This design comes from an exercise in tuning for small area and a short achievable clock period on the open sky130 flow, not from production work. RTL that was checked went through simulation tests only; none was proved equivalent to the original. The series may have gaps, and a smaller design here may also do less where the tests do not look. No functional check of the RTL was part of runs 1 to 4.

--- flow/design.v ---
module gte_unr_divide (
   input  wire        clk,
   input  wire        reset,
   input  wire        trigger,
   input  wire [15:0] lhs,
   input  wire [15:0] rhs,
   output reg  [16:0] result,
   output reg         div_error
);
   function [9:0] unr_u;
      input [8:0] j;
      begin
         case (j)
         9'd0: unr_u = 10'h200;
         9'd1: unr_u = 10'h1FE;
         9'd2: unr_u = 10'h1FE;
         9'd3: unr_u = 10'h1FC;
         9'd4: unr_u = 10'h1FC;
         9'd5: unr_u = 10'h1FA;
         9'd6: unr_u = 10'h1FA;
         9'd7: unr_u = 10'h1F8;
         9'd8: unr_u = 10'h1F8;
         9'd9: unr_u = 10'h1F6;
         9'd10: unr_u = 10'h1F6;
         9'd11: unr_u = 10'h1F4;
         9'd12: unr_u = 10'h1F4;
         9'd13: unr_u = 10'h1F2;
         9'd14: unr_u = 10'h1F2;
         9'd15: unr_u = 10'h1F0;
         9'd16: unr_u = 10'h1F0;
         9'd17: unr_u = 10'h1EF;
         9'd18: unr_u = 10'h1EF;
         9'd19: unr_u = 10'h1ED;
         9'd20: unr_u = 10'h1ED;
         9'd21: unr_u = 10'h1EB;
         9'd22: unr_u = 10'h1EB;
         9'd23: unr_u = 10'h1E9;
         9'd24: unr_u = 10'h1E9;
         9'd25: unr_u = 10'h1E7;
         9'd26: unr_u = 10'h1E7;
         9'd27: unr_u = 10'h1E5;
         9'd28: unr_u = 10'h1E5;
         9'd29: unr_u = 10'h1E4;
         9'd30: unr_u = 10'h1E4;
         9'd31: unr_u = 10'h1E2;
         9'd32: unr_u = 10'h1E2;
         9'd33: unr_u = 10'h1E0;
         9'd34: unr_u = 10'h1E0;
         9'd35: unr_u = 10'h1DE;
         9'd36: unr_u = 10'h1DE;
         9'd37: unr_u = 10'h1DD;
         9'd38: unr_u = 10'h1DD;
         9'd39: unr_u = 10'h1DB;
         9'd40: unr_u = 10'h1DB;
         9'd41: unr_u = 10'h1D9;
         9'd42: unr_u = 10'h1D9;
         9'd43: unr_u = 10'h1D7;
         9'd44: unr_u = 10'h1D7;
         9'd45: unr_u = 10'h1D6;
         9'd46: unr_u = 10'h1D6;
         9'd47: unr_u = 10'h1D4;
         9'd48: unr_u = 10'h1D4;
         9'd49: unr_u = 10'h1D2;
         9'd50: unr_u = 10'h1D2;
         9'd51: unr_u = 10'h1D1;
         9'd52: unr_u = 10'h1D1;
         9'd53: unr_u = 10'h1CF;
         9'd54: unr_u = 10'h1CF;
         9'd55: unr_u = 10'h1CE;
         9'd56: unr_u = 10'h1CE;
         9'd57: unr_u = 10'h1CC;
         9'd58: unr_u = 10'h1CC;
         9'd59: unr_u = 10'h1CA;
         9'd60: unr_u = 10'h1CA;
         9'd61: unr_u = 10'h1C9;
         9'd62: unr_u = 10'h1C9;
         9'd63: unr_u = 10'h1C7;
         9'd64: unr_u = 10'h1C7;
         9'd65: unr_u = 10'h1C6;
         9'd66: unr_u = 10'h1C6;
         9'd67: unr_u = 10'h1C4;
         9'd68: unr_u = 10'h1C4;
         9'd69: unr_u = 10'h1C2;
         9'd70: unr_u = 10'h1C2;
         9'd71: unr_u = 10'h1C1;
         9'd72: unr_u = 10'h1C1;
         9'd73: unr_u = 10'h1BF;
         9'd74: unr_u = 10'h1BF;
         9'd75: unr_u = 10'h1BE;
         9'd76: unr_u = 10'h1BE;
         9'd77: unr_u = 10'h1BC;
         9'd78: unr_u = 10'h1BC;
         9'd79: unr_u = 10'h1BB;
         9'd80: unr_u = 10'h1BB;
         9'd81: unr_u = 10'h1B9;
         9'd82: unr_u = 10'h1B9;
         9'd83: unr_u = 10'h1B8;
         9'd84: unr_u = 10'h1B8;
         9'd85: unr_u = 10'h1B6;
         9'd86: unr_u = 10'h1B6;
         9'd87: unr_u = 10'h1B5;
         9'd88: unr_u = 10'h1B5;
         9'd89: unr_u = 10'h1B3;
         9'd90: unr_u = 10'h1B3;
         9'd91: unr_u = 10'h1B2;
         9'd92: unr_u = 10'h1B2;
         9'd93: unr_u = 10'h1B1;
         9'd94: unr_u = 10'h1B1;
         9'd95: unr_u = 10'h1AF;
         9'd96: unr_u = 10'h1AF;
         9'd97: unr_u = 10'h1AE;
         9'd98: unr_u = 10'h1AE;
         9'd99: unr_u = 10'h1AC;
         9'd100: unr_u = 10'h1AC;
         9'd101: unr_u = 10'h1AB;
         9'd102: unr_u = 10'h1AB;
         9'd103: unr_u = 10'h1AA;
         9'd104: unr_u = 10'h1AA;
         9'd105: unr_u = 10'h1A8;
         9'd106: unr_u = 10'h1A8;
         9'd107: unr_u = 10'h1A7;
         9'd108: unr_u = 10'h1A7;
         9'd109: unr_u = 10'h1A5;
         9'd110: unr_u = 10'h1A5;
         9'd111: unr_u = 10'h1A4;
         9'd112: unr_u = 10'h1A4;
         9'd113: unr_u = 10'h1A3;
         9'd114: unr_u = 10'h1A3;
         9'd115: unr_u = 10'h1A1;
         9'd116: unr_u = 10'h1A1;
         9'd117: unr_u = 10'h1A0;
         9'd118: unr_u = 10'h1A0;
         9'd119: unr_u = 10'h19F;
         9'd120: unr_u = 10'h19F;
         9'd121: unr_u = 10'h19D;
         9'd122: unr_u = 10'h19D;
         9'd123: unr_u = 10'h19C;
         9'd124: unr_u = 10'h19C;
         9'd125: unr_u = 10'h19B;
         9'd126: unr_u = 10'h19B;
         9'd127: unr_u = 10'h19A;
         9'd128: unr_u = 10'h19A;
         9'd129: unr_u = 10'h198;
         9'd130: unr_u = 10'h198;
         9'd131: unr_u = 10'h197;
         9'd132: unr_u = 10'h197;
         9'd133: unr_u = 10'h196;
         9'd134: unr_u = 10'h196;
         9'd135: unr_u = 10'h195;
         9'd136: unr_u = 10'h195;
         9'd137: unr_u = 10'h193;
         9'd138: unr_u = 10'h193;
         9'd139: unr_u = 10'h192;
         9'd140: unr_u = 10'h192;
         9'd141: unr_u = 10'h191;
         9'd142: unr_u = 10'h191;
         9'd143: unr_u = 10'h190;
         9'd144: unr_u = 10'h190;
         9'd145: unr_u = 10'h18E;
         9'd146: unr_u = 10'h18E;
         9'd147: unr_u = 10'h18D;
         9'd148: unr_u = 10'h18D;
         9'd149: unr_u = 10'h18C;
         9'd150: unr_u = 10'h18C;
         9'd151: unr_u = 10'h18B;
         9'd152: unr_u = 10'h18B;
         9'd153: unr_u = 10'h18A;
         9'd154: unr_u = 10'h18A;
         9'd155: unr_u = 10'h188;
         9'd156: unr_u = 10'h188;
         9'd157: unr_u = 10'h187;
         9'd158: unr_u = 10'h187;
         9'd159: unr_u = 10'h186;
         9'd160: unr_u = 10'h186;
         9'd161: unr_u = 10'h185;
         9'd162: unr_u = 10'h185;
         9'd163: unr_u = 10'h184;
         9'd164: unr_u = 10'h184;
         9'd165: unr_u = 10'h183;
         9'd166: unr_u = 10'h183;
         9'd167: unr_u = 10'h182;
         9'd168: unr_u = 10'h182;
         9'd169: unr_u = 10'h180;
         9'd170: unr_u = 10'h180;
         9'd171: unr_u = 10'h17F;
         9'd172: unr_u = 10'h17F;
         9'd173: unr_u = 10'h17E;
         9'd174: unr_u = 10'h17E;
         9'd175: unr_u = 10'h17D;
         9'd176: unr_u = 10'h17D;
         9'd177: unr_u = 10'h17C;
         9'd178: unr_u = 10'h17C;
         9'd179: unr_u = 10'h17B;
         9'd180: unr_u = 10'h17B;
         9'd181: unr_u = 10'h17A;
         9'd182: unr_u = 10'h17A;
         9'd183: unr_u = 10'h179;
         9'd184: unr_u = 10'h179;
         9'd185: unr_u = 10'h178;
         9'd186: unr_u = 10'h178;
         9'd187: unr_u = 10'h176;
         9'd188: unr_u = 10'h176;
         9'd189: unr_u = 10'h175;
         9'd190: unr_u = 10'h175;
         9'd191: unr_u = 10'h174;
         9'd192: unr_u = 10'h174;
         9'd193: unr_u = 10'h173;
         9'd194: unr_u = 10'h173;
         9'd195: unr_u = 10'h172;
         9'd196: unr_u = 10'h172;
         9'd197: unr_u = 10'h171;
         9'd198: unr_u = 10'h171;
         9'd199: unr_u = 10'h170;
         9'd200: unr_u = 10'h170;
         9'd201: unr_u = 10'h16F;
         9'd202: unr_u = 10'h16F;
         9'd203: unr_u = 10'h16E;
         9'd204: unr_u = 10'h16E;
         9'd205: unr_u = 10'h16D;
         9'd206: unr_u = 10'h16D;
         9'd207: unr_u = 10'h16C;
         9'd208: unr_u = 10'h16C;
         9'd209: unr_u = 10'h16B;
         9'd210: unr_u = 10'h16B;
         9'd211: unr_u = 10'h16A;
         9'd212: unr_u = 10'h16A;
         9'd213: unr_u = 10'h169;
         9'd214: unr_u = 10'h169;
         9'd215: unr_u = 10'h168;
         9'd216: unr_u = 10'h168;
         9'd217: unr_u = 10'h167;
         9'd218: unr_u = 10'h167;
         9'd219: unr_u = 10'h166;
         9'd220: unr_u = 10'h166;
         9'd221: unr_u = 10'h165;
         9'd222: unr_u = 10'h165;
         9'd223: unr_u = 10'h164;
         9'd224: unr_u = 10'h164;
         9'd225: unr_u = 10'h163;
         9'd226: unr_u = 10'h163;
         9'd227: unr_u = 10'h162;
         9'd228: unr_u = 10'h162;
         9'd229: unr_u = 10'h161;
         9'd230: unr_u = 10'h161;
         9'd231: unr_u = 10'h160;
         9'd232: unr_u = 10'h160;
         9'd233: unr_u = 10'h15F;
         9'd234: unr_u = 10'h15F;
         9'd235: unr_u = 10'h15E;
         9'd236: unr_u = 10'h15E;
         9'd237: unr_u = 10'h15E;
         9'd238: unr_u = 10'h15E;
         9'd239: unr_u = 10'h15D;
         9'd240: unr_u = 10'h15D;
         9'd241: unr_u = 10'h15C;
         9'd242: unr_u = 10'h15C;
         9'd243: unr_u = 10'h15B;
         9'd244: unr_u = 10'h15B;
         9'd245: unr_u = 10'h15A;
         9'd246: unr_u = 10'h15A;
         9'd247: unr_u = 10'h159;
         9'd248: unr_u = 10'h159;
         9'd249: unr_u = 10'h158;
         9'd250: unr_u = 10'h158;
         9'd251: unr_u = 10'h157;
         9'd252: unr_u = 10'h157;
         9'd253: unr_u = 10'h156;
         9'd254: unr_u = 10'h156;
         9'd255: unr_u = 10'h155;
         9'd256: unr_u = 10'h155;
         9'd257: unr_u = 10'h154;
         9'd258: unr_u = 10'h154;
         9'd259: unr_u = 10'h154;
         9'd260: unr_u = 10'h154;
         9'd261: unr_u = 10'h153;
         9'd262: unr_u = 10'h153;
         9'd263: unr_u = 10'h152;
         9'd264: unr_u = 10'h152;
         9'd265: unr_u = 10'h151;
         9'd266: unr_u = 10'h151;
         9'd267: unr_u = 10'h150;
         9'd268: unr_u = 10'h150;
         9'd269: unr_u = 10'h14F;
         9'd270: unr_u = 10'h14F;
         9'd271: unr_u = 10'h14E;
         9'd272: unr_u = 10'h14E;
         9'd273: unr_u = 10'h14E;
         9'd274: unr_u = 10'h14E;
         9'd275: unr_u = 10'h14D;
         9'd276: unr_u = 10'h14D;
         9'd277: unr_u = 10'h14C;
         9'd278: unr_u = 10'h14C;
         9'd279: unr_u = 10'h14B;
         9'd280: unr_u = 10'h14B;
         9'd281: unr_u = 10'h14A;
         9'd282: unr_u = 10'h14A;
         9'd283: unr_u = 10'h149;
         9'd284: unr_u = 10'h149;
         9'd285: unr_u = 10'h149;
         9'd286: unr_u = 10'h149;
         9'd287: unr_u = 10'h148;
         9'd288: unr_u = 10'h148;
         9'd289: unr_u = 10'h147;
         9'd290: unr_u = 10'h147;
         9'd291: unr_u = 10'h146;
         9'd292: unr_u = 10'h146;
         9'd293: unr_u = 10'h145;
         9'd294: unr_u = 10'h145;
         9'd295: unr_u = 10'h144;
         9'd296: unr_u = 10'h144;
         9'd297: unr_u = 10'h144;
         9'd298: unr_u = 10'h144;
         9'd299: unr_u = 10'h143;
         9'd300: unr_u = 10'h143;
         9'd301: unr_u = 10'h142;
         9'd302: unr_u = 10'h142;
         9'd303: unr_u = 10'h141;
         9'd304: unr_u = 10'h141;
         9'd305: unr_u = 10'h140;
         9'd306: unr_u = 10'h140;
         9'd307: unr_u = 10'h140;
         9'd308: unr_u = 10'h140;
         9'd309: unr_u = 10'h13F;
         9'd310: unr_u = 10'h13F;
         9'd311: unr_u = 10'h13E;
         9'd312: unr_u = 10'h13E;
         9'd313: unr_u = 10'h13D;
         9'd314: unr_u = 10'h13D;
         9'd315: unr_u = 10'h13D;
         9'd316: unr_u = 10'h13D;
         9'd317: unr_u = 10'h13C;
         9'd318: unr_u = 10'h13C;
         9'd319: unr_u = 10'h13B;
         9'd320: unr_u = 10'h13B;
         9'd321: unr_u = 10'h13A;
         9'd322: unr_u = 10'h13A;
         9'd323: unr_u = 10'h13A;
         9'd324: unr_u = 10'h13A;
         9'd325: unr_u = 10'h139;
         9'd326: unr_u = 10'h139;
         9'd327: unr_u = 10'h138;
         9'd328: unr_u = 10'h138;
         9'd329: unr_u = 10'h137;
         9'd330: unr_u = 10'h137;
         9'd331: unr_u = 10'h137;
         9'd332: unr_u = 10'h137;
         9'd333: unr_u = 10'h136;
         9'd334: unr_u = 10'h136;
         9'd335: unr_u = 10'h135;
         9'd336: unr_u = 10'h135;
         9'd337: unr_u = 10'h134;
         9'd338: unr_u = 10'h134;
         9'd339: unr_u = 10'h134;
         9'd340: unr_u = 10'h134;
         9'd341: unr_u = 10'h133;
         9'd342: unr_u = 10'h133;
         9'd343: unr_u = 10'h132;
         9'd344: unr_u = 10'h132;
         9'd345: unr_u = 10'h132;
         9'd346: unr_u = 10'h132;
         9'd347: unr_u = 10'h131;
         9'd348: unr_u = 10'h131;
         9'd349: unr_u = 10'h130;
         9'd350: unr_u = 10'h130;
         9'd351: unr_u = 10'h12F;
         9'd352: unr_u = 10'h12F;
         9'd353: unr_u = 10'h12F;
         9'd354: unr_u = 10'h12F;
         9'd355: unr_u = 10'h12E;
         9'd356: unr_u = 10'h12E;
         9'd357: unr_u = 10'h12D;
         9'd358: unr_u = 10'h12D;
         9'd359: unr_u = 10'h12D;
         9'd360: unr_u = 10'h12D;
         9'd361: unr_u = 10'h12C;
         9'd362: unr_u = 10'h12C;
         9'd363: unr_u = 10'h12B;
         9'd364: unr_u = 10'h12B;
         9'd365: unr_u = 10'h12B;
         9'd366: unr_u = 10'h12B;
         9'd367: unr_u = 10'h12A;
         9'd368: unr_u = 10'h12A;
         9'd369: unr_u = 10'h129;
         9'd370: unr_u = 10'h129;
         9'd371: unr_u = 10'h129;
         9'd372: unr_u = 10'h129;
         9'd373: unr_u = 10'h128;
         9'd374: unr_u = 10'h128;
         9'd375: unr_u = 10'h127;
         9'd376: unr_u = 10'h127;
         9'd377: unr_u = 10'h127;
         9'd378: unr_u = 10'h127;
         9'd379: unr_u = 10'h126;
         9'd380: unr_u = 10'h126;
         9'd381: unr_u = 10'h125;
         9'd382: unr_u = 10'h125;
         9'd383: unr_u = 10'h125;
         9'd384: unr_u = 10'h125;
         9'd385: unr_u = 10'h124;
         9'd386: unr_u = 10'h124;
         9'd387: unr_u = 10'h123;
         9'd388: unr_u = 10'h123;
         9'd389: unr_u = 10'h123;
         9'd390: unr_u = 10'h123;
         9'd391: unr_u = 10'h122;
         9'd392: unr_u = 10'h122;
         9'd393: unr_u = 10'h121;
         9'd394: unr_u = 10'h121;
         9'd395: unr_u = 10'h121;
         9'd396: unr_u = 10'h121;
         9'd397: unr_u = 10'h120;
         9'd398: unr_u = 10'h120;
         9'd399: unr_u = 10'h11F;
         9'd400: unr_u = 10'h11F;
         9'd401: unr_u = 10'h11F;
         9'd402: unr_u = 10'h11F;
         9'd403: unr_u = 10'h11E;
         9'd404: unr_u = 10'h11E;
         9'd405: unr_u = 10'h11E;
         9'd406: unr_u = 10'h11E;
         9'd407: unr_u = 10'h11D;
         9'd408: unr_u = 10'h11D;
         9'd409: unr_u = 10'h11C;
         9'd410: unr_u = 10'h11C;
         9'd411: unr_u = 10'h11C;
         9'd412: unr_u = 10'h11C;
         9'd413: unr_u = 10'h11B;
         9'd414: unr_u = 10'h11B;
         9'd415: unr_u = 10'h11A;
         9'd416: unr_u = 10'h11A;
         9'd417: unr_u = 10'h11A;
         9'd418: unr_u = 10'h11A;
         9'd419: unr_u = 10'h119;
         9'd420: unr_u = 10'h119;
         9'd421: unr_u = 10'h119;
         9'd422: unr_u = 10'h119;
         9'd423: unr_u = 10'h118;
         9'd424: unr_u = 10'h118;
         9'd425: unr_u = 10'h117;
         9'd426: unr_u = 10'h117;
         9'd427: unr_u = 10'h117;
         9'd428: unr_u = 10'h117;
         9'd429: unr_u = 10'h116;
         9'd430: unr_u = 10'h116;
         9'd431: unr_u = 10'h116;
         9'd432: unr_u = 10'h116;
         9'd433: unr_u = 10'h115;
         9'd434: unr_u = 10'h115;
         9'd435: unr_u = 10'h115;
         9'd436: unr_u = 10'h115;
         9'd437: unr_u = 10'h114;
         9'd438: unr_u = 10'h114;
         9'd439: unr_u = 10'h113;
         9'd440: unr_u = 10'h113;
         9'd441: unr_u = 10'h113;
         9'd442: unr_u = 10'h113;
         9'd443: unr_u = 10'h112;
         9'd444: unr_u = 10'h112;
         9'd445: unr_u = 10'h112;
         9'd446: unr_u = 10'h112;
         9'd447: unr_u = 10'h111;
         9'd448: unr_u = 10'h111;
         9'd449: unr_u = 10'h110;
         9'd450: unr_u = 10'h110;
         9'd451: unr_u = 10'h110;
         9'd452: unr_u = 10'h110;
         9'd453: unr_u = 10'h10F;
         9'd454: unr_u = 10'h10F;
         9'd455: unr_u = 10'h10F;
         9'd456: unr_u = 10'h10F;
         9'd457: unr_u = 10'h10E;
         9'd458: unr_u = 10'h10E;
         9'd459: unr_u = 10'h10E;
         9'd460: unr_u = 10'h10E;
         9'd461: unr_u = 10'h10D;
         9'd462: unr_u = 10'h10D;
         9'd463: unr_u = 10'h10D;
         9'd464: unr_u = 10'h10D;
         9'd465: unr_u = 10'h10C;
         9'd466: unr_u = 10'h10C;
         9'd467: unr_u = 10'h10B;
         9'd468: unr_u = 10'h10B;
         9'd469: unr_u = 10'h10B;
         9'd470: unr_u = 10'h10B;
         9'd471: unr_u = 10'h10A;
         9'd472: unr_u = 10'h10A;
         9'd473: unr_u = 10'h10A;
         9'd474: unr_u = 10'h10A;
         9'd475: unr_u = 10'h109;
         9'd476: unr_u = 10'h109;
         9'd477: unr_u = 10'h109;
         9'd478: unr_u = 10'h109;
         9'd479: unr_u = 10'h108;
         9'd480: unr_u = 10'h108;
         9'd481: unr_u = 10'h108;
         9'd482: unr_u = 10'h108;
         9'd483: unr_u = 10'h107;
         9'd484: unr_u = 10'h107;
         9'd485: unr_u = 10'h107;
         9'd486: unr_u = 10'h107;
         9'd487: unr_u = 10'h106;
         9'd488: unr_u = 10'h106;
         9'd489: unr_u = 10'h106;
         9'd490: unr_u = 10'h106;
         9'd491: unr_u = 10'h105;
         9'd492: unr_u = 10'h105;
         9'd493: unr_u = 10'h105;
         9'd494: unr_u = 10'h105;
         9'd495: unr_u = 10'h104;
         9'd496: unr_u = 10'h104;
         9'd497: unr_u = 10'h104;
         9'd498: unr_u = 10'h104;
         9'd499: unr_u = 10'h103;
         9'd500: unr_u = 10'h103;
         9'd501: unr_u = 10'h103;
         9'd502: unr_u = 10'h103;
         9'd503: unr_u = 10'h102;
         9'd504: unr_u = 10'h102;
         9'd505: unr_u = 10'h102;
         9'd506: unr_u = 10'h102;
         9'd507: unr_u = 10'h101;
         9'd508: unr_u = 10'h101;
         9'd509: unr_u = 10'h101;
         9'd510: unr_u = 10'h101;
         9'd511: unr_u = 10'h101;
         default: unr_u = 10'h000;
         endcase
      end
   endfunction
   reg  [3:0] z0;
   integer    i;
   always @(*) begin
      z0 = 4'd0;
      for (i = 0; i < 16; i = i + 1)
         if (rhs[i]) z0 = 4'd15 - i[3:0];
   end
   wire        err0 = ({1'b0, lhs} >= {rhs, 1'b0});
   wire [31:0] nsh0 = {16'd0, lhs} << z0;
   wire [31:0] dsh0 = {16'd0, rhs} << z0;
   reg         ve1;
   reg  [16:0] np1;
   reg  [14:0] dp1;
   always @(posedge clk) begin
      ve1 <= ~reset & trigger & err0;
      np1 <= nsh0[16:0];
      dp1 <= dsh0[14:0];
   end
   reg         ve2;
   reg  [16:0] np2;
   reg  [14:0] dp2;
   reg  [9:0]  u2;
   always @(posedge clk) begin
      ve2 <= ~reset & ve1;
      np2 <= np1;
      dp2 <= dp1;
      u2  <= unr_u(dp1[14:6]);
   end
   wire [16:0] w2  = 17'h00080 - {1'b1, dp2} * u2;    
   reg         ve3;
   reg  [16:0] np3;
   reg  [9:0]  u3;
   reg  [8:0]  dl3;
   always @(posedge clk) begin
      ve3 <= ~reset & ve2;
      np3 <= np2;
      u3  <= u2;
      dl3 <= w2[16:8];
   end
   wire [25:0] p3  = {u3, 16'd0} + dl3 * u3 - {u3 & {10{dl3[8]}}, 9'd0} + 26'd128;
   wire [17:0] r3  = p3[25:8];
   reg         ve4;
   reg  [16:0] np4;
   reg  [16:0] rho4;
   always @(posedge clk) begin
      ve4  <= ~reset & ve3;
      np4  <= np3;
      rho4 <= {r3[17], r3[15:0]};                   
   end
   wire [25:0] a4 = np4 * rho4[7:0] + 26'h8000;
   reg         ve5;
   reg  [16:0] np5;
   reg  [8:0]  rh5;
   reg  [17:0] a5;
   always @(posedge clk) begin
      ve5 <= ~reset & ve4;
      np5 <= np4;
      rh5 <= rho4[16:8];
      a5  <= a4[25:8];
   end
   wire [26:0] t5 = np5 * rh5 + a5 + {np5, 8'd0};
   reg         ve6;
   reg  [17:0] s6;
   always @(posedge clk) begin
      ve6 <= ~reset & ve5;
      s6  <= t5[25:8];
   end
   always @(posedge clk) begin
      div_error <= ~reset & ve6;
      result    <= (s6[17] | ve6) ? 17'h1FFFF : s6[16:0];
   end
endmodule
--- flow/run.sh ---
#!/bin/bash
# synth_recipe.tcl (not shown) runs the flow's synth.tcl, then flattens the netlist and writes it again
# the make line also repeats each setting of config.mk as NAME=value (left out here)
make -C /OpenROAD-flow-scripts/flow DESIGN_CONFIG=/design/flow/config.mk WORK_HOME=/design/flow/orfs CLKGATE_MAP_FILE= SYNTH_SCRIPT=/design/flow/synth_recipe.tcl finish
--- flow/config.mk ---
export PLATFORM = sky130hd
export DESIGN_NAME = gte_unr_divide
export DESIGN_NICKNAME = gte_unr_divide
export VERILOG_FILES = /design/flow/design.v
export SDC_FILE = /design/flow/constraint.sdc
export NUM_CORES = 4
export LEC_CHECK = 0
export CAP_MARGIN = 20
export CORE_MARGIN = 2
export CORE_UTILIZATION = 40
export SETUP_SLACK_MARGIN = 5
export SLEW_MARGIN = 20
export SYNTH_MEMORY_MAX_BITS = 16384
--- flow/constraint.sdc ---
create_clock -name core_clock -period 8.0 [get_ports {clk}]
set_input_delay 1.6000 -clock core_clock [delete_from_list [all_inputs] [get_ports {clk}]]
set_output_delay 1.6000 -clock core_clock [all_outputs]
set_load 0.01 [all_outputs]
Run 1, nets reached from selected ports:
Bar = 100 um.
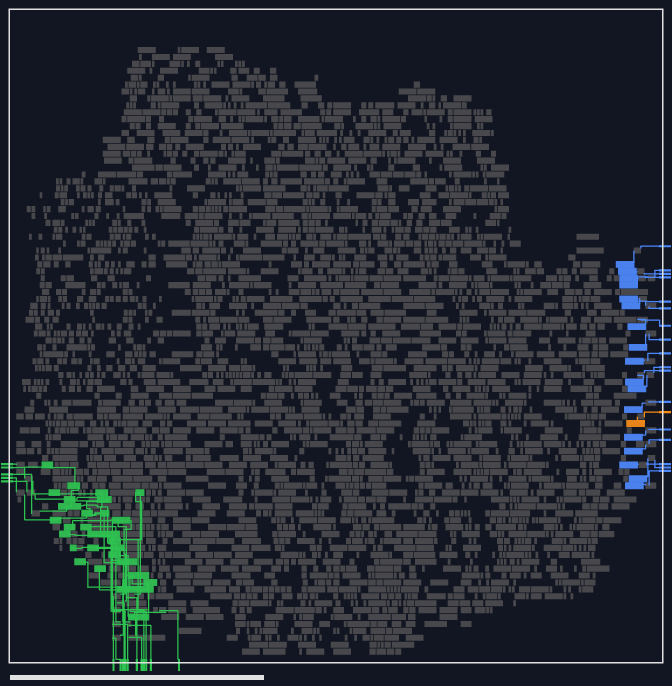
legend:
  green:
    port: lhs
    bits: 16
    direction: input
    edge: 11 south, 5 west
    end_cells: 34
    buffers: 16
    wire: 1170 um
  blue:
    port: result
    bits: 17
    direction: output
    edge: east
    end_cells: 17
    buffers: 17
    wire: 174 um
  orange:
    port: div_error
    bits: 1
    direction: output
    edge: east
    end_cells: 1
    buffers: 1
    wire: 13.0 um

Run 1, cell area per tile:
Bar = 100 um. 26 x 26 tiles, from dark purple (low) to yellow (high), 0 to 100% covered.
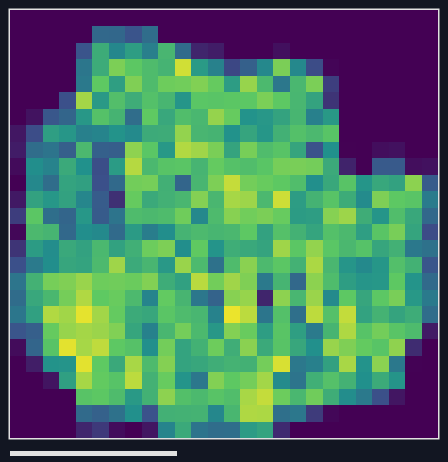
emptiest ninth of the die: north-east
nearly empty tiles: 23%
fullest tile: 97%
mean over tiles: 46%
tiles over 75% full: 19%

==> qor.csv, run 1 <==
metric,value,unit
Non-clk invs,532,
IO Port Bufs,52,
hold path depth,0,
predominant post-synthesis flop cell,dfxtp_1,
Hold Startpoint,rho4[15],
CP max FO,7,
largest net degree at the start of global routing,73,
Residual DRC,0,
Reg2Reg Depth,19,
DRT Pass-1 Iters,6,
status,no timing/DRC/antenna violations,
largest stage delay on the critical path,560,ps
synth top area cells,"fa_1 29%, dfxtp_1 18%, ha_1 12%, inv_1 7.8%, and2_1 6.5%",
footprint of the multi-input gates,20100,sq um
Top class by area,multi-input combinational cells,
H-tree Lvls,1,
Multi-Input Combinational,1976,
root buf cell,clkbuf_16,
Die ar.,65800,sq um
slew margin rel.,31.9,%
CP Launch Type,register,
via/cell ratio,5.16,
gpl congestion,0.890,
register area share after synthesis,18.1,%
average size of a mapped cell,8.91,sq um
"CTS clk-pin slew, worst paths",70,ps
reg-to-reg critical path startpoint,rh5[3],
reg-to-reg critical path endpoint,s6[17],
Worst-Margin Slew,1020,ps
WHS Endpoint,rh5[7],
data arrival time of the worst path,5950,ps
sequential share of cell area,15.5,%
initial antenna violation count,0,
Peak Freq,183,MHz
clk_skew,27.6,ps
fin crit share,68.2,%
cell with the most instances after synthesis,inv_1,
"Clk Latency, worst-skew pair",560,ps
Slew Limit Fails,0,
overall global routing resource usage,19.8,%
global-route wire length before repair,107000,um
commonest cells in the netlist,"531 x inv_1, 374 x fa_1, 311 x nand2_1",
cell count after synthesis,2863,
vias in the first global route,21300,
chip width,256,um
Synth area leader,fa_1,
cts hold-fix bufs,0,
count of cell types in the netlist,67,
"Cell Area, Synth",25500,sq um
yosys warns,1,
Nets,3664,
multi-input combinational area share,64.3,%
RSZ-0062 raised after global routing,true,
top-level I/O count,53,
Crit path max-delay family,adder cells,
well tap count,846,
clock tree buffer depth,3,
Floorplan Core Area,63100,sq um
"critical path, cell by cell",and2_4 > fa_1 > inv_2 > fa_2 > inv_2 > fa_2 > fa_1 > inv_1 > fa_1 > inv_2 > ha_4 > a21o_1 > a2111o_1 > a41oi_2 > nand2_2 > a32o_2 > o41a_1 > or4_1 > nand3_1,
Critical Path Source,rh5[3],
GRT Residual Overflow,0,
post-route ant nets,0,
# clock sinks,230,
Top Registers,"a5 (18), s6 (18)",
Non-clock buffer share,7.35,%
Buffers excl. clock,248,
Num CTS Buffers,26,
final worst path period need,5460,ps
clk tree area frac,3.02,%
setup TNS,0,ps
Detail Placement HPWL,46400,um
Initial Util,40.4,%
layout sequential cell count,230,
layout cells sized above 1,21.0,%
Die Y-Extent,256,um
fill count,5767,
Final Setup Violations,0,
"Net Count, Synth",3513,
register area,4830,sq um
CP bufs+invs,4,
Async SR Flop Fraction,0,%
synth-to-layout area growth,22.4,%
share of the synthesized area in the top cell type,29.4,%
DRT iter0 DRCs,1439,
worst reg-to-reg setup slack,2540,ps
# clk buffers,31,
Rows,92,
Crit Path Class,reg2reg,
CTS tree,done,
critical path endpoint category,register,
HP Class,reg2reg,
critical path required time,8500,ps
total of max-cap violations,0,
Yosys reg bits,230,
Avg WL per Cell,16.9,um
CP max stage cell,fa_2,
Fin. Hold Viols,0,
antenna cell count,0,
"EDFF count, synth",0,
Run 1, signal routing as the flow saved it:
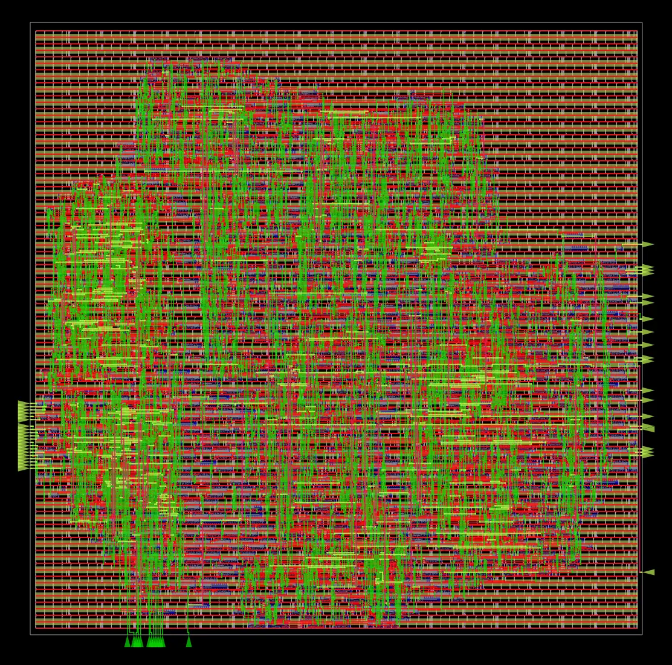
WL final: 65700 um
Top Layer Used: met4
via count: 20000

==> run 1: metal layers <==
layer,part of all wire [%],wire (um),vias up,global-route usage (%)
met5,0,0,-,0
met4,3.6,2370,0,7.19
met3,5.3,3480,172,2.68
met2,50,32600,652,34.9
met1,41,27200,9865,24.7
li1,-,-,9320,-
==> run 1: cell families (layout without fill, tap and decap cells) <==
| group | Yosys count | count (layout) | share of synthesized area [%] |
|---|---|---|---|
| adders and majority gates | 616 | 616 | 41.2 |
| AOI/OAI and AO/OA | 360 | 363 | 8.89 |
| buffers and inverters | 661 | 828 | 9.78 |
| muxes | 66 | 66 | 2.90 |
| xor gates and xnor gates | 71 | 71 | 2.44 |
| DFF | 230 | 230 | 18.1 |
| and+or+nand+nor | 859 | 860 | 16.7 |
==> run 1: repair_timing <==
item,4_1_cts,5_1_grt
setup buffers,144,42
gates cloned,6,0
setup endpoints to repair,108,107
pin swaps,132,86
gates resized for setup,381,136
==> run 1: how the worst max path moves through the flow <==
stage / end / slack, ps / cells past startpoint
3_5_place_dp: s6[17] / 1940 / 18
5_1_grt: s6[17] / 2400 / 18
2_1_floorplan: s6[17] / 2600 / 20
3_3_place_gp: s6[17] / 2100 / 18
6_report: s6[17] / 2540 / 19
4_1_cts: s6[17] / 2560 / 19
==> run 1: stage by stage <==
| step | instances | hold WS [ps] | util, % | cell area [sq um] | worst slack, ps |
|---|---|---|---|---|---|
| 3_5_place_dp | 3640 | 312 | 43.0 | 27100 | 1940 |
| 3_3_place_gp | 3640 | 311 | 43.0 | 27100 | 2100 |
| 6_report | 3880 | 307 | 49.5 | 31200 | 2540 |
| 5_1_grt | 3880 | 302 | 49.5 | 31200 | 2400 |
| 4_1_cts | 3838 | 303 | 48.2 | 30400 | 2560 |
| 2_1_floorplan | 2863 | 310 | - | 26300 | 2600 |
==> run 1: cells in the final DEF (no fill, tap or decap), drive strengths merged, types with 16 or more instances in the layout <==
cell           count
a21o              22
a21oi            102
a31oi             25
and2             266
buf              202
clkbuf            32
clkdlybuf4s50     17
dfxtp            230
fa               374
ha               241
inv              535
mux2i             57
nand2            311
nand2b            16
nand3             20
nor2             120
nor2b             22
nor3              28
o211ai            17
o21ai             90
or3               24
xnor2             53
xor2              18
Run 1, routed clock nets over the placement:
Bar = 100 um.
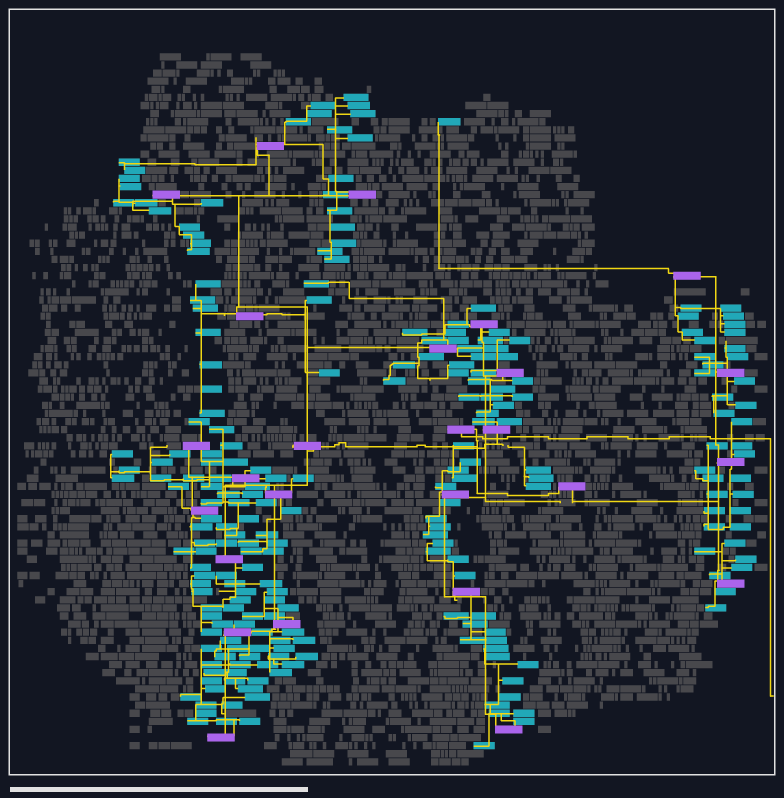

==> run 2: too many edits to list; what changed since run 1 <==
flow/design.v: 601 -> 2790 lines; modules unchanged: 0
  gte_unr_divide: edited, 601 -> 2790 lines
--- a/flow/config.mk
+++ b/flow/config.mk
@@ -8,6 +8,7 @@
 export CAP_MARGIN = 20
 export CORE_MARGIN = 2
-export CORE_UTILIZATION = 40
-export SETUP_SLACK_MARGIN = 5
+export CORE_UTILIZATION = 65
+export CTS_CLUSTER_DIAMETER = 100
+export CTS_CLUSTER_SIZE = 25
+export SETUP_SLACK_MARGIN = 4.5
 export SLEW_MARGIN = 20
-export SYNTH_MEMORY_MAX_BITS = 16384
Run 2, routed clock nets over the placement:
Bar = 50 um.
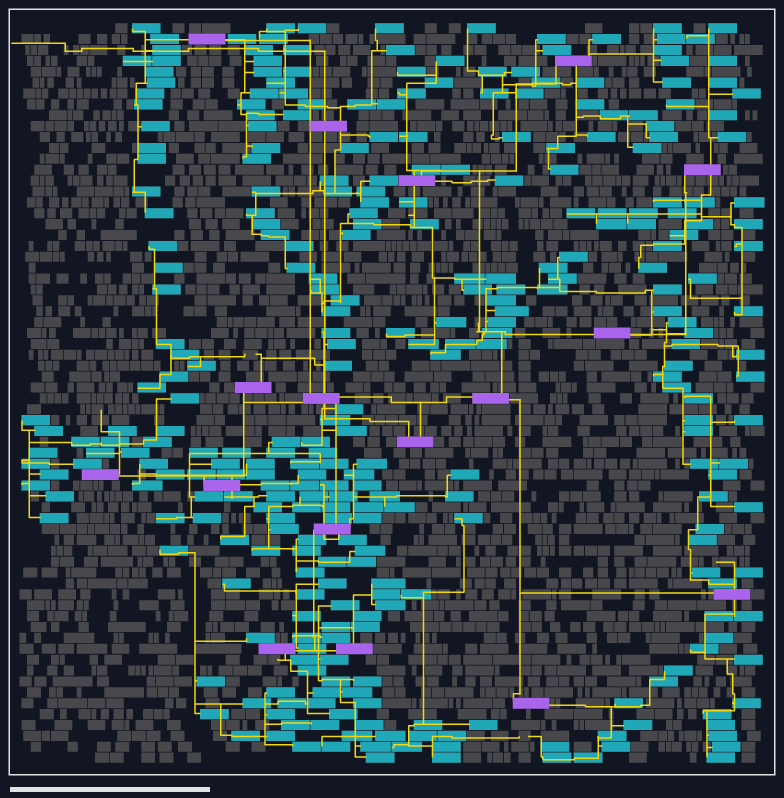
legend:
  yellow:
    item: clock wires
    length: 3410 um
  purple:
    item: clock drivers
    count: 17
  cyan:
    item: flip-flops
    count: 313
flops lie: all over the die

Run 2, placed standard cells:
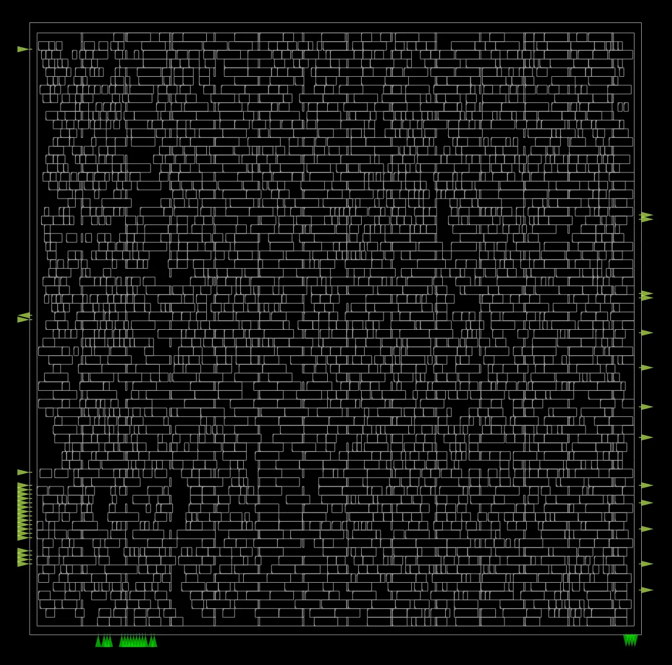
well tap count: 455
Final Util: 70.2%
fill count: 2684
Floorplan Core Area: 34500 sq um

Run 2, nets reached from selected ports:
Bar = 50 um.
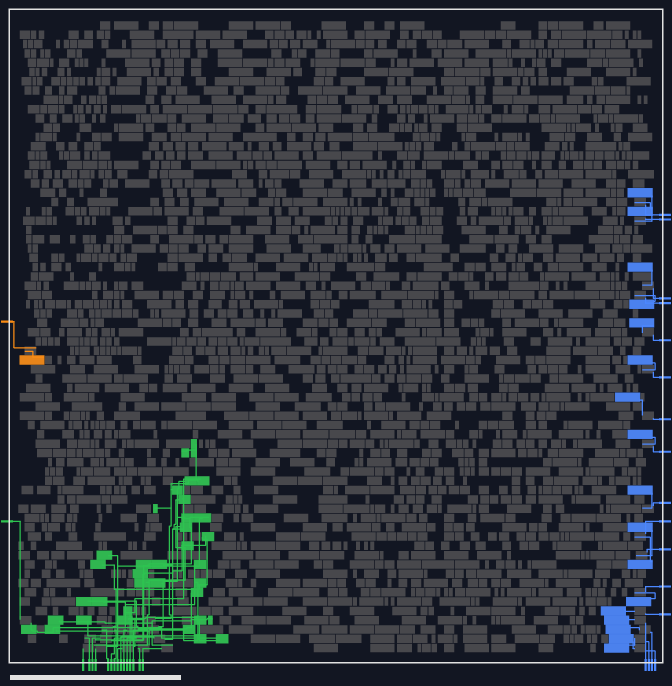
legend:
  orange:
    port: div_error
    bits: 1
    direction: output
    edge: west
    end_cells: 1
    buffers: 1
    wire: 22.0 um
  green:
    port: lhs
    bits: 16
    direction: input
    edge: 15 south, 1 west
    end_cells: 36
    buffers: 16
    wire: 1110 um
  blue:
    port: result
    bits: 17
    direction: output
    edge: 13 east, 4 south
    end_cells: 17
    buffers: 17
    wire: 209 um

==> run 2 against run 1 <==
  * Critical endpoint is now dp1[14]
  * Critical path type is now in2reg
  * First-iteration DRC count grew 6.0%
  * Final area is 23% lower
  * Cell count fell by 29%
  * Count of clock-buffer cells in the layout decreased by 13
  * Highest routed layer unchanged
==> qor.csv, run 2 <==
metric,value,unit
"commonest non-fill, non-tap cell in the layout",dfxtp_1,
Avg WL per Cell,19.5,um
antenna cell count,0,
Yosys reg bits,313,
compound-gate portion of the synthesized area,18.8,%
# clock sinks,313,
"critical path, cell by cell",dlygate4sd2_1 > a221oi_4 > o41ai_4 > o41ai_4 > buf_4 > bufbuf_16 > nand2_1 > o21ai_1 > a21o_1 > a221o_1,
largest net degree at the start of global routing,64,
count of cell types in the netlist,92,
register area share after synthesis,27.6,%
Simple-Gate Fraction of Synth Area,8.18,%
largest stage delay on the critical path,530,ps
Final Setup Violations,0,
CP max stage cell,dlygate4sd2_1,
root buf cell,clkbuf_16,
CTS tree,done,
WP depth,10,
worst hold slack,301,ps
total of max-cap violations,0,
cell with the most instances after synthesis,dfxtp_1,
Reg2Reg Depth,12,
chip width,191,um
commonest cells in the netlist,"313 x dfxtp_1, 227 x a22oi_1, 193 x xnor2_1",
initial antenna violation count,0,
overall global routing resource usage,29.8,%
via/cell ratio,6.29,
final setup margin,4570,ps
Nets,2673,
reg-to-reg critical path endpoint,r4a_13_36,
layout cells sized above 1,7.43,%
synth-to-layout area growth,6.55,%
Synth Area in Adders,23.3,%
most frequent cells in the layout,"282 x dfxtp_1, 227 x a22oi_1, 192 x xnor2_1, 189 x inv_1, 167 x ha_1",
top-level I/O count,53,
GRT Residual Overflow,0,
critical path endpoint category,register,
setup TNS,0,ps
Initial Util,65.9,%
gpl congestion,0.909,
global-route wire length before repair,88500,um
post-route ant nets,0,
Async SR Flop Fraction,0,%
CP endpoint,dp1[14],
largest family of logic cells by synthesized area,adder cells,
worst reg-to-reg setup slack,4620,ps
vias in the first global route,17500,
fin crit share,42.9,%
"Cell Area, Synth",22700,sq um
Crit Path Class,in2reg,
IO Port Bufs,52,
dpl ws,3370,ps
synth top area cells,"dfxtp_1 28%, fa_1 14%, ha_1 9.4%, a22oi_1 7.5%, xnor2_1 7.4%",
DRT iter0 DRCs,1526,
predominant post-synthesis flop cell,dfxtp_1,
clock tree buffer depth,3,
Worst-Margin Slew,1080,ps
data arrival time of the worst path,3830,ps
CP Launch Type,input port,
"EDFF count, synth",0,
final worst path period need,3430,ps
"Net Count, Synth",2759,
share of the synthesized area in the top cell type,27.6,%
CP bufs+invs,3,
status,no timing/DRC/antenna violations,
Detail Placement HPWL,38400,um
HP Class,reg2reg,
"CTS clk-pin slew, worst paths",100,ps
cell count after synthesis,2396,
Fin. Hold Viols,0,
slew margin rel.,27.6,%
post-synthesis mux area share,3.50,%
Synth area leader,dfxtp_1,
reg-to-reg critical path startpoint,r3a_cy,
Die ar.,36400,sq um
Peak Freq,291,MHz
WL final,54100,um
Rows,68,
Crit path max-delay family,compound AO/OA/AOI/OAI gates,
Slew Limit Fails,0,
xor/xnor share of the synthesized area,11.8,%
clk_skew,30.6,ps
yosys warns,1,
H-tree Lvls,1,
cts hold-fix bufs,0,
Die Y-Extent,191,um
Residual DRC,0,
via count,17400,
==> run 2: area by class of cell <==
cell class,count,area [sq um]
sequential,313,6310
fill,2684,10300
timing repair buffer,90,845
multi-input combinational,1690,15200
inverter,198,748
tap,455,569
clock inverter,6,51.3
clock buffer,18,439
==> run 2: layer usage <==
layer / vias to the layer above / wire, um / global-route usage [%]
li1: 8103 / - / -
met1: 8481 / 22400 / 37.9
met2: 686 / 26700 / 53.0
met3: 163 / 3060 / 2.48
met4: 0 / 1930 / 10.9
met5: - / 0 / 0
==> run 2: cells by family (layout without fill, tap and decap cells) <==
group	Yosys count	after routing
compound gates	601	602
xor+xnor	304	304
flops	313	313
buf+inv	394	312
mux	77	77
simple gates	379	379
fa+ha+maj	328	328
==> run 2: worst min-delay path by stage <==
stage                     slack, ps  startpoint  cells past startpoint       to
after global placement          310      np3[5]                      0   np4[5]
after global routing            320      np4[3]                      0   np5[3]
final                           300      np4[3]                      0   np5[3]
after detailed placement        310     np2[12]                      0  np3[12]
after CTS                       310      np4[3]                      0   np5[3]
after floorplan                 310      dp1[0]                      0   dp2[0]
==> run 2: worst reg2reg max path: stages, from the launching register on <==
cell and delay (ps):
dfxtp_1 330, fa_1 430, ha_2 200, a21o_1 190, a21oi_2 160, nor2b_1 60, o21a_1 190, o41a_1 390
xnor2_4 170, buf_4 180, a22o_1 270, xor2_1 170, fa_1 530
==> run 2: what timing repair did <==
action | in CTS | in global routing
gates cloned | 2 | 0
pin swaps | 5 | 9
gates resized for setup | 59 | 59
setup buffers | 12 | 7
endpoints found under the setup margin | 68 | 86
==> run 2: stage by stage <==
stage,utilization [%],instances,instance area [sq um]
final,70.2,2770,24200
after global routing,70.2,2770,24200
after CTS,69.5,2763,24000
after detailed placement,67.2,2725,23200
after global placement,67.2,2725,23200
after floorplan,-,2396,22700
Run 2, logic cells by family:
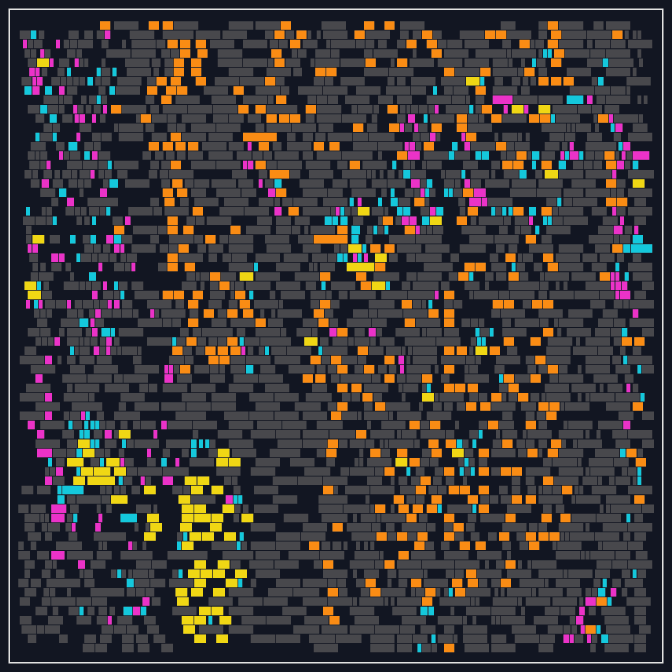

## Run 3: what changed since run 2
--- a/flow/config.mk
+++ b/flow/config.mk
@@ -9,5 +9,6 @@
 export CORE_MARGIN = 2
-export CORE_UTILIZATION = 65
+export CORE_UTILIZATION = 70
 export CTS_CLUSTER_DIAMETER = 100
-export CTS_CLUSTER_SIZE = 25
+export CTS_CLUSTER_SIZE = 30
+export PLACE_DENSITY = 0.8
 export SETUP_SLACK_MARGIN = 4.5
Run 3, logic cells by family:
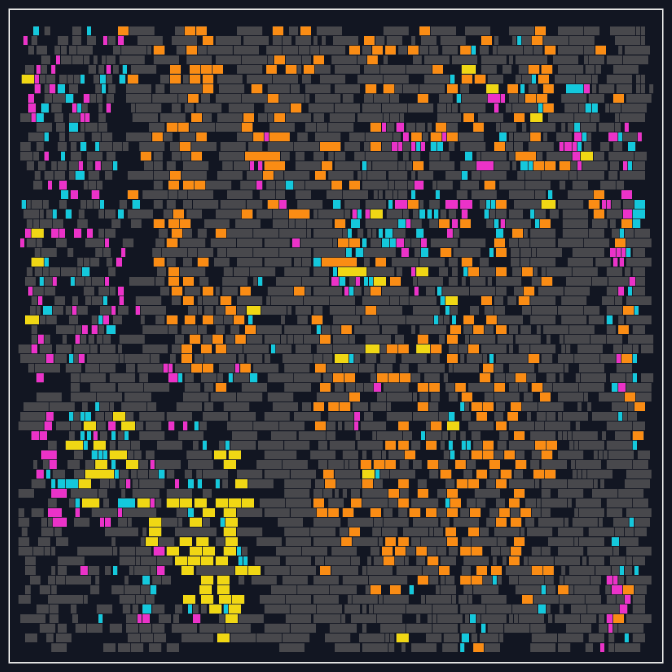
legend:
  cyan:
    family: nand cells
    cells: 185
    where: all over the die
  magenta:
    family: nor cells
    cells: 156
    where: all over the die
  orange:
    family: xor and xnor cells
    cells: 304
  yellow:
    family: mux cells
    cells: 77

Run 3, cell area per tile:
Bar = 50 um. 18 x 18 tiles, from dark purple (low) to yellow (high), 0 to 100% covered.
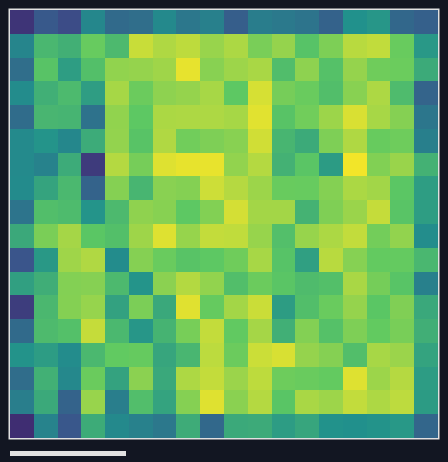
densest ninth of the die: centre
tiles over 75% full: 51%
fullest tile: 98%
mean over tiles: 70%
Initial Util: 71.6%
Final Util: 76.5%
Floorplan Core Area: 31700 sq um

Run 3, nets reached from selected ports:
Bar = 50 um.
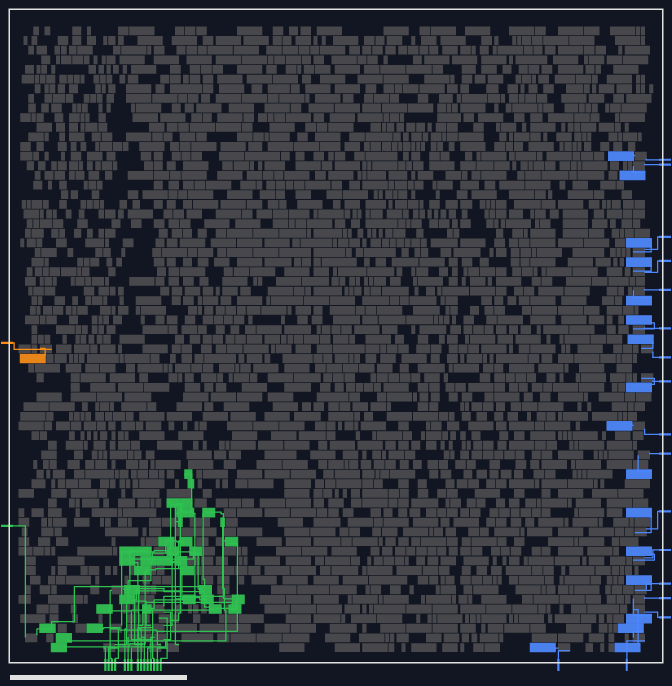
legend:
  orange:
    port: div_error
    bits: 1
    direction: output
    edge: west
    end_cells: 1
    buffers: 1
    wire: 16.6 um
  blue:
    port: result
    bits: 17
    direction: output
    edge: 15 east, 2 south
    end_cells: 17
    buffers: 17
    wire: 204 um
  green:
    port: lhs
    bits: 16
    direction: input
    edge: 15 south, 1 west
    end_cells: 36
    buffers: 16
    wire: 1090 um

==> run 3 against run 2 <==
  * Flip-flop and latch count unchanged
  * Critical endpoint is now r6a_cy
  * Register-to-register slack got worse by 140 ps
  * Sequential share of layout area shrank 0.057 points
  * Critical path type is now reg2reg
  * Global-route usage increased by 2.6 points
  * Highest routed layer unchanged
  * Utilization is 6.3 points higher
  * Maximum frequency fell by 2.5%
  * Via count is 2.2% higher
==> qor.csv, run 3 <==
metric,value,unit
data arrival time of the worst path,3900,ps
vias in the first global route,18100,
initial antenna violation count,1,
# clock sinks,313,
"EDFF count, synth",0,
critical path endpoint category,register,
"commonest non-fill, non-tap cell in the layout",dfxtp_1,
Num CTS Buffers,16,
CP endpoint,r6a_cy,
fin crit share,44.0,%
Worst-Margin Slew,1080,ps
cell count after synthesis,2396,
register area,6310,sq um
Reg2Reg Depth,10,
Nets,2675,
M2 GR Usage,57.0,%
largest net degree at the start of global routing,64,
DR WL met3,3890,um
Crit Path Class,reg2reg,
DRT Pass-1 Iters,6,
Rows,65,
clock tree buffer depth,3,
Critical Path Source,rd5_n4,
CP max stage cell,dfxtp_2,
Die ar.,33900,sq um
GRT Residual Overflow,0,
Fin. Hold Viols,0,
RSZ-0062 raised after global routing,true,
root buf cell,clkbuf_16,
Async SR Flop Fraction,0,%
reg-to-reg critical path endpoint,r6a_cy,
total of max-cap violations,0,
Yosys reg bits,313,
Cells after DPL,2669,
via count,17800,
Detail Placement HPWL,38700,um
critical path required time,8380,ps
M1 wire length,22000,um
final cell count without fillers,2719,
met3 Usage GRT,4.04,%
synth-to-layout area growth,6.85,%
IO Port Bufs,52,
DRT iter0 DRCs,1651,
"critical path, cell by cell",inv_2 > xnor2_1 > fa_1 > fa_1 > fa_1 > inv_1 > ha_1 > o21a_1 > nor2_1 > a31oi_1,
WL final,55200,um
"Net Count, Synth",2759,
CP dominant cell by count,fa_1,
fill count,2184,
HP Class,reg2reg,
H-tree Lvls,1,
busiest grt layer,met2,
footprint of the multi-input gates,15300,sq um
Final Setup Violations,0,
CTS tree,done,
predominant post-synthesis flop cell,dfxtp_1,
DR WL met2,27000,um
clk_skew,22.6,ps
register area share after synthesis,27.6,%
Die Y-Extent,184,um
CP max FO,11,
final worst path period need,3520,ps
setup TNS,0,ps
Top Layer Used,met4,
gpl congestion,0.924,
"Clk Latency, worst-skew pair",520,ps
average size of a mapped cell,9.47,sq um
GR Layer Usage met1,40.0,%
yosys warns,1,
global-route wire length before repair,89700,um
count of cell types in the netlist,92,
most frequent cells in the layout,"277 x dfxtp_1, 224 x a22oi_1, 190 x xnor2_1, 189 x inv_1, 163 x ha_1",
Synth area leader,dfxtp_1,
post-route ant nets,0,
synth top area cells,"dfxtp_1 28%, fa_1 14%, ha_1 9.4%, a22oi_1 7.5%, xnor2_1 7.4%",
overall global routing resource usage,32.5,%
reg-to-reg critical path startpoint,rd5_n4,
cell with the most instances after synthesis,dfxtp_1,
share of the synthesized area in the top cell type,27.6,%
Slew Limit Fails,0,
Avg WL per Cell,20.3,um
Residual DRC,0,
top-level I/O count,53,
antenna cell count,0,
commonest cells in the netlist,"313 x dfxtp_1, 227 x a22oi_1, 193 x xnor2_1",
largest stage delay on the critical path,630,ps
"Cell Area, Synth",22700,sq um
status,no timing/DRC/antenna violations,
"CTS clk-pin slew, worst paths",100,ps
Peak Freq,284,MHz
layout cells sized above 1,8.33,%
worst reg-to-reg setup slack,4480,ps
slew margin rel.,27.5,%
via/cell ratio,6.55,
chip width,184,um
CP Launch Type,register,
## run 3: cell types whose count changed in the layout (fill, tap and decap cells not counted), moves of 3 or more
| cell | delta |
|---|---|
| ha_1 | -4 |
| a22oi_1 | -3 |
| inv_6 | -3 |
| dfxtp_1 | -5 |
| a22oi_2 | +3 |
| dfxtp_2 | +6 |
## run 3: cell families (layout without fill, tap and decap cells)
kind of cell    after synthesis  count (layout)  synth area share, %
compound gates              601             602                 18.8
buf+inv                     394             314                 6.80
simple gates                379             379                 8.18
fa+ha+maj                   328             328                 23.3
flops                       313             313                 27.6
xor+xnor                    304             304                 11.8
mux                          77              77                 3.50
## run 3: stage by stage
step           util [%]  hold slack, ps  setup slack [ps]  area [sq um]
2_1_floorplan         -             310              4490         22700
3_3_place_gp       72.7             310              3400         23100
3_5_place_dp       72.7             312              3350         23100
4_1_cts            75.5             332              4380         23900
5_1_grt            76.5             335              4440         24200
6_report           76.5             331              4480         24200
## run 3: what timing repair did
| action | in CTS | in global routing |
|---|---|---|
| buffers inserted | 14 | 11 |
| hold buffers | 0 | 0 |
| setup endpoints to repair | 72 | 58 |
| cloned | 2 | 0 |
| resized for setup | 61 | 67 |
| pin swaps | 6 | 17 |
| endpoints found under the hold margin | 0 | 0 |
## run 3: layout make-up
class	instances	share of cell area, %
Tap cell	402	2.07
Clock buffer	17	1.75
Inverter	198	3.09
Sequential cell	313	26.0
Timing Repair Buffer	93	3.61
Multi-Input combinational cell	1690	63.0
Clock inverter	6	0.433
## run 3: critical path: cells and delay by family, from the launching register on
kind / cells / cell delay (ps)
xor gates and xnor gates: 1 / 260
DFF: 1 / 630
AOI/OAI and AO/OA: 2 / 420
buffers and inverters: 2 / 290
adders and majority gates: 4 / 1730
and+or+nand+nor: 1 / 40
## run 3: worst min-delay path by stage
| stage | slack (ps) | start | to | depth (start not counted) |
|---|---|---|---|---|
| finish | 330 | np4[13] | np5[13] | 0 |
| global route | 330 | np2[13] | np3[13] | 0 |
| CTS | 330 | np4[2] | np5[2] | 0 |
| detailed placement | 310 | dp1[3] | dp2[3] | 0 |
| global placement | 310 | np4[5] | np5[5] | 0 |
| floorplan | 310 | dp1[0] | dp2[0] | 0 |
Run 3, routed clock nets over the placement:
Bar = 50 um.
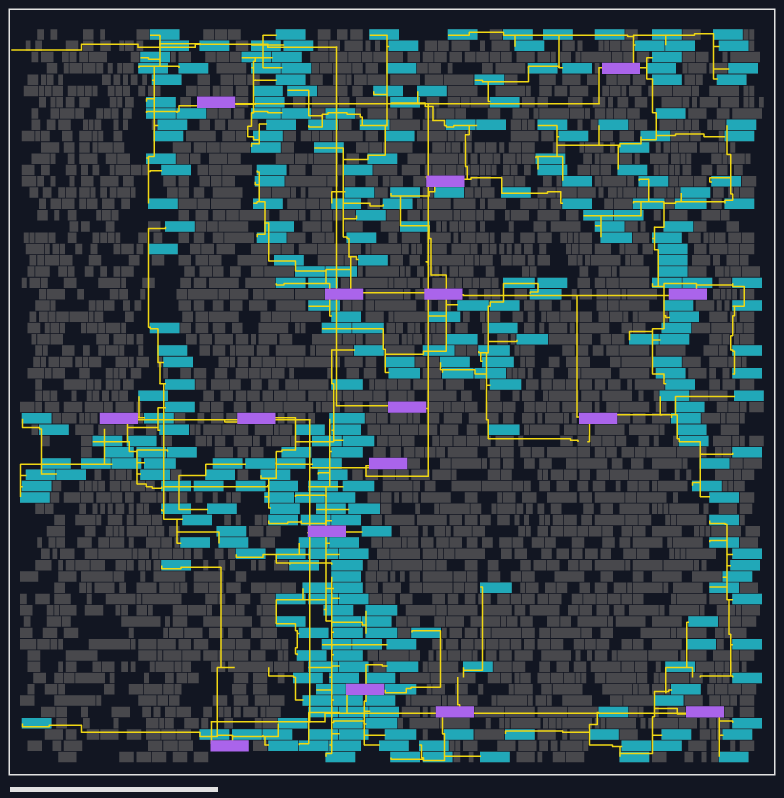

## Run 4: what changed since run 3
==> flow/flow/run.sh (new file) <==
#!/bin/bash
set -euo pipefail
bash standard.sh "BUFFER_PORTS_ARGS=-buffer_cell sky130_fd_sc_hd__buf_2" finish > standard_make.log 2>&1
==> flow/standard.sh (new file) <==
#!/bin/bash
# synth_recipe.tcl (not shown) runs the flow's synth.tcl, then flattens the netlist and writes it again
# the make line also repeats each setting of config.mk as NAME=value (left out here)
make -C /OpenROAD-flow-scripts/flow DESIGN_CONFIG=/design/flow/config.mk WORK_HOME=/design/flow/orfs CLKGATE_MAP_FILE= SYNTH_SCRIPT=/design/flow/synth_recipe.tcl "${@:-finish}"
--- a/flow/config.mk
+++ b/flow/config.mk
@@ -9,6 +9,5 @@
 export CORE_MARGIN = 2
-export CORE_UTILIZATION = 70
+export CORE_UTILIZATION = 65
 export CTS_CLUSTER_DIAMETER = 100
-export CTS_CLUSTER_SIZE = 30
-export PLACE_DENSITY = 0.8
+export CTS_CLUSTER_SIZE = 25
 export SETUP_SLACK_MARGIN = 4.5
removed: flow/run.sh
Run 4, routed clock nets over the placement:
Bar = 50 um.
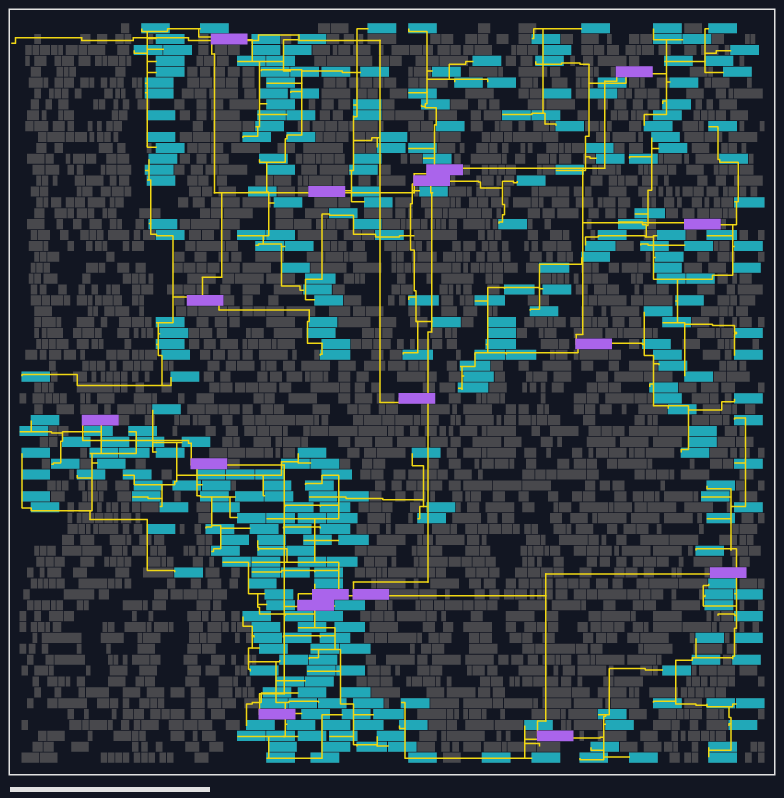
legend:
  purple:
    item: clock drivers
    count: 17
  cyan:
    item: flip-flops
    count: 313
  yellow:
    item: clock wires
    length: 3360 um
flops lie: all over the die
routed clock nets: 18

Run 4, placed standard cells:
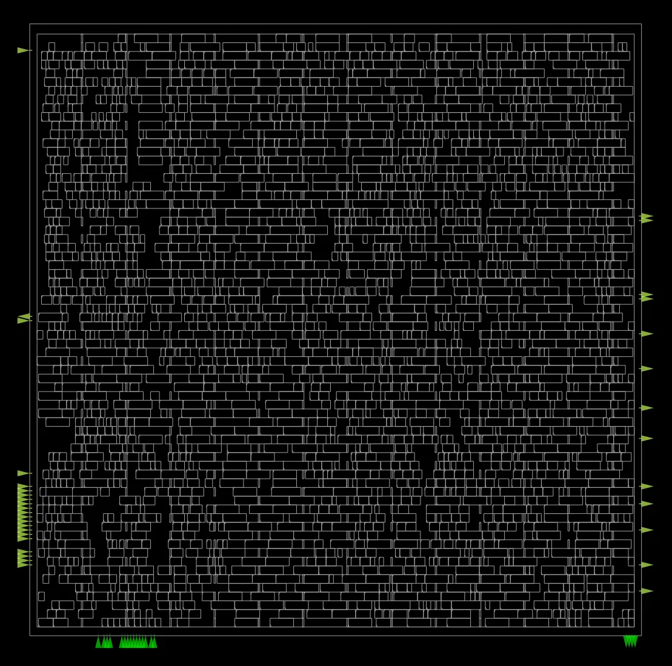
layout sequential cell count: 313
Final Util: 69.2%
sequential share of cell area: 26.4%
Rows: 68

==> run 4 against run 3 <==
  * Still clean
  * Maximum frequency up 3.2%
  * Clock skew decreased by 3.7 ps
  * Area after synthesis did not move
  * Wire length fell by 2.8%
  * Synthesized cell count is the same
  * Highest routed layer unchanged
==> qor.csv, run 4 <==
metric,value,unit
status,no timing/DRC/antenna violations,
DRT iter0 DRCs,1461,
Critical Path Source,r3a_cy,
initial antenna violation count,1,
Worst-Margin Slew,1090,ps
fill count,2738,
cts hold-fix bufs,0,
post-route ant nets,0,
Residual DRC,0,
# clock sinks,313,
largest family of logic cells by synthesized area,adder cells,
worst reg-to-reg setup slack,4590,ps
cell with the most instances after synthesis,dfxtp_1,
largest net degree at the start of global routing,64,
Fin. Hold Viols,0,
Peak Freq,293,MHz
top-level I/O count,53,
fin crit share,42.6,%
Avg WL per Cell,19.4,um
CTS tree,done,
Detail Placement HPWL,38000,um
Cells after DPL,2722,
via count,17200,
"critical path, cell by cell",fa_2 > ha_2 > a21o_1 > a21oi_2 > nor2b_1 > o21a_1 > o41a_1 > xnor2_4 > buf_6 > o21ai_2 > xnor2_1 > ha_1 > inv_2 > fa_1,
compound-gate portion of the synthesized area,18.8,%
cell area after layout,23900,sq um
Area after DPL,22900,sq um
commonest cells in the netlist,"313 x dfxtp_1, 227 x a22oi_1, 193 x xnor2_1",
count of cell types in the netlist,92,
Yosys reg bits,313,
CP max stage cell,o41a_1,
DR WL met2,26600,um
"CTS clk-pin slew, worst paths",90,ps
global-route wire length before repair,87800,um
Die Y-Extent,191,um
clock tree buffer depth,3,
share of the synthesized area in the top cell type,27.6,%
Final Setup Violations,0,
"EDFF count, synth",0,
slew margin rel.,26.7,%
DRT Pass-1 Iters,8,
vias in the first global route,17500,
Nets,2671,
cell count after synthesis,2396,
gpl congestion,0.922,
HP Class,reg2reg,
Top Layer Used,met4,
register area share after synthesis,27.6,%
RSZ-0062 raised after global routing,true,
"Cell Area, Synth",22700,sq um
critical path endpoint category,register,
predominant post-synthesis flop cell,dfxtp_1,
Synth Area in Adders,23.3,%
Slew Limit Fails,0,
Reg2Reg Depth,14,
WL final,53600,um
yosys warns,1,
CP bufs+invs,2,
GRT Residual Overflow,0,
layout cells sized above 1,9.48,%
most frequent cells in the layout,"279 x dfxtp_1, 225 x a22oi_1, 190 x xnor2_1, 189 x inv_1, 165 x ha_1",
"commonest non-fill, non-tap cell in the layout",dfxtp_1,
Crit path max-delay family,adder cells,
Crit Path Class,reg2reg,
M1 wire length,22500,um
final worst path period need,3410,ps
setup TNS,0,ps
total of max-cap violations,0,
Simple-Gate Fraction of Synth Area,8.18,%
xor/xnor share of the synthesized area,11.8,%
Synth area leader,dfxtp_1,
chip width,191,um
clk_skew,18.9,ps
root buf cell,clkbuf_16,
reg-to-reg critical path endpoint,r4a_9_24,
reg-to-reg critical path startpoint,r3a_cy,
Num CTS Buffers,17,
synth top area cells,"dfxtp_1 28%, fa_1 14%, ha_1 9.4%, a22oi_1 7.5%, xnor2_1 7.4%",
hold path depth,0,
IO Port Bufs,52,
final cell count without fillers,2766,
Hold Startpoint,np4[15],
critical path required time,8400,ps
CP Launch Type,register,
H-tree Lvls,1,
data arrival time of the worst path,3820,ps
overall global routing resource usage,29.5,%
DR WL met3,2780,um
average size of a mapped cell,9.47,sq um
via/cell ratio,6.21,
antenna cell count,0,
largest stage delay on the critical path,450,ps
WHS Endpoint,np5[15],
"Net Count, Synth",2759,
post-synthesis mux area share,3.50,%
synth-to-layout area growth,5.13,%
"Clk Latency, worst-skew pair",520,ps
Async SR Flop Fraction,0,%
Die ar.,36400,sq um
CP max FO,4,
Run 4, cell area per tile:
Bar = 50 um. 19 x 19 tiles, from dark purple (low) to yellow (high), 0 to 100% covered.
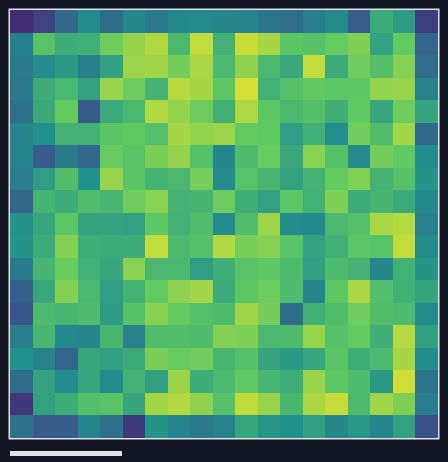
mean over tiles: 64%
tiles over 75% full: 27%
fullest tile: 94%
Floorplan Core Area: 34500 sq um
Initial Util: 65.9%

## run 4: cell counts after synthesis
No cell type changed its count.
## run 4: layout make-up
cell class / instances / area [sq um] / area share, %
Tap cell: 455 / 569 / 2.39
Inverter: 198 / 752 / 3.15
Sequential cell: 313 / 6310 / 26.4
Multi-Input combinational cell: 1691 / 15200 / 63.6
Clock inverter: 5 / 71.3 / 0.299
Timing Repair Buffer: 87 / 552 / 2.31
Clock buffer: 17 / 425 / 1.78
## run 4: cell families (layout without fill, tap and decap cells)
kind of cell / Yosys count / after routing
adder cells (fa/ha/maj): 328 / 328
buffers and inverters: 394 / 307
XOR/XNOR: 304 / 304
AO/OA/AOI/OAI: 601 / 602
AND/OR/NAND/NOR: 379 / 380
multiplexers: 77 / 77
flip-flops: 313 / 313
## run 4: how the worst max path moves through the flow
stage,slack (ps),end,cells after the start
finish,4590,r4a_9_24,14
global route,4450,np1[5],7
CTS,4420,np1[12],8
floorplan,4490,r6a_cy,12
detailed placement,3860,np1[12],8
global placement,3960,np1[12],9
## run 4: what timing repair did
action	CTS	global route
resized for setup	21	64
setup buffers	5	15
pin swaps	2	17
cloned	0	2
endpoints found under the setup margin	46	77
## run 4: per-stage QoR
step / setup slack (ps) / hold slack [ps]
after floorplan: 4490 / 310
after global placement: 3960 / 310
after detailed placement: 3860 / 312
after CTS: 4420 / 330
after global routing: 4450 / 334
final: 4590 / 328
## run 4: worst reg2reg max path: stages (launching register included)
cell and delay, ps:
dfxtp_2 330, fa_2 370, ha_2 180, a21o_1 170, a21oi_2 170, nor2b_1 70
o21a_1 210, o41a_1 450, xnor2_4 270, buf_6 140, o21ai_2 50, xnor2_1 140
ha_1 290, inv_2 40, fa_1 430
## run 4: metal layers
metal	GRT usage, %	up-vias
li1	-	8105
met1	37.5	8343
met2	51.2	587
met3	3.13	130
met4	12.0	0
met5	0	-
Run 4, nets reached from selected ports:
Bar = 50 um.
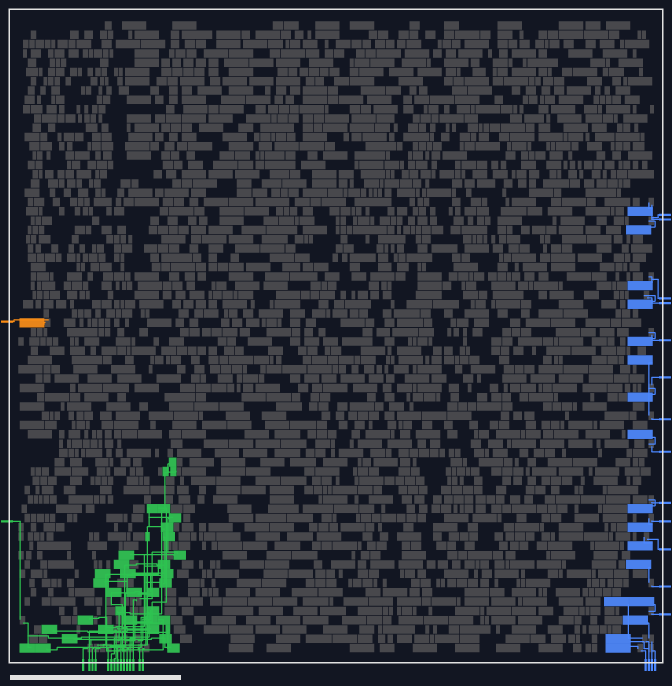

## Run 5: large edit since run 4, in outline
flow/design.v: 2790 -> 2724 lines; modules unchanged: 0
  gte_unr_divide: edited, 2790 -> 2724 lines
==> flow/run.sh (new file) <==
#!/bin/bash
# synth_recipe.tcl (not shown) runs the flow's synth.tcl, then flattens the netlist and writes it again
# the make line also repeats each setting of config.mk as NAME=value (left out here)
make -C /OpenROAD-flow-scripts/flow DESIGN_CONFIG=/design/flow/config.mk WORK_HOME=/design/flow/orfs CLKGATE_MAP_FILE= SYNTH_SCRIPT=/design/flow/synth_recipe.tcl finish
removed: flow/flow/run.sh
removed: flow/standard.sh
Run 5, nets reached from selected ports:
Bar = 50 um.
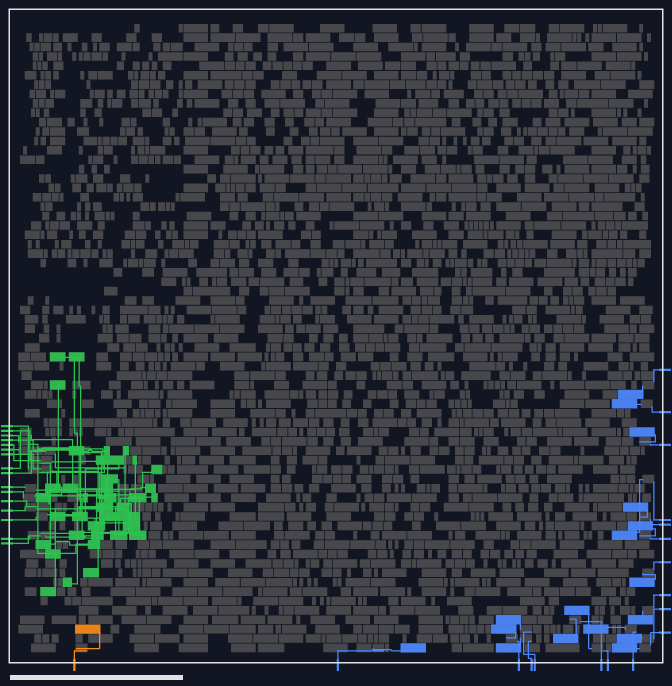
legend:
  orange:
    port: div_error
    bits: 1
    direction: output
    edge: south
    end_cells: 1
    buffers: 1
    wire: 18.2 um
  blue:
    port: result
    bits: 17
    direction: output
    edge: 10 east, 7 south
    end_cells: 17
    buffers: 17
    wire: 233 um
  green:
    port: lhs
    bits: 16
    direction: input
    edge: west
    end_cells: 37
    buffers: 16
    wire: 1160 um

Run 5, placed standard cells:
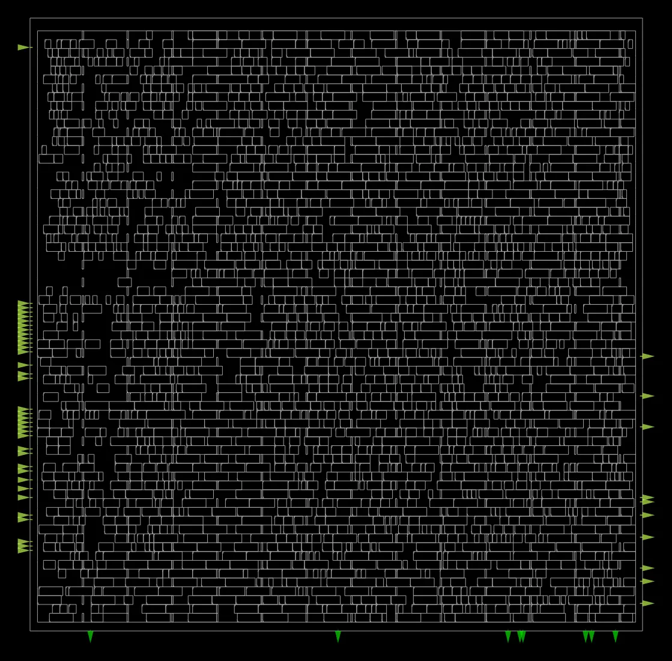
sequential share of cell area: 26.4%
Rows: 67
fill count: 2533

==> run 5 against run 4 <==
  * Still clean
  * Setup slack got worse by 7.2 ps
  * Synthesized cell count decreased by 3.0%
  * Maximum frequency decreased by 0.21%
  * Clock skew decreased by 2.8 ps
  * Final area increased by 0.44%
  * Sequential share of layout area decreased by 0.088 points
  * Critical endpoint is now np1[12]
==> qor.csv, run 5 <==
metric,value,unit
clock tree buffer depth,3,
dpl ws,3320,ps
HP Class,reg2reg,
CP max FO,16,
hold path depth,0,
Async SR Flop Fraction,0,%
Peak Freq,293,MHz
GRT Residual Overflow,0,
post-route ant nets,0,
Hold Startpoint,np3[0],
initial antenna violation count,0,
worst reg-to-reg setup slack,4610,ps
Crit Path Class,in2reg,
Synth area leader,dfxtp_1,
DRT Pass-1 Iters,6,
layout cells sized above 1,8.53,%
"EDFF count, synth",0,
IO Port Bufs,52,
status,no timing/DRC/antenna violations,
Residual DRC,0,
largest net degree at the start of global routing,49,
yosys warns,1,
"Net Count, Synth",2686,
reg-to-reg critical path startpoint,r4a_12_34,
vias in the first global route,17100,
final setup margin,4580,ps
count of cell types in the netlist,83,
synth-to-layout area growth,7.84,%
Final Setup Violations,0,
Die Y-Extent,189,um
WHS Endpoint,np4[0],
Die ar.,35700,sq um
average size of a mapped cell,9.56,sq um
root buf cell,clkbuf_16,
global-route wire length before repair,87000,um
Reg2Reg Depth,14,
commonest cells in the netlist,"313 x dfxtp_1, 226 x a22oi_1, 194 x xnor2_1",
"Clk Latency, worst-skew pair",510,ps
# clock sinks,313,
Floorplan Core Area,33600,sq um
top-level I/O count,53,
total of max-cap violations,0,
fin crit share,42.7,%
share of the synthesized area in the top cell type,28.2,%
Yosys reg bits,313,
synth top area cells,"dfxtp_1 28%, fa_1 14%, ha_1 9.5%, xnor2_1 7.6%, a22oi_1 7.6%",
RSZ-0062 raised after global routing,true,
Cells after DPL,2660,
cell with the most instances after synthesis,dfxtp_1,
Worst-Margin Slew,955,ps
most frequent cells in the layout,"284 x dfxtp_1, 225 x a22oi_1, 191 x xnor2_1, 189 x inv_1, 164 x ha_1",
cts hold-fix bufs,0,
setup TNS,0,ps
Nets,2621,
"commonest non-fill, non-tap cell in the layout",dfxtp_1,
critical path required time,8430,ps
via/cell ratio,6.35,
register area share after synthesis,28.2,%
via count,17200,
final worst path period need,3420,ps
CTS tree,done,
CP Launch Type,input port,
"Cell Area, Synth",22200,sq um
predominant post-synthesis flop cell,dfxtp_1,
reg-to-reg critical path endpoint,rd5_t8,
overall global routing resource usage,29.9,%
"CTS clk-pin slew, worst paths",90,ps
critical path endpoint category,register,
slew margin rel.,35.9,%
Slew Limit Fails,0,
Num CTS Buffers,17,
chip width,189,um
Critical Path Source,rhs[14],
gpl congestion,0.988,
clk_skew,16.1,ps
DRT iter0 DRCs,1597,
H-tree Lvls,1,
data arrival time of the worst path,3850,ps
Initial Util,66.1,%
cell count after synthesis,2324,
Detail Placement HPWL,38100,um
final cell count without fillers,2712,
Fin. Hold Viols,0,
Run 5, signal routing as the flow saved it:
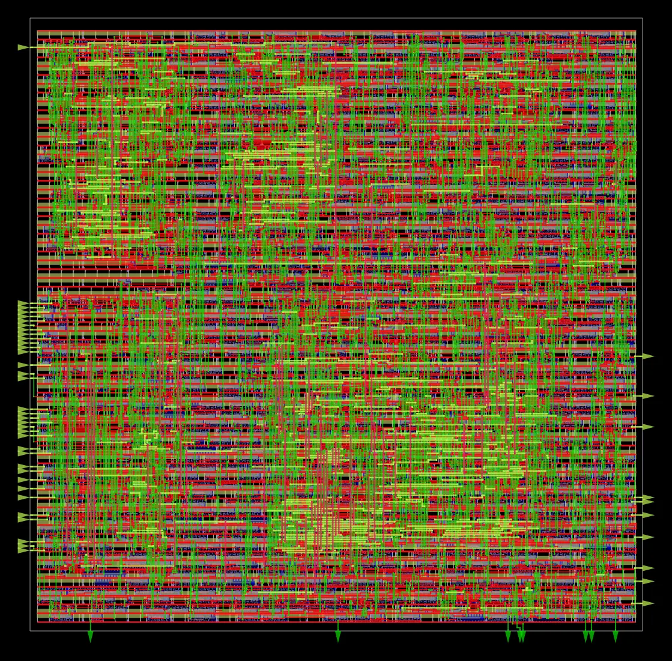
DR WL met3: 4030 um
WL final: 54600 um
Avg WL per Cell: 20.1 um

## run 5: cell count changes after synthesis, sizes merged, moves of 9 or more
cell,delta
nor2,+15
nor3,-13
nand2b,-9
o21ai,-17
nand3,-10
## run 5: routing by layer
metal  track usage (%)  share of wire (%)  up-vias
met4              11.0                3.6        0
met1              38.3                 40     8375
li1                  -                  -     7852
met3              3.80                7.4      171
met2              52.0                 49      836
met5                 0                  0        -
## run 5: how the worst max path moves through the flow
stage	to	cells after the start
final	np1[12]	9
after global routing	r4a_9_24	14
after floorplan	r6a_cy	12
after CTS	r6a_cy	9
after global placement	np1[12]	9
after detailed placement	np1[12]	9
## run 5: critical path: stages
cell	delay, ps
clkdlybuf4s50_1	530
inv_1	210
nor2_1	80
a221o_2	400
clkbuf_16	220
or3b_2	480
nor2_1	100
a21oi_1	60
a21oi_1	170
## run 5: final cells by class
cell class / count / area (sq um) / share of cell area, %
Timing Repair Buffer: 100 / 986 / 4.11
Clock inverter: 5 / 68.8 / 0.287
Multi-Input combinational cell: 1630 / 14900 / 62.0
Clock buffer: 18 / 429 / 1.79
Inverter: 197 / 743 / 3.10
Sequential cell: 313 / 6310 / 26.4
Tap cell: 448 / 561 / 2.34
Antenna cell: 1 / 2.50 / 0.0104
## run 5: timing repair
| item | CTS | global route |
|---|---|---|
| gates cloned | 1 | 2 |
| setup endpoints to repair | 83 | 93 |
| setup buffers | 13 | 12 |
| pin swaps | 7 | 19 |
| gates resized for setup | 53 | 83 |
## run 5: logic make-up after synthesis
| group | count (synthesis) | synth area share [%] |
|---|---|---|
| fa+ha+maj | 327 | 23.7 |
| compound gates | 575 | 18.3 |
| simple gates | 343 | 7.34 |
| flops | 313 | 28.2 |
| xor+xnor | 309 | 12.2 |
| mux | 76 | 3.69 |
| buf+inv | 381 | 6.53 |
## run 5: stage by stage
step	hold WS (ps)	area, sq um	util, %
3_5_place_dp	312	22700	67.7
6_report	320	24000	71.3
2_1_floorplan	310	22200	-
5_1_grt	324	24000	71.3
4_1_cts	322	23500	70.0
3_3_place_gp	310	22700	67.7
Run 5, logic cells by family:
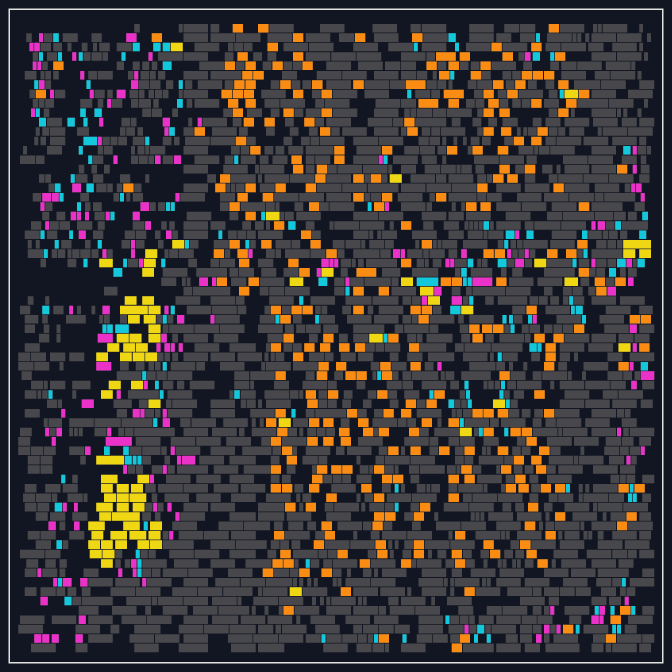

## Run 6: what changed since run 5
==> flow/flow/run.sh (new file) <==
#!/bin/bash
set -euo pipefail
bash standard.sh "BUFFER_PORTS_ARGS=-buffer_cell sky130_fd_sc_hd__buf_2" finish > standard_make.log 2>&1
==> flow/standard.sh (new file) <==
#!/bin/bash
# synth_recipe.tcl (not shown) runs the flow's synth.tcl, then flattens the netlist and writes it again
# the make line also repeats each setting of config.mk as NAME=value (left out here)
make -C /OpenROAD-flow-scripts/flow DESIGN_CONFIG=/design/flow/config.mk WORK_HOME=/design/flow/orfs CLKGATE_MAP_FILE= SYNTH_SCRIPT=/design/flow/synth_recipe.tcl "${@:-finish}"
--- a/flow/config.mk
+++ b/flow/config.mk
@@ -12,3 +12,3 @@
 export CTS_CLUSTER_SIZE = 25
-export SETUP_SLACK_MARGIN = 4.5
+export SETUP_SLACK_MARGIN = 4.7
 export SLEW_MARGIN = 20
removed: flow/run.sh
Run 6, logic cells by family:
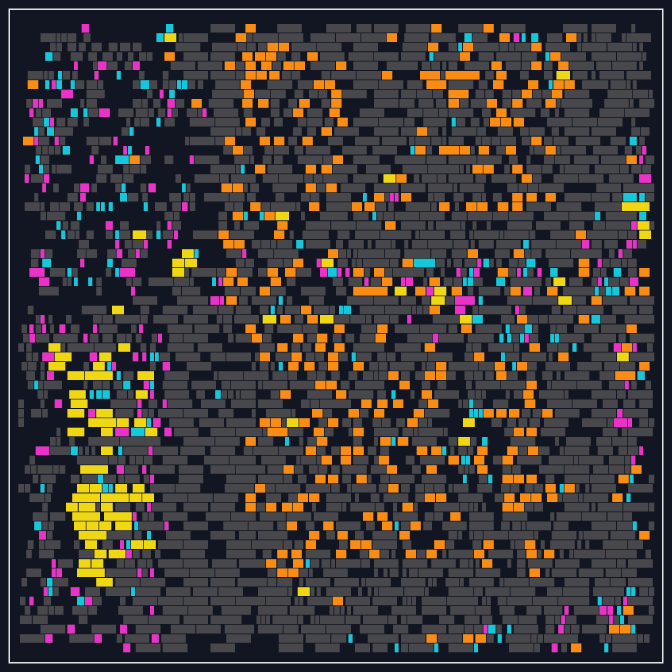
legend:
  orange:
    family: xor and xnor cells
    cells: 309
  cyan:
    family: nand cells
    cells: 160
    where: all over the die
  magenta:
    family: nor cells
    cells: 152
    where: all over the die
  yellow:
    family: mux cells
    cells: 76
final cell count without fillers: 2715
multi-input combinational area share: 62.9%
commonest non-fill, non-tap cell in the layout: dfxtp_1

Run 6, routed clock nets over the placement:
Bar = 50 um.
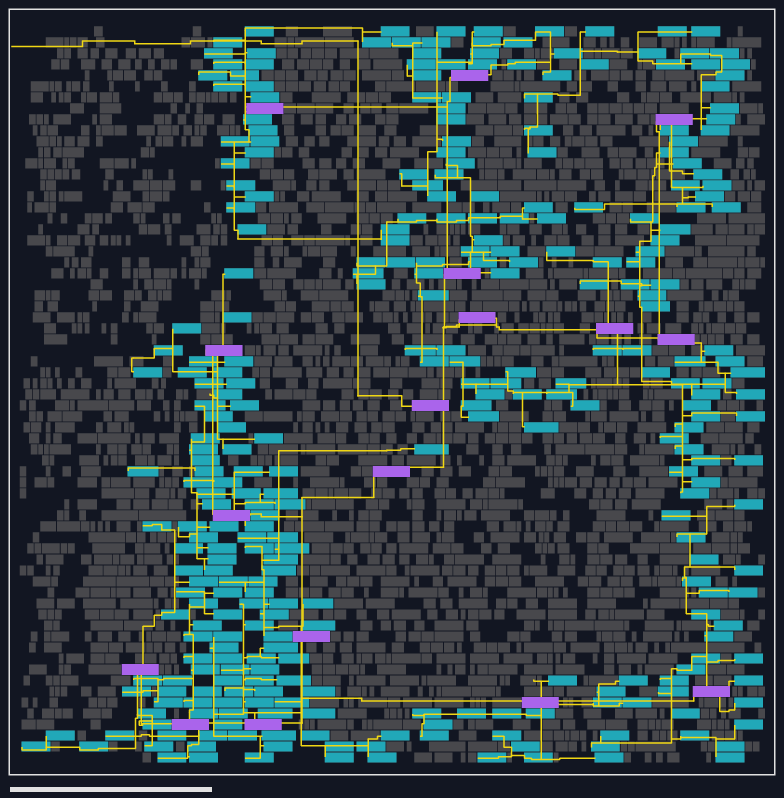
legend:
  cyan:
    item: flip-flops
    count: 313
  purple:
    item: clock drivers
    count: 17
  yellow:
    item: clock wires
    length: 3180 um
routed clock nets: 18
clk_skew: 28.6 ps

Run 6, cell area per tile:
Bar = 50 um. 19 x 19 tiles, from dark purple (low) to yellow (high), 0 to 100% covered.
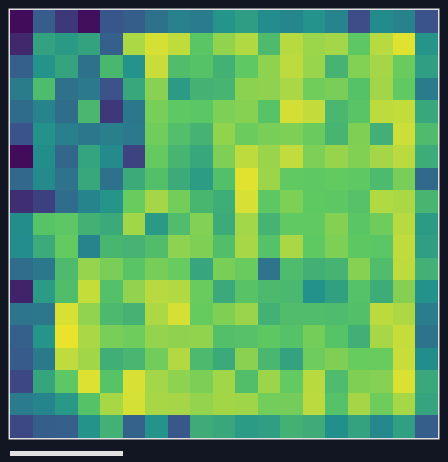
mean over tiles: 66%
emptiest ninth of the die: north-west
fullest tile: 97%
tiles over 75% full: 41%

==> run 6 against run 5 <==
  * Die area did not move
  * Non-clock buffer count rose by 5
  * Sequential share of layout area fell by 0.076 points
  * Highest routed layer unchanged
  * Setup slack improved by 1.6 ps
  * Count of clock-buffer cells in the layout did not move
  * Global-route usage rose by 0.38 points
  * Final area rose by 0.80%
  * Area after synthesis did not move
  * Wire length rose by 1.4%
  * Critical path type is now reg2reg
==> qor.csv, run 6 <==
metric,value,unit
status,no timing/DRC/antenna violations,
Residual DRC,0,
reg-to-reg critical path endpoint,rd5_t8,
"CTS clk-pin slew, worst paths",100,ps
Num CTS Buffers,17,
DRT iter0 DRCs,1513,
slew margin rel.,39.7,%
reg-to-reg critical path startpoint,r4a_10_28,
Async SR Flop Fraction,0,%
root buf cell,clkbuf_16,
Critical Path Source,r4a_10_28,
"Cell Area, Synth",22200,sq um
GRT Residual Overflow,0,
CTS tree,done,
data arrival time of the worst path,3810,ps
CP Launch Type,register,
gpl congestion,0.914,
# clock sinks,313,
DR WL met2,27200,um
yosys warns,1,
Floorplan Core Area,33600,sq um
register area share after synthesis,28.2,%
Slew Limit Fails,0,
CP max stage cell,fa_1,
IO Port Bufs,52,
critical path required time,8400,ps
Fin. Hold Viols,0,
cts hold-fix bufs,0,
DR WL met3,3670,um
"critical path, cell by cell",fa_1 > ha_4 > a21o_1 > a221o_1 > a221oi_2 > o31ai_4 > a31o_4 > nand3_4 > a31oi_4 > a21oi_2 > xnor2_1 > ha_1 > nor2b_1 > mux2i_1,
post-route ant nets,0,
chip width,189,um
Worst-Margin Slew,899,ps
predominant post-synthesis flop cell,dfxtp_1,
final worst path period need,3420,ps
Synth area leader,dfxtp_1,
Hold Startpoint,np4[12],
fin crit share,42.7,%
most frequent cells in the layout,"278 x dfxtp_1, 219 x a22oi_1, 188 x xnor2_1, 185 x inv_1, 156 x fa_1",
Final Util,71.9,%
Final Setup Violations,0,
Die Y-Extent,189,um
hold path depth,0,
WHS Endpoint,np5[12],
Avg WL per Cell,20.4,um
cell count after synthesis,2324,
fill count,2516,
clock tree buffer depth,3,
CP max FO,3,
setup TNS,0,ps
Peak Freq,293,MHz
Rows,67,
vias in the first global route,17000,
Crit Path Class,reg2reg,
Initial Util,66.1,%
share of the synthesized area in the top cell type,28.2,%
synth top area cells,"dfxtp_1 28%, fa_1 14%, ha_1 9.5%, xnor2_1 7.6%, a22oi_1 7.6%",
largest stage delay on the critical path,600,ps
antenna cell count,0,
Detail Placement HPWL,38000,um
global-route wire length before repair,87900,um
M1 wire length,22800,um
Nets,2626,
critical path endpoint category,register,
DRT Pass-1 Iters,5,
## run 6: cell count changes in the layout (fill, tap and decap cells not counted), moves of 7 or more
cell	previous run	this run
buf_2	0	50
clkdlybuf4s50_1	38	0
mux2i_1	58	46
dfxtp_4	5	15
ha_1	164	155
dlymetal6s2s_1	7	0
## run 6: how the worst max path moves through the flow
stage,to,slack [ps],depth (start not counted)
finish,rd5_t8,4580,14
floorplan,dp1[12],4530,9
CTS,rd5_t8,4660,14
detailed placement,np1[14],3860,9
global route,rd5_t8,4520,14
global placement,np1[12],3880,9
## run 6: timing repair
action                     4_1_cts  5_1_grt
gates cloned                     1        3
pin swaps                       16       48
resized for setup               83      122
setup endpoints to repair      104       93
buffers inserted                15       15
## run 6: cell families (layout without fill, tap and decap cells)
| kind of cell | after synthesis | count (layout) | share of synthesized area (%) |
|---|---|---|---|
| AOI/OAI and AO/OA | 575 | 575 | 18.3 |
| xor gates and xnor gates | 309 | 309 | 12.2 |
| adders and majority gates | 327 | 327 | 23.7 |
| buffers and inverters | 381 | 324 | 6.53 |
| DFF | 313 | 313 | 28.2 |
| muxes | 76 | 76 | 3.69 |
| and+or+nand+nor | 343 | 343 | 7.34 |
## run 6: per-layer routing
metal  vias to the layer above  track usage (%)
met5                         -                0
met4                         0             10.5
met3                       137             4.43
met2                       707             52.4
met1                      8287             38.8
li1                       7861                -
## run 6: critical path, delay by kind of cell, from the launching register on
family / cells / cell delay, ps
adders and majority gates: 3 / 1030
DFF: 1 / 340
and+or+nand+nor: 2 / 200
AOI/OAI and AO/OA: 7 / 1560
muxes: 1 / 80
xor gates and xnor gates: 1 / 100
## run 6: metrics by stage
stage                     setup WS [ps]  instance area (sq um)  cells
after CTS                          4660                  23400   2697
after global routing               4520                  24200   2715
after detailed placement           3860                  22500   2659
after floorplan                    4530                  22300   2324
after global placement             3880                  22500   2659
final                              4580                  24200   2715
## run 6: area by class of cell
type	count	area [sq um]	area share [%]
multi-input cells	1630	15200	62.9
flip-flops and latches	313	6350	26.3
repair buffers	105	826	3.42
inverters	197	748	3.10
well taps	448	561	2.32
clock buffers	18	439	1.82
clock inverters	4	51.3	0.212
Run 6, nets reached from selected ports:
Bar = 50 um.
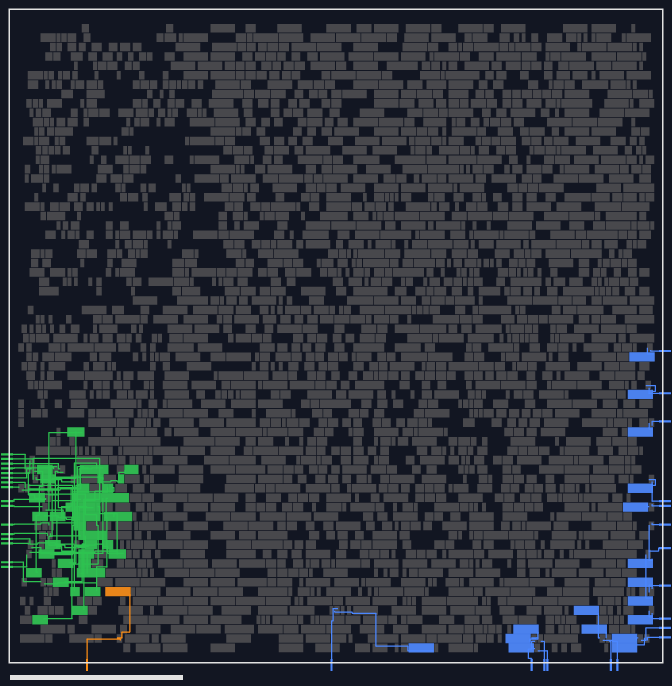

## Run 7: what changed since run 6
--- a/flow/config.mk
+++ b/flow/config.mk
@@ -12,3 +12,3 @@
 export CTS_CLUSTER_SIZE = 25
-export SETUP_SLACK_MARGIN = 4.7
+export SETUP_SLACK_MARGIN = 4.3
 export SLEW_MARGIN = 20
Run 7, nets reached from selected ports:
Bar = 50 um.
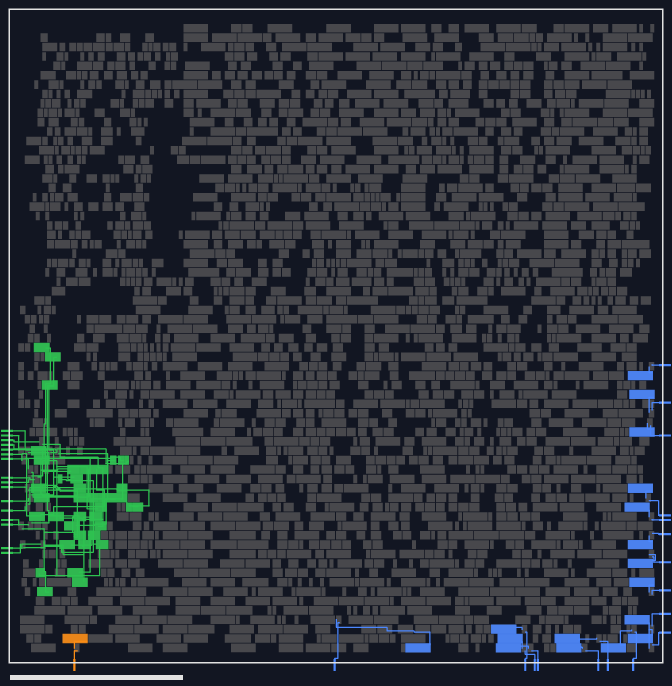
legend:
  blue:
    port: result
    bits: 17
    direction: output
    edge: 10 east, 7 south
    end_cells: 17
    buffers: 17
    wire: 195 um
  green:
    port: lhs
    bits: 16
    direction: input
    edge: west
    end_cells: 37
    buffers: 16
    wire: 980 um
  orange:
    port: div_error
    bits: 1
    direction: output
    edge: south
    end_cells: 1
    buffers: 1
    wire: 9.50 um

Run 7, logic cells by family:
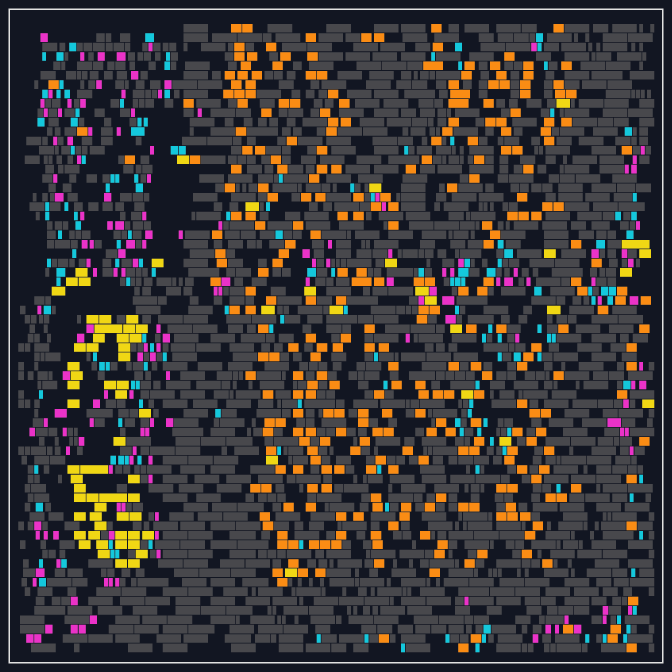
legend:
  cyan:
    family: nand cells
    cells: 160
    where: all over the die
  yellow:
    family: mux cells
    cells: 76
  orange:
    family: xor and xnor cells
    cells: 309
  magenta:
    family: nor cells
    cells: 152
    where: all over the die

==> run 7 against run 6 <==
  * Die area did not move
  * Non-clock buffer count fell by 23
  * Register-to-register slack got worse by 250 ps
  * Utilization fell by 3.1 points
  * Maximum frequency fell by 6.8%
  * Worst hold slack improved by 3.9 ps
  * Wire length fell by 5.2%
  * Flip-flop and latch count did not move
  * Critical path type unchanged
  * Critical endpoint is now r6a_15_7
  * Highest routed layer unchanged
==> qor.csv, run 7 <==
metric,value,unit
status,no timing/DRC/antenna violations,
IO Port Bufs,52,
setup TNS,0,ps
vias in the first global route,16700,
Die Y-Extent,189,um
worst reg-to-reg setup slack,4330,ps
via/cell ratio,6.23,
Crit Path Class,reg2reg,
"commonest non-fill, non-tap cell in the layout",dfxtp_1,
share of the synthesized area in the top cell type,28.2,%
final cell count without fillers,2691,
RSZ-0062 raised after global routing,true,
root buf cell,clkbuf_16,
synth top area cells,"dfxtp_1 28%, fa_1 14%, ha_1 9.5%, xnor2_1 7.6%, a22oi_1 7.6%",
Worst-Margin Slew,1090,ps
most frequent cells in the layout,"301 x dfxtp_1, 226 x a22oi_1, 192 x xnor2_1, 191 x inv_1, 167 x ha_1",
Reg2Reg Depth,8,
total of max-cap violations,0,
antenna cell count,0,
WHS Endpoint,np5[4],
Synth area leader,dfxtp_1,
clock tree buffer depth,3,
Floorplan Core Area,33600,sq um
gpl congestion,0.963,
commonest cells in the netlist,"313 x dfxtp_1, 226 x a22oi_1, 194 x xnor2_1",
Peak Freq,273,MHz
Initial Util,66.1,%
initial antenna violation count,1,
Cells after DPL,2657,
largest net degree at the start of global routing,49,
Residual DRC,0,
slew margin rel.,27.0,%
fin crit share,45.8,%
cell count after synthesis,2324,
Slew Limit Fails,0,
HP Class,reg2reg,
Detail Placement HPWL,37600,um
post-synthesis mux area share,3.69,%
final worst path period need,3670,ps
clk_skew,17.0,ps
predominant post-synthesis flop cell,dfxtp_1,
H-tree Lvls,1,
cell with the most instances after synthesis,dfxtp_1,
top-level I/O count,53,
compound-gate portion of the synthesized area,18.3,%
Rows,67,
xor/xnor share of the synthesized area,12.2,%
Synth Area in Adders,23.8,%
Nets,2603,
critical path required time,8390,ps
Die ar.,35700,sq um
yosys warns,1,
DRT Pass-1 Iters,6,
CP max FO,18,
# clock sinks,313,
GRT Residual Overflow,0,
Simple-Gate Fraction of Synth Area,7.34,%
reg-to-reg critical path startpoint,np5[13],
reg-to-reg critical path endpoint,r6a_15_7,
count of cell types in the netlist,83,
"Clk Latency, worst-skew pair",510,ps
CP Launch Type,register,
post-route ant nets,0,
Critical Path Source,np5[13],
critical path endpoint category,register,
Hold Startpoint,np4[4],
Num CTS Buffers,17,
largest family of logic cells by synthesized area,adder cells,
layout cells sized above 1,7.27,%
data arrival time of the worst path,4050,ps
Run 7, signal routing as the flow saved it:
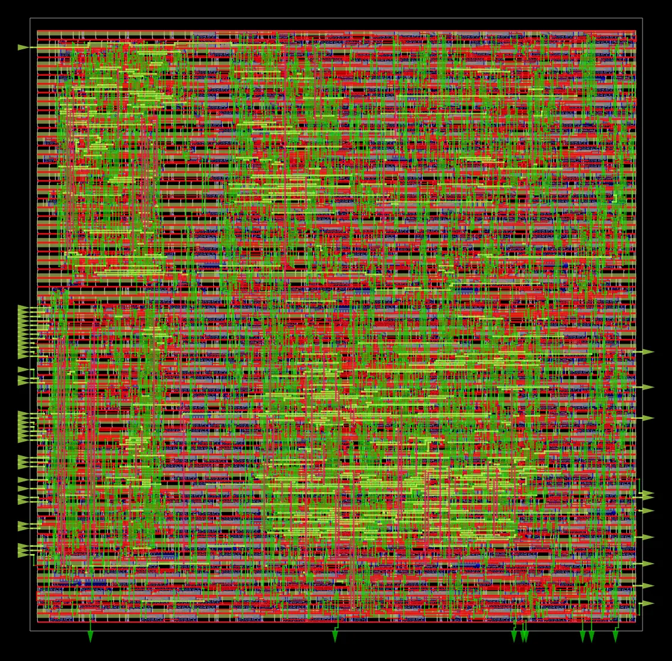
WL final: 52500 um
DR WL met2: 25000 um
via count: 16800
M1 wire length: 21900 um
overall global routing resource usage: 29.4%

run 7: cell types whose count changed in the layout (fill, tap and decap cells not counted), sizes merged:
cell / before / now
inv: 196 / 195
buf: 100 / 82
clkbuf: 22 / 17
clkinv: 3 / 4
bufbuf: 1 / 0
run 7: kinds of logic after synthesis:
kind of cell               after synthesis
xor gates and xnor gates               309
muxes                                   76
buffers and inverters                  381
AOI/OAI and AO/OA                      575
adders and majority gates              327
and+or+nand+nor                        343
DFF                                    313
run 7: how the worst max path moves through the flow:
stage / slack (ps) / to / depth (start not counted)
global placement: 3860 / np1[12] / 9
CTS: 4300 / result[14] / 10
detailed placement: 3780 / dp1[14] / 11
finish: 4330 / r6a_15_7 / 8
global route: 4110 / rd5_t8 / 14
floorplan: 4380 / r6a_cy / 11
run 7: metrics by stage:
step	utilization (%)	worst slack, ps	cell area, sq um	hold slack, ps
CTS	68.4	4300	23000	328
global route	68.8	4110	23100	335
detailed placement	66.8	3780	22500	312
floorplan	-	4380	22200	310
global placement	66.8	3860	22500	310
finish	68.8	4330	23100	322
run 7: routing by layer:
layer / vias up / GRT usage (%) / share of wire, %
li1: 7816 / - / -
met1: 8045 / 38.9 / 42
met2: 773 / 49.5 / 48
met3: 134 / 4.02 / 7.5
met4: 0 / 10.4 / 3.3
met5: - / 0 / 0
run 7: area by class of cell:
class	instances	area (sq um)
flip-flops and latches	313	6280
fillers	2676	10500
repair buffers	82	498
clock buffers	17	425
clock inverters	4	45.0
inverters	197	743
multi-input cells	1630	14600
well taps	448	561
run 7: repair_timing:
action                                 in CTS  in global routing
setup endpoints to repair                  28                 42
hold buffers                                0                  0
endpoints found under the hold margin       0                  0
pin swaps                                   0                  4
setup buffers                               4                  9
gates resized for setup                     6                 19
run 7: critical path, stage by stage (launching register included):
cell	delay, ps
dfxtp_1	970
a22oi_1	230
xnor2_1	220
fa_1	580
inv_1	70
fa_1	420
fa_1	550
inv_1	60
fa_1	430
Run 7, routed clock nets over the placement:
Bar = 50 um.
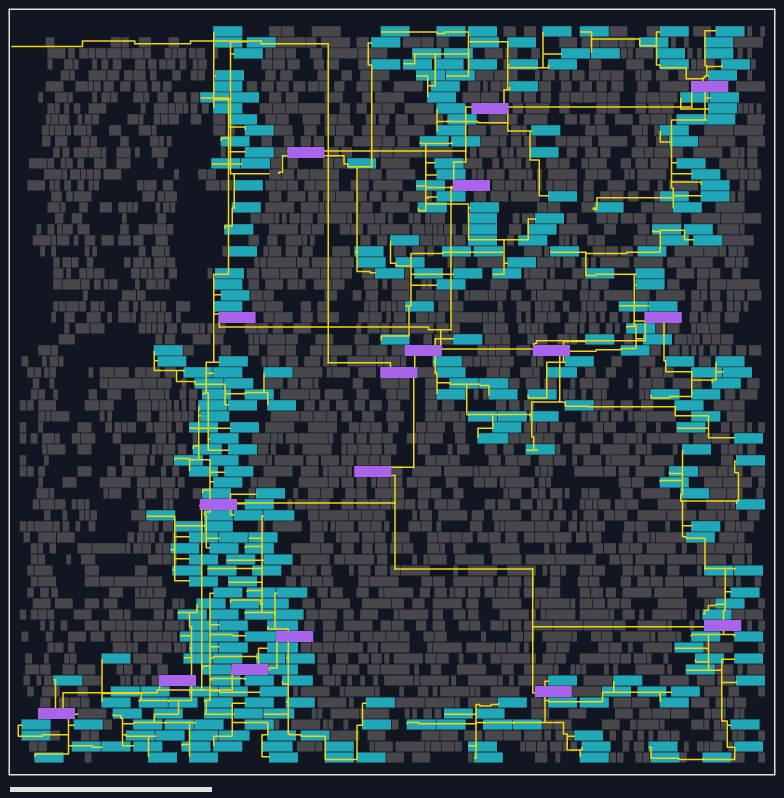

## Run 8: what changed since run 7
--- a/flow/config.mk
+++ b/flow/config.mk
@@ -12,3 +12,3 @@
 export CTS_CLUSTER_SIZE = 25
-export SETUP_SLACK_MARGIN = 4.3
+export SETUP_SLACK_MARGIN = 4.0
 export SLEW_MARGIN = 20
Run 8, routed clock nets over the placement:
Bar = 50 um.
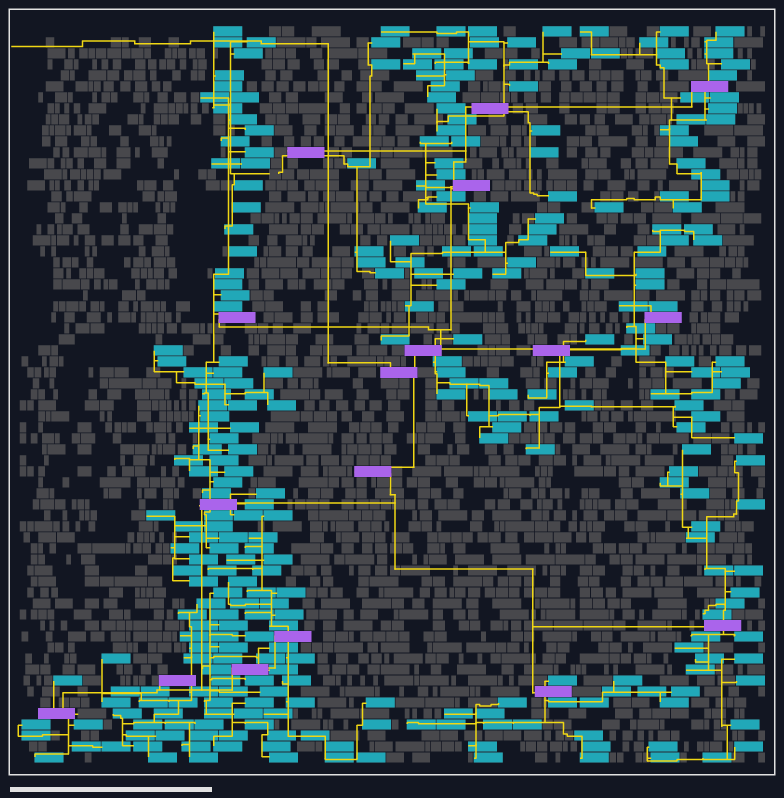
legend:
  yellow:
    item: clock wires
    length: 3080 um
  cyan:
    item: flip-flops
    count: 313
  purple:
    item: clock drivers
    count: 17
routed clock nets: 18
flops lie: all over the die

Run 8, signal routing as the flow saved it:
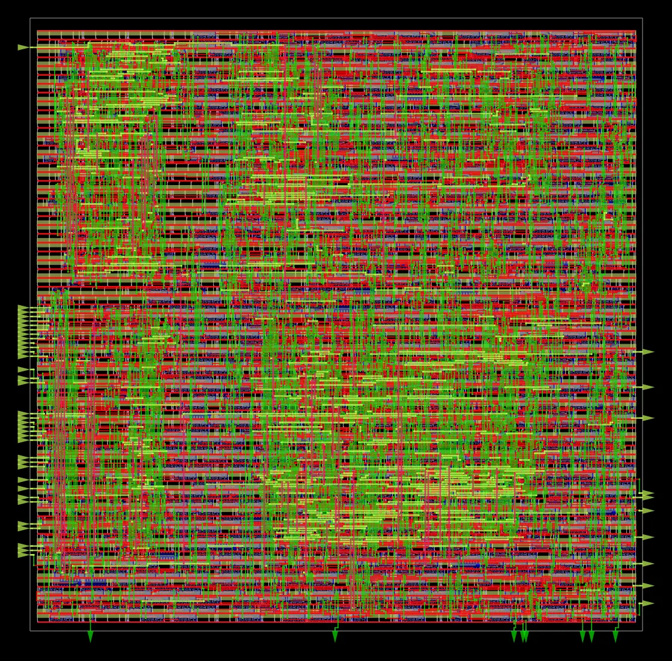
DR WL met3: 4030 um
overall global routing resource usage: 29.4%
WL final: 52300 um
via count: 16800
DR WL met2: 24900 um

Run 8, cell area per tile:
Bar = 50 um. 19 x 19 tiles, from dark purple (low) to yellow (high), 0 to 100% covered.
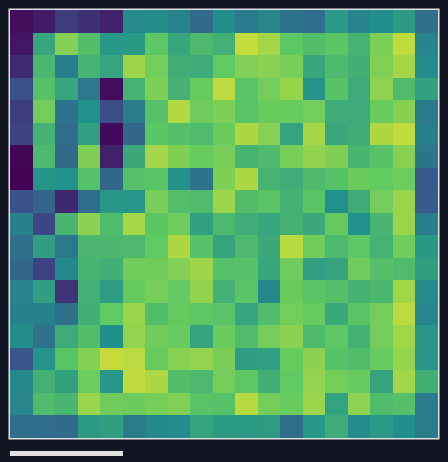
emptiest ninth of the die: north-west
tiles over 75% full: 33%
mean over tiles: 63%
fullest tile: 91%

==> run 8 against run 7 <==
  * Via count about the same
  * Synthesized cell count unchanged
  * First-iteration DRC count decreased by 8.8%
  * Maximum frequency down 3.1%
  * Register-to-register slack worse by 120 ps
  * Wire length fell by 0.34%
  * Worst hold slack improved by 4.7 ps
  * Non-clock buffer count down 13
  * Sequential share of layout area increased by 0.13 points
  * Count of clock-buffer cells in the layout stayed put
  * Die area unchanged
  * Largest cell class unchanged
==> qor.csv, run 8 <==
metric,value,unit
gpl congestion,0.963,
Area after DPL,22500,sq um
CP max stage cell,dfxtp_1,
share of the synthesized area in the top cell type,28.2,%
average size of a mapped cell,9.56,sq um
Final Setup Violations,0,
global-route wire length before repair,85400,um
"EDFF count, synth",0,
post-route ant nets,0,
final worst path period need,3780,ps
Residual DRC,0,
Peak Freq,264,MHz
Reg2Reg Depth,7,
layout cells sized above 1,5.78,%
synth top area cells,"dfxtp_1 28%, fa_1 14%, ha_1 9.5%, xnor2_1 7.6%, a22oi_1 7.6%",
slew margin rel.,30.3,%
antenna cell count,0,
clk_skew,18.2,ps
WHS Endpoint,np5[4],
reg-to-reg critical path endpoint,r6a_16_9,
"Clk Latency, worst-skew pair",510,ps
cell count after synthesis,2324,
Rows,67,
Crit Path Class,reg2reg,
Detail Placement HPWL,37600,um
clock tree buffer depth,3,
Die Y-Extent,189,um
critical path required time,8390,ps
fin crit share,47.3,%
CP Launch Type,register,
Die ar.,35700,sq um
vias in the first global route,16600,
largest stage delay on the critical path,770,ps
HP Class,reg2reg,
IO Port Bufs,52,
reg-to-reg critical path startpoint,rd5_n7,
worst hold slack,327,ps
Slew Limit Fails,0,
Floorplan Core Area,33600,sq um
root buf cell,clkbuf_16,
hold path depth,0,
"critical path, cell by cell",inv_1 > xnor2_1 > fa_1 > fa_1 > fa_1 > inv_1 > fa_1,
CP dominant cell by count,fa_1,
count of cell types in the netlist,83,
yosys warns,1,
most frequent cells in the layout,"313 x dfxtp_1, 226 x a22oi_1, 193 x xnor2_1, 192 x inv_1, 169 x ha_1",
Yosys reg bits,313,
Synth area leader,dfxtp_1,
status,no timing/DRC/antenna violations,
GRT Residual Overflow,0,
synth-to-layout area growth,3.33,%
RSZ-0062 raised after global routing,false,
register area share after synthesis,28.2,%
"Cell Area, Synth",22200,sq um
cell area after layout,23000,sq um
critical path endpoint category,register,
chip width,189,um
Hold Startpoint,np4[4],
H-tree Lvls,1,
data arrival time of the worst path,4170,ps
Crit path max-delay family,adder cells,
CP bufs+invs,2,
Worst-Margin Slew,1040,ps
top-level I/O count,53,
Avg WL per Cell,19.5,um
total of max-cap violations,0,
Final Util,68.3,%
worst reg-to-reg setup slack,4220,ps
Initial Util,66.1,%
"CTS clk-pin slew, worst paths",90,ps
Num CTS Buffers,17,
DRT iter0 DRCs,1504,
predominant post-synthesis flop cell,dfxtp_1,
cell with the most instances after synthesis,dfxtp_1,
CTS tree,done,
Async SR Flop Fraction,0,%
"Net Count, Synth",2686,
largest net degree at the start of global routing,49,
"commonest non-fill, non-tap cell in the layout",dfxtp_1,
CP max FO,13,
initial antenna violation count,1,
via/cell ratio,6.26,
DRT Pass-1 Iters,9,
final cell count without fillers,2678,
commonest cells in the netlist,"313 x dfxtp_1, 226 x a22oi_1, 194 x xnor2_1",
# clock sinks,313,
setup TNS,0,ps
Nets,2590,
Fin. Hold Viols,0,
WP depth,7,
Cells after DPL,2657,
## run 8: worst max-delay path by stage
stage,startpoint,to
finish,rd5_n7,r6a_16_9
global route,rhs[0],dp1[14]
CTS,rd5_n7,r6a_16_9
detailed placement,rhs[0],dp1[14]
global placement,rhs[0],np1[12]
floorplan,rd5_n2,r6a_cy
## run 8: area by class of cell
cell class	count	area, sq um
clock inverter	4	45.0
fill	2684	10700
sequential	313	6270
multi-input combinational	1630	14500
inverter	197	739
clock buffer	17	425
tap	448	561
timing repair buffer	69	388
## run 8: what timing repair did
action,in CTS,in global routing
endpoints found under the setup margin,3,6
hold buffers,0,0
gates cloned,0,0
setup buffers,0,0
resized for setup,1,3
## run 8: per-stage QoR
stage / worst slack [ps]
global placement: 3860
detailed placement: 3780
finish: 4220
global route: 4030
CTS: 4230
floorplan: 4380
## run 8: cell families (layout without fill, tap and decap cells)
family	Yosys count	after routing	share of synthesized area (%)
multiplexers	76	76	3.69
AND/OR/NAND/NOR	343	343	7.34
buffers and inverters	381	287	6.53
flip-flops	313	313	28.2
adder cells (fa/ha/maj)	327	327	23.7
AO/OA/AOI/OAI	575	575	18.3
XOR/XNOR	309	309	12.2
## run 8: layer usage
metal,track usage [%],routed length (um)
met5,0,0
met4,10.6,1780
met3,4.02,4030
met2,49.3,24900
met1,38.9,21600
Run 8, placed standard cells:
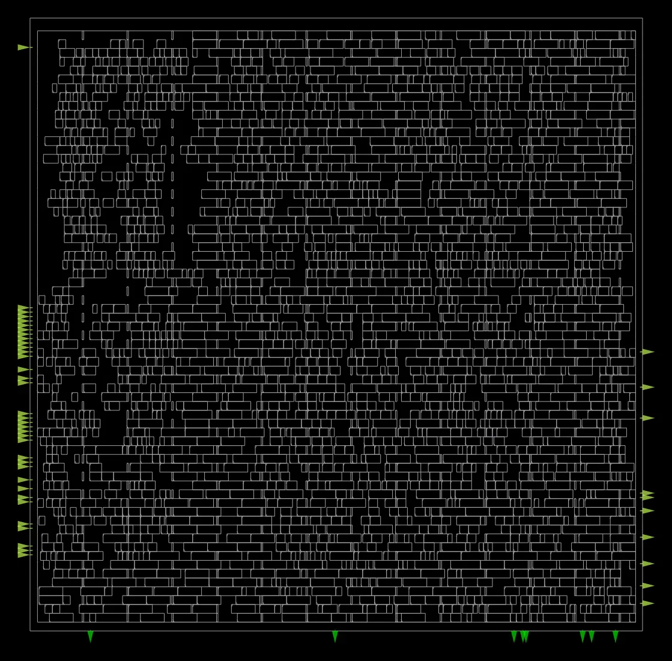

## Run 9: what changed since run 8
--- a/flow/config.mk
+++ b/flow/config.mk
@@ -12,3 +12,3 @@
 export CTS_CLUSTER_SIZE = 25
-export SETUP_SLACK_MARGIN = 4.0
+export SETUP_SLACK_MARGIN = 4.5
 export SLEW_MARGIN = 20
Run 9, placed standard cells:
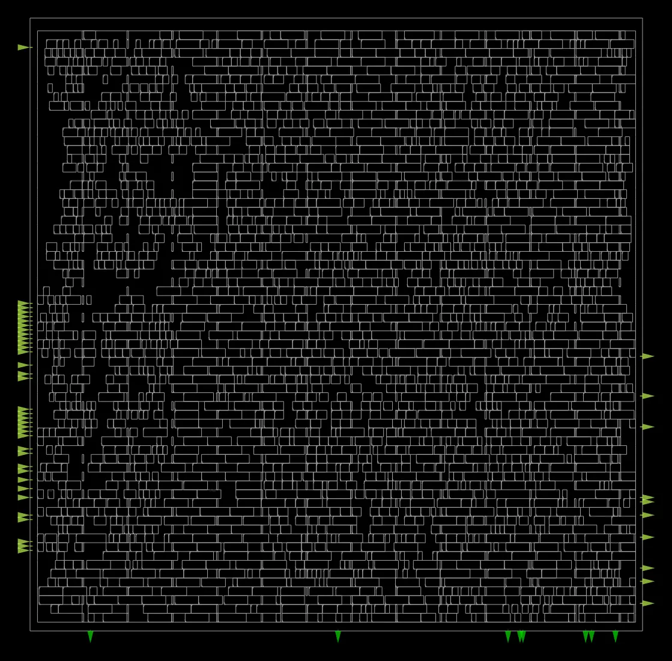
fill count: 2661
Final Util: 69.6%
Floorplan Core Area: 33600 sq um

Run 9, nets reached from selected ports:
Bar = 50 um.
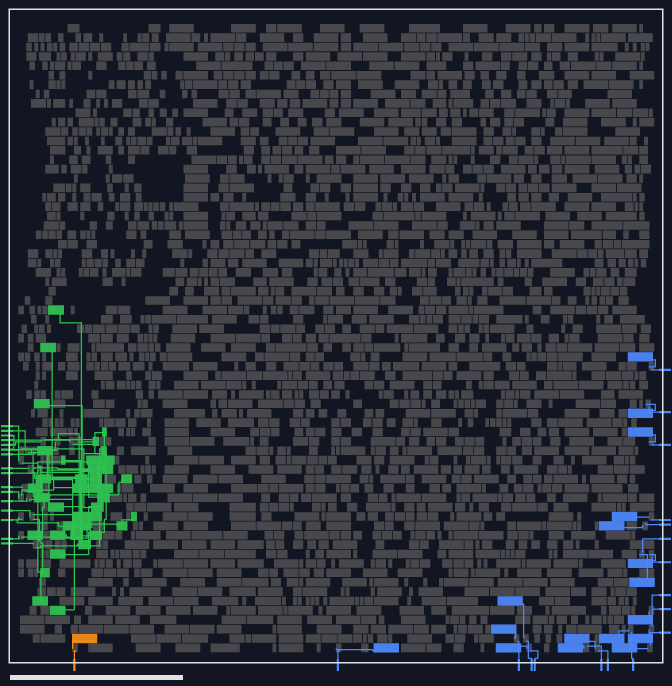
legend:
  blue:
    port: result
    bits: 17
    direction: output
    edge: 10 east, 7 south
    end_cells: 17
    buffers: 17
    wire: 187 um
  orange:
    port: div_error
    bits: 1
    direction: output
    edge: south
    end_cells: 1
    buffers: 1
    wire: 12.3 um
  green:
    port: lhs
    bits: 16
    direction: input
    edge: west
    end_cells: 37
    buffers: 16
    wire: 1020 um

Run 9, cell area per tile:
Bar = 50 um. 19 x 19 tiles, from dark purple (low) to yellow (high), 0 to 100% covered.
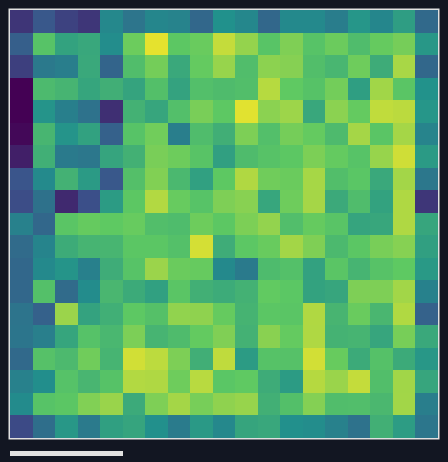
nearly empty tiles: 0.60%
emptiest ninth of the die: north-west
tiles over 75% full: 31%
mean over tiles: 64%

==> run 9 against run 8 <==
  * Cell count rose by 0.67%
  * Largest cell class unchanged
  * Final area rose by 2.0%
  * Critical path type unchanged
  * Sequential share of layout area decreased by 0.36 points
  * Still clean
  * Via count down 0.63%
  * Synthesized cell count is the same
==> qor.csv, run 9 <==
metric,value,unit
CTS tree,done,
critical path required time,8450,ps
Nets,2608,
GRT Residual Overflow,0,
initial antenna violation count,0,
top-level I/O count,53,
Rows,67,
footprint of the multi-input gates,14800,sq um
synth-to-layout area growth,5.36,%
largest net degree at the start of global routing,49,
antenna cell count,0,
"EDFF count, synth",0,
global-route wire length before repair,85400,um
Yosys reg bits,313,
average size of a mapped cell,9.56,sq um
via count,16700,
Final Setup Violations,0,
# clock sinks,313,
count of cell types in the netlist,83,
chip width,189,um
Async SR Flop Fraction,0,%
cell with the most instances after synthesis,dfxtp_1,
root buf cell,clkbuf_16,
final cell count without fillers,2696,
via/cell ratio,6.18,
largest stage delay on the critical path,580,ps
commonest cells in the netlist,"313 x dfxtp_1, 226 x a22oi_1, 194 x xnor2_1",
vias in the first global route,16700,
Initial Util,66.1,%
"Cell Area, Synth",22200,sq um
status,no timing/DRC/antenna violations,
H-tree Lvls,1,
Detail Placement HPWL,37800,um
Reg2Reg Depth,14,
"Net Count, Synth",2686,
register area share after synthesis,28.2,%
total of max-cap violations,0,
Die Y-Extent,189,um
Num CTS Buffers,17,
predominant post-synthesis flop cell,dfxtp_1,
Fin. Hold Viols,0,
"commonest non-fill, non-tap cell in the layout",dfxtp_1,
DRT iter0 DRCs,1302,
critical path endpoint category,register,
WP depth,14,
IO Port Bufs,52,
Die ar.,35700,sq um
gpl congestion,0.968,
share of the synthesized area in the top cell type,28.2,%
slew margin rel.,38.0,%
"critical path, cell by cell",fa_1 > ha_4 > a21o_1 > a221o_1 > a221oi_2 > o31ai_4 > a31o_4 > nand3_2 > a31oi_4 > a21oi_2 > xnor2_1 > ha_1 > nor2_1 > mux2i_1,
final worst path period need,3420,ps
WL final,52500,um
layout cells sized above 1,9.21,%
RSZ-0062 raised after global routing,true,
Cells after DPL,2658,
CP bufs+invs,0,
clock tree buffer depth,3,
"Clk Latency, worst-skew pair",510,ps
synth top area cells,"dfxtp_1 28%, fa_1 14%, ha_1 9.5%, xnor2_1 7.6%, a22oi_1 7.6%",
Crit Path Class,reg2reg,
Avg WL per Cell,19.5,um
cell area after layout,23400,sq um
clk_skew,31.4,ps
CP Launch Type,register,
setup TNS,0,ps
Worst-Margin Slew,923,ps
yosys warns,1,
hold path depth,0,
## run 9: final cells by class
cell class | instances | area share [%]
Multi-Input combinational cell | 1630 | 63.1
Timing Repair Buffer | 87 | 2.33
Tap cell | 448 | 2.39
Sequential cell | 313 | 26.9
Clock inverter | 4 | 0.289
Inverter | 197 | 3.17
Clock buffer | 17 | 1.82
## run 9: repair_timing
action	4_1_cts	5_1_grt
hold buffers	0	0
gates resized for setup	26	55
setup endpoints to repair	60	80
buffers inserted	12	5
pin swaps	6	7
gates cloned	0	0
## run 9: per-stage QoR
| stage | setup WS, ps |
|---|---|
| 2_1_floorplan | 4510 |
| 3_3_place_gp | 3890 |
| 3_5_place_dp | 3850 |
| 4_1_cts | 4450 |
| 5_1_grt | 4410 |
| 6_report | 4580 |
## run 9: per-layer routing
metal  GRT usage, %  up-vias  share of wire [%]
met5              0        -                  0
met4           11.7        0                3.9
met3           3.76      145                6.5
met2           49.3      686                 47
met1           38.6     7998                 42
li1               -     7823                  -
## run 9: final timing paths
path                                start      to  slack (ps)
worst max-delay path            r4a_10_26  rd5_t8        4580
worst min-delay path               np4[7]  np5[7]         330
worst max register to register  r4a_10_26  rd5_t8        4580
worst min register to register     np4[7]  np5[7]         330
## run 9: kinds of logic (layout without fill, tap and decap cells)
logic type               count (synthesis)  in the layout  share of synthesized area (%)
adder cells (fa/ha/maj)                327            327                           23.7
buffers and inverters                  381            305                           6.53
multiplexers                            76             76                           3.69
AO/OA/AOI/OAI                          575            575                           18.3
flip-flops                             313            313                           28.2
AND/OR/NAND/NOR                        343            343                           7.34
XOR/XNOR                               309            309                           12.2

[re-timing with driven ports]
Ports are ideal in the flow. The routed layouts listed here were re-timed in OpenROAD. Step 1 sets driving cells, clkbuf_16 on the clock port and buf_2 on the other inputs (assumed; they add their load-dependent delay and slew). Step 2 moves the port delays by t, midway between the first and last clock arrival at a register: inputs arrive t later, outputs are due t later. That takes back most of the time a late clock gives input paths. Three values: ideal, step 1, step 2; two values: the first two.
run | shift t [ns] | setup WS [ns] | slew at the worst register clock pin (ns) | worst slew at a driven data input, ns
run 1 | 0.603 | 2.545 / 2.545 / 2.545 | 0.07 / 0.07 | 0.06
run 2 | 0.577 | 4.568 / 4.609 / 4.032 | 0.10 / 0.10 | 0.04
run 3 | 0.566 | 4.480 / 4.480 / 4.043 | 0.11 / 0.11 | 0.04
run 4 | 0.569 | 4.589 / 4.589 / 4.087 | 0.10 / 0.10 | 0.04
run 5 | 0.559 | 4.582 / 4.609 / 4.058 | 0.10 / 0.10 | 0.04
run 6 | 0.566 | 4.584 / 4.584 / 4.205 | 0.10 / 0.10 | 0.04
run 7 | 0.556 | 4.334 / 4.334 / 3.937 | 0.09 / 0.09 | 0.03
run 8 | 0.553 | 4.218 / 4.218 / 3.787 | 0.10 / 0.10 | 0.03
run 9 | 0.555 | 4.578 / 4.578 / 4.088 | 0.10 / 0.10 | 0.03
After both steps setup and hold are still met in every run listed. For run 2, which loses most, drivers alone change the setup slack by +0.041 ns; drivers and shift together by -0.536 ns.
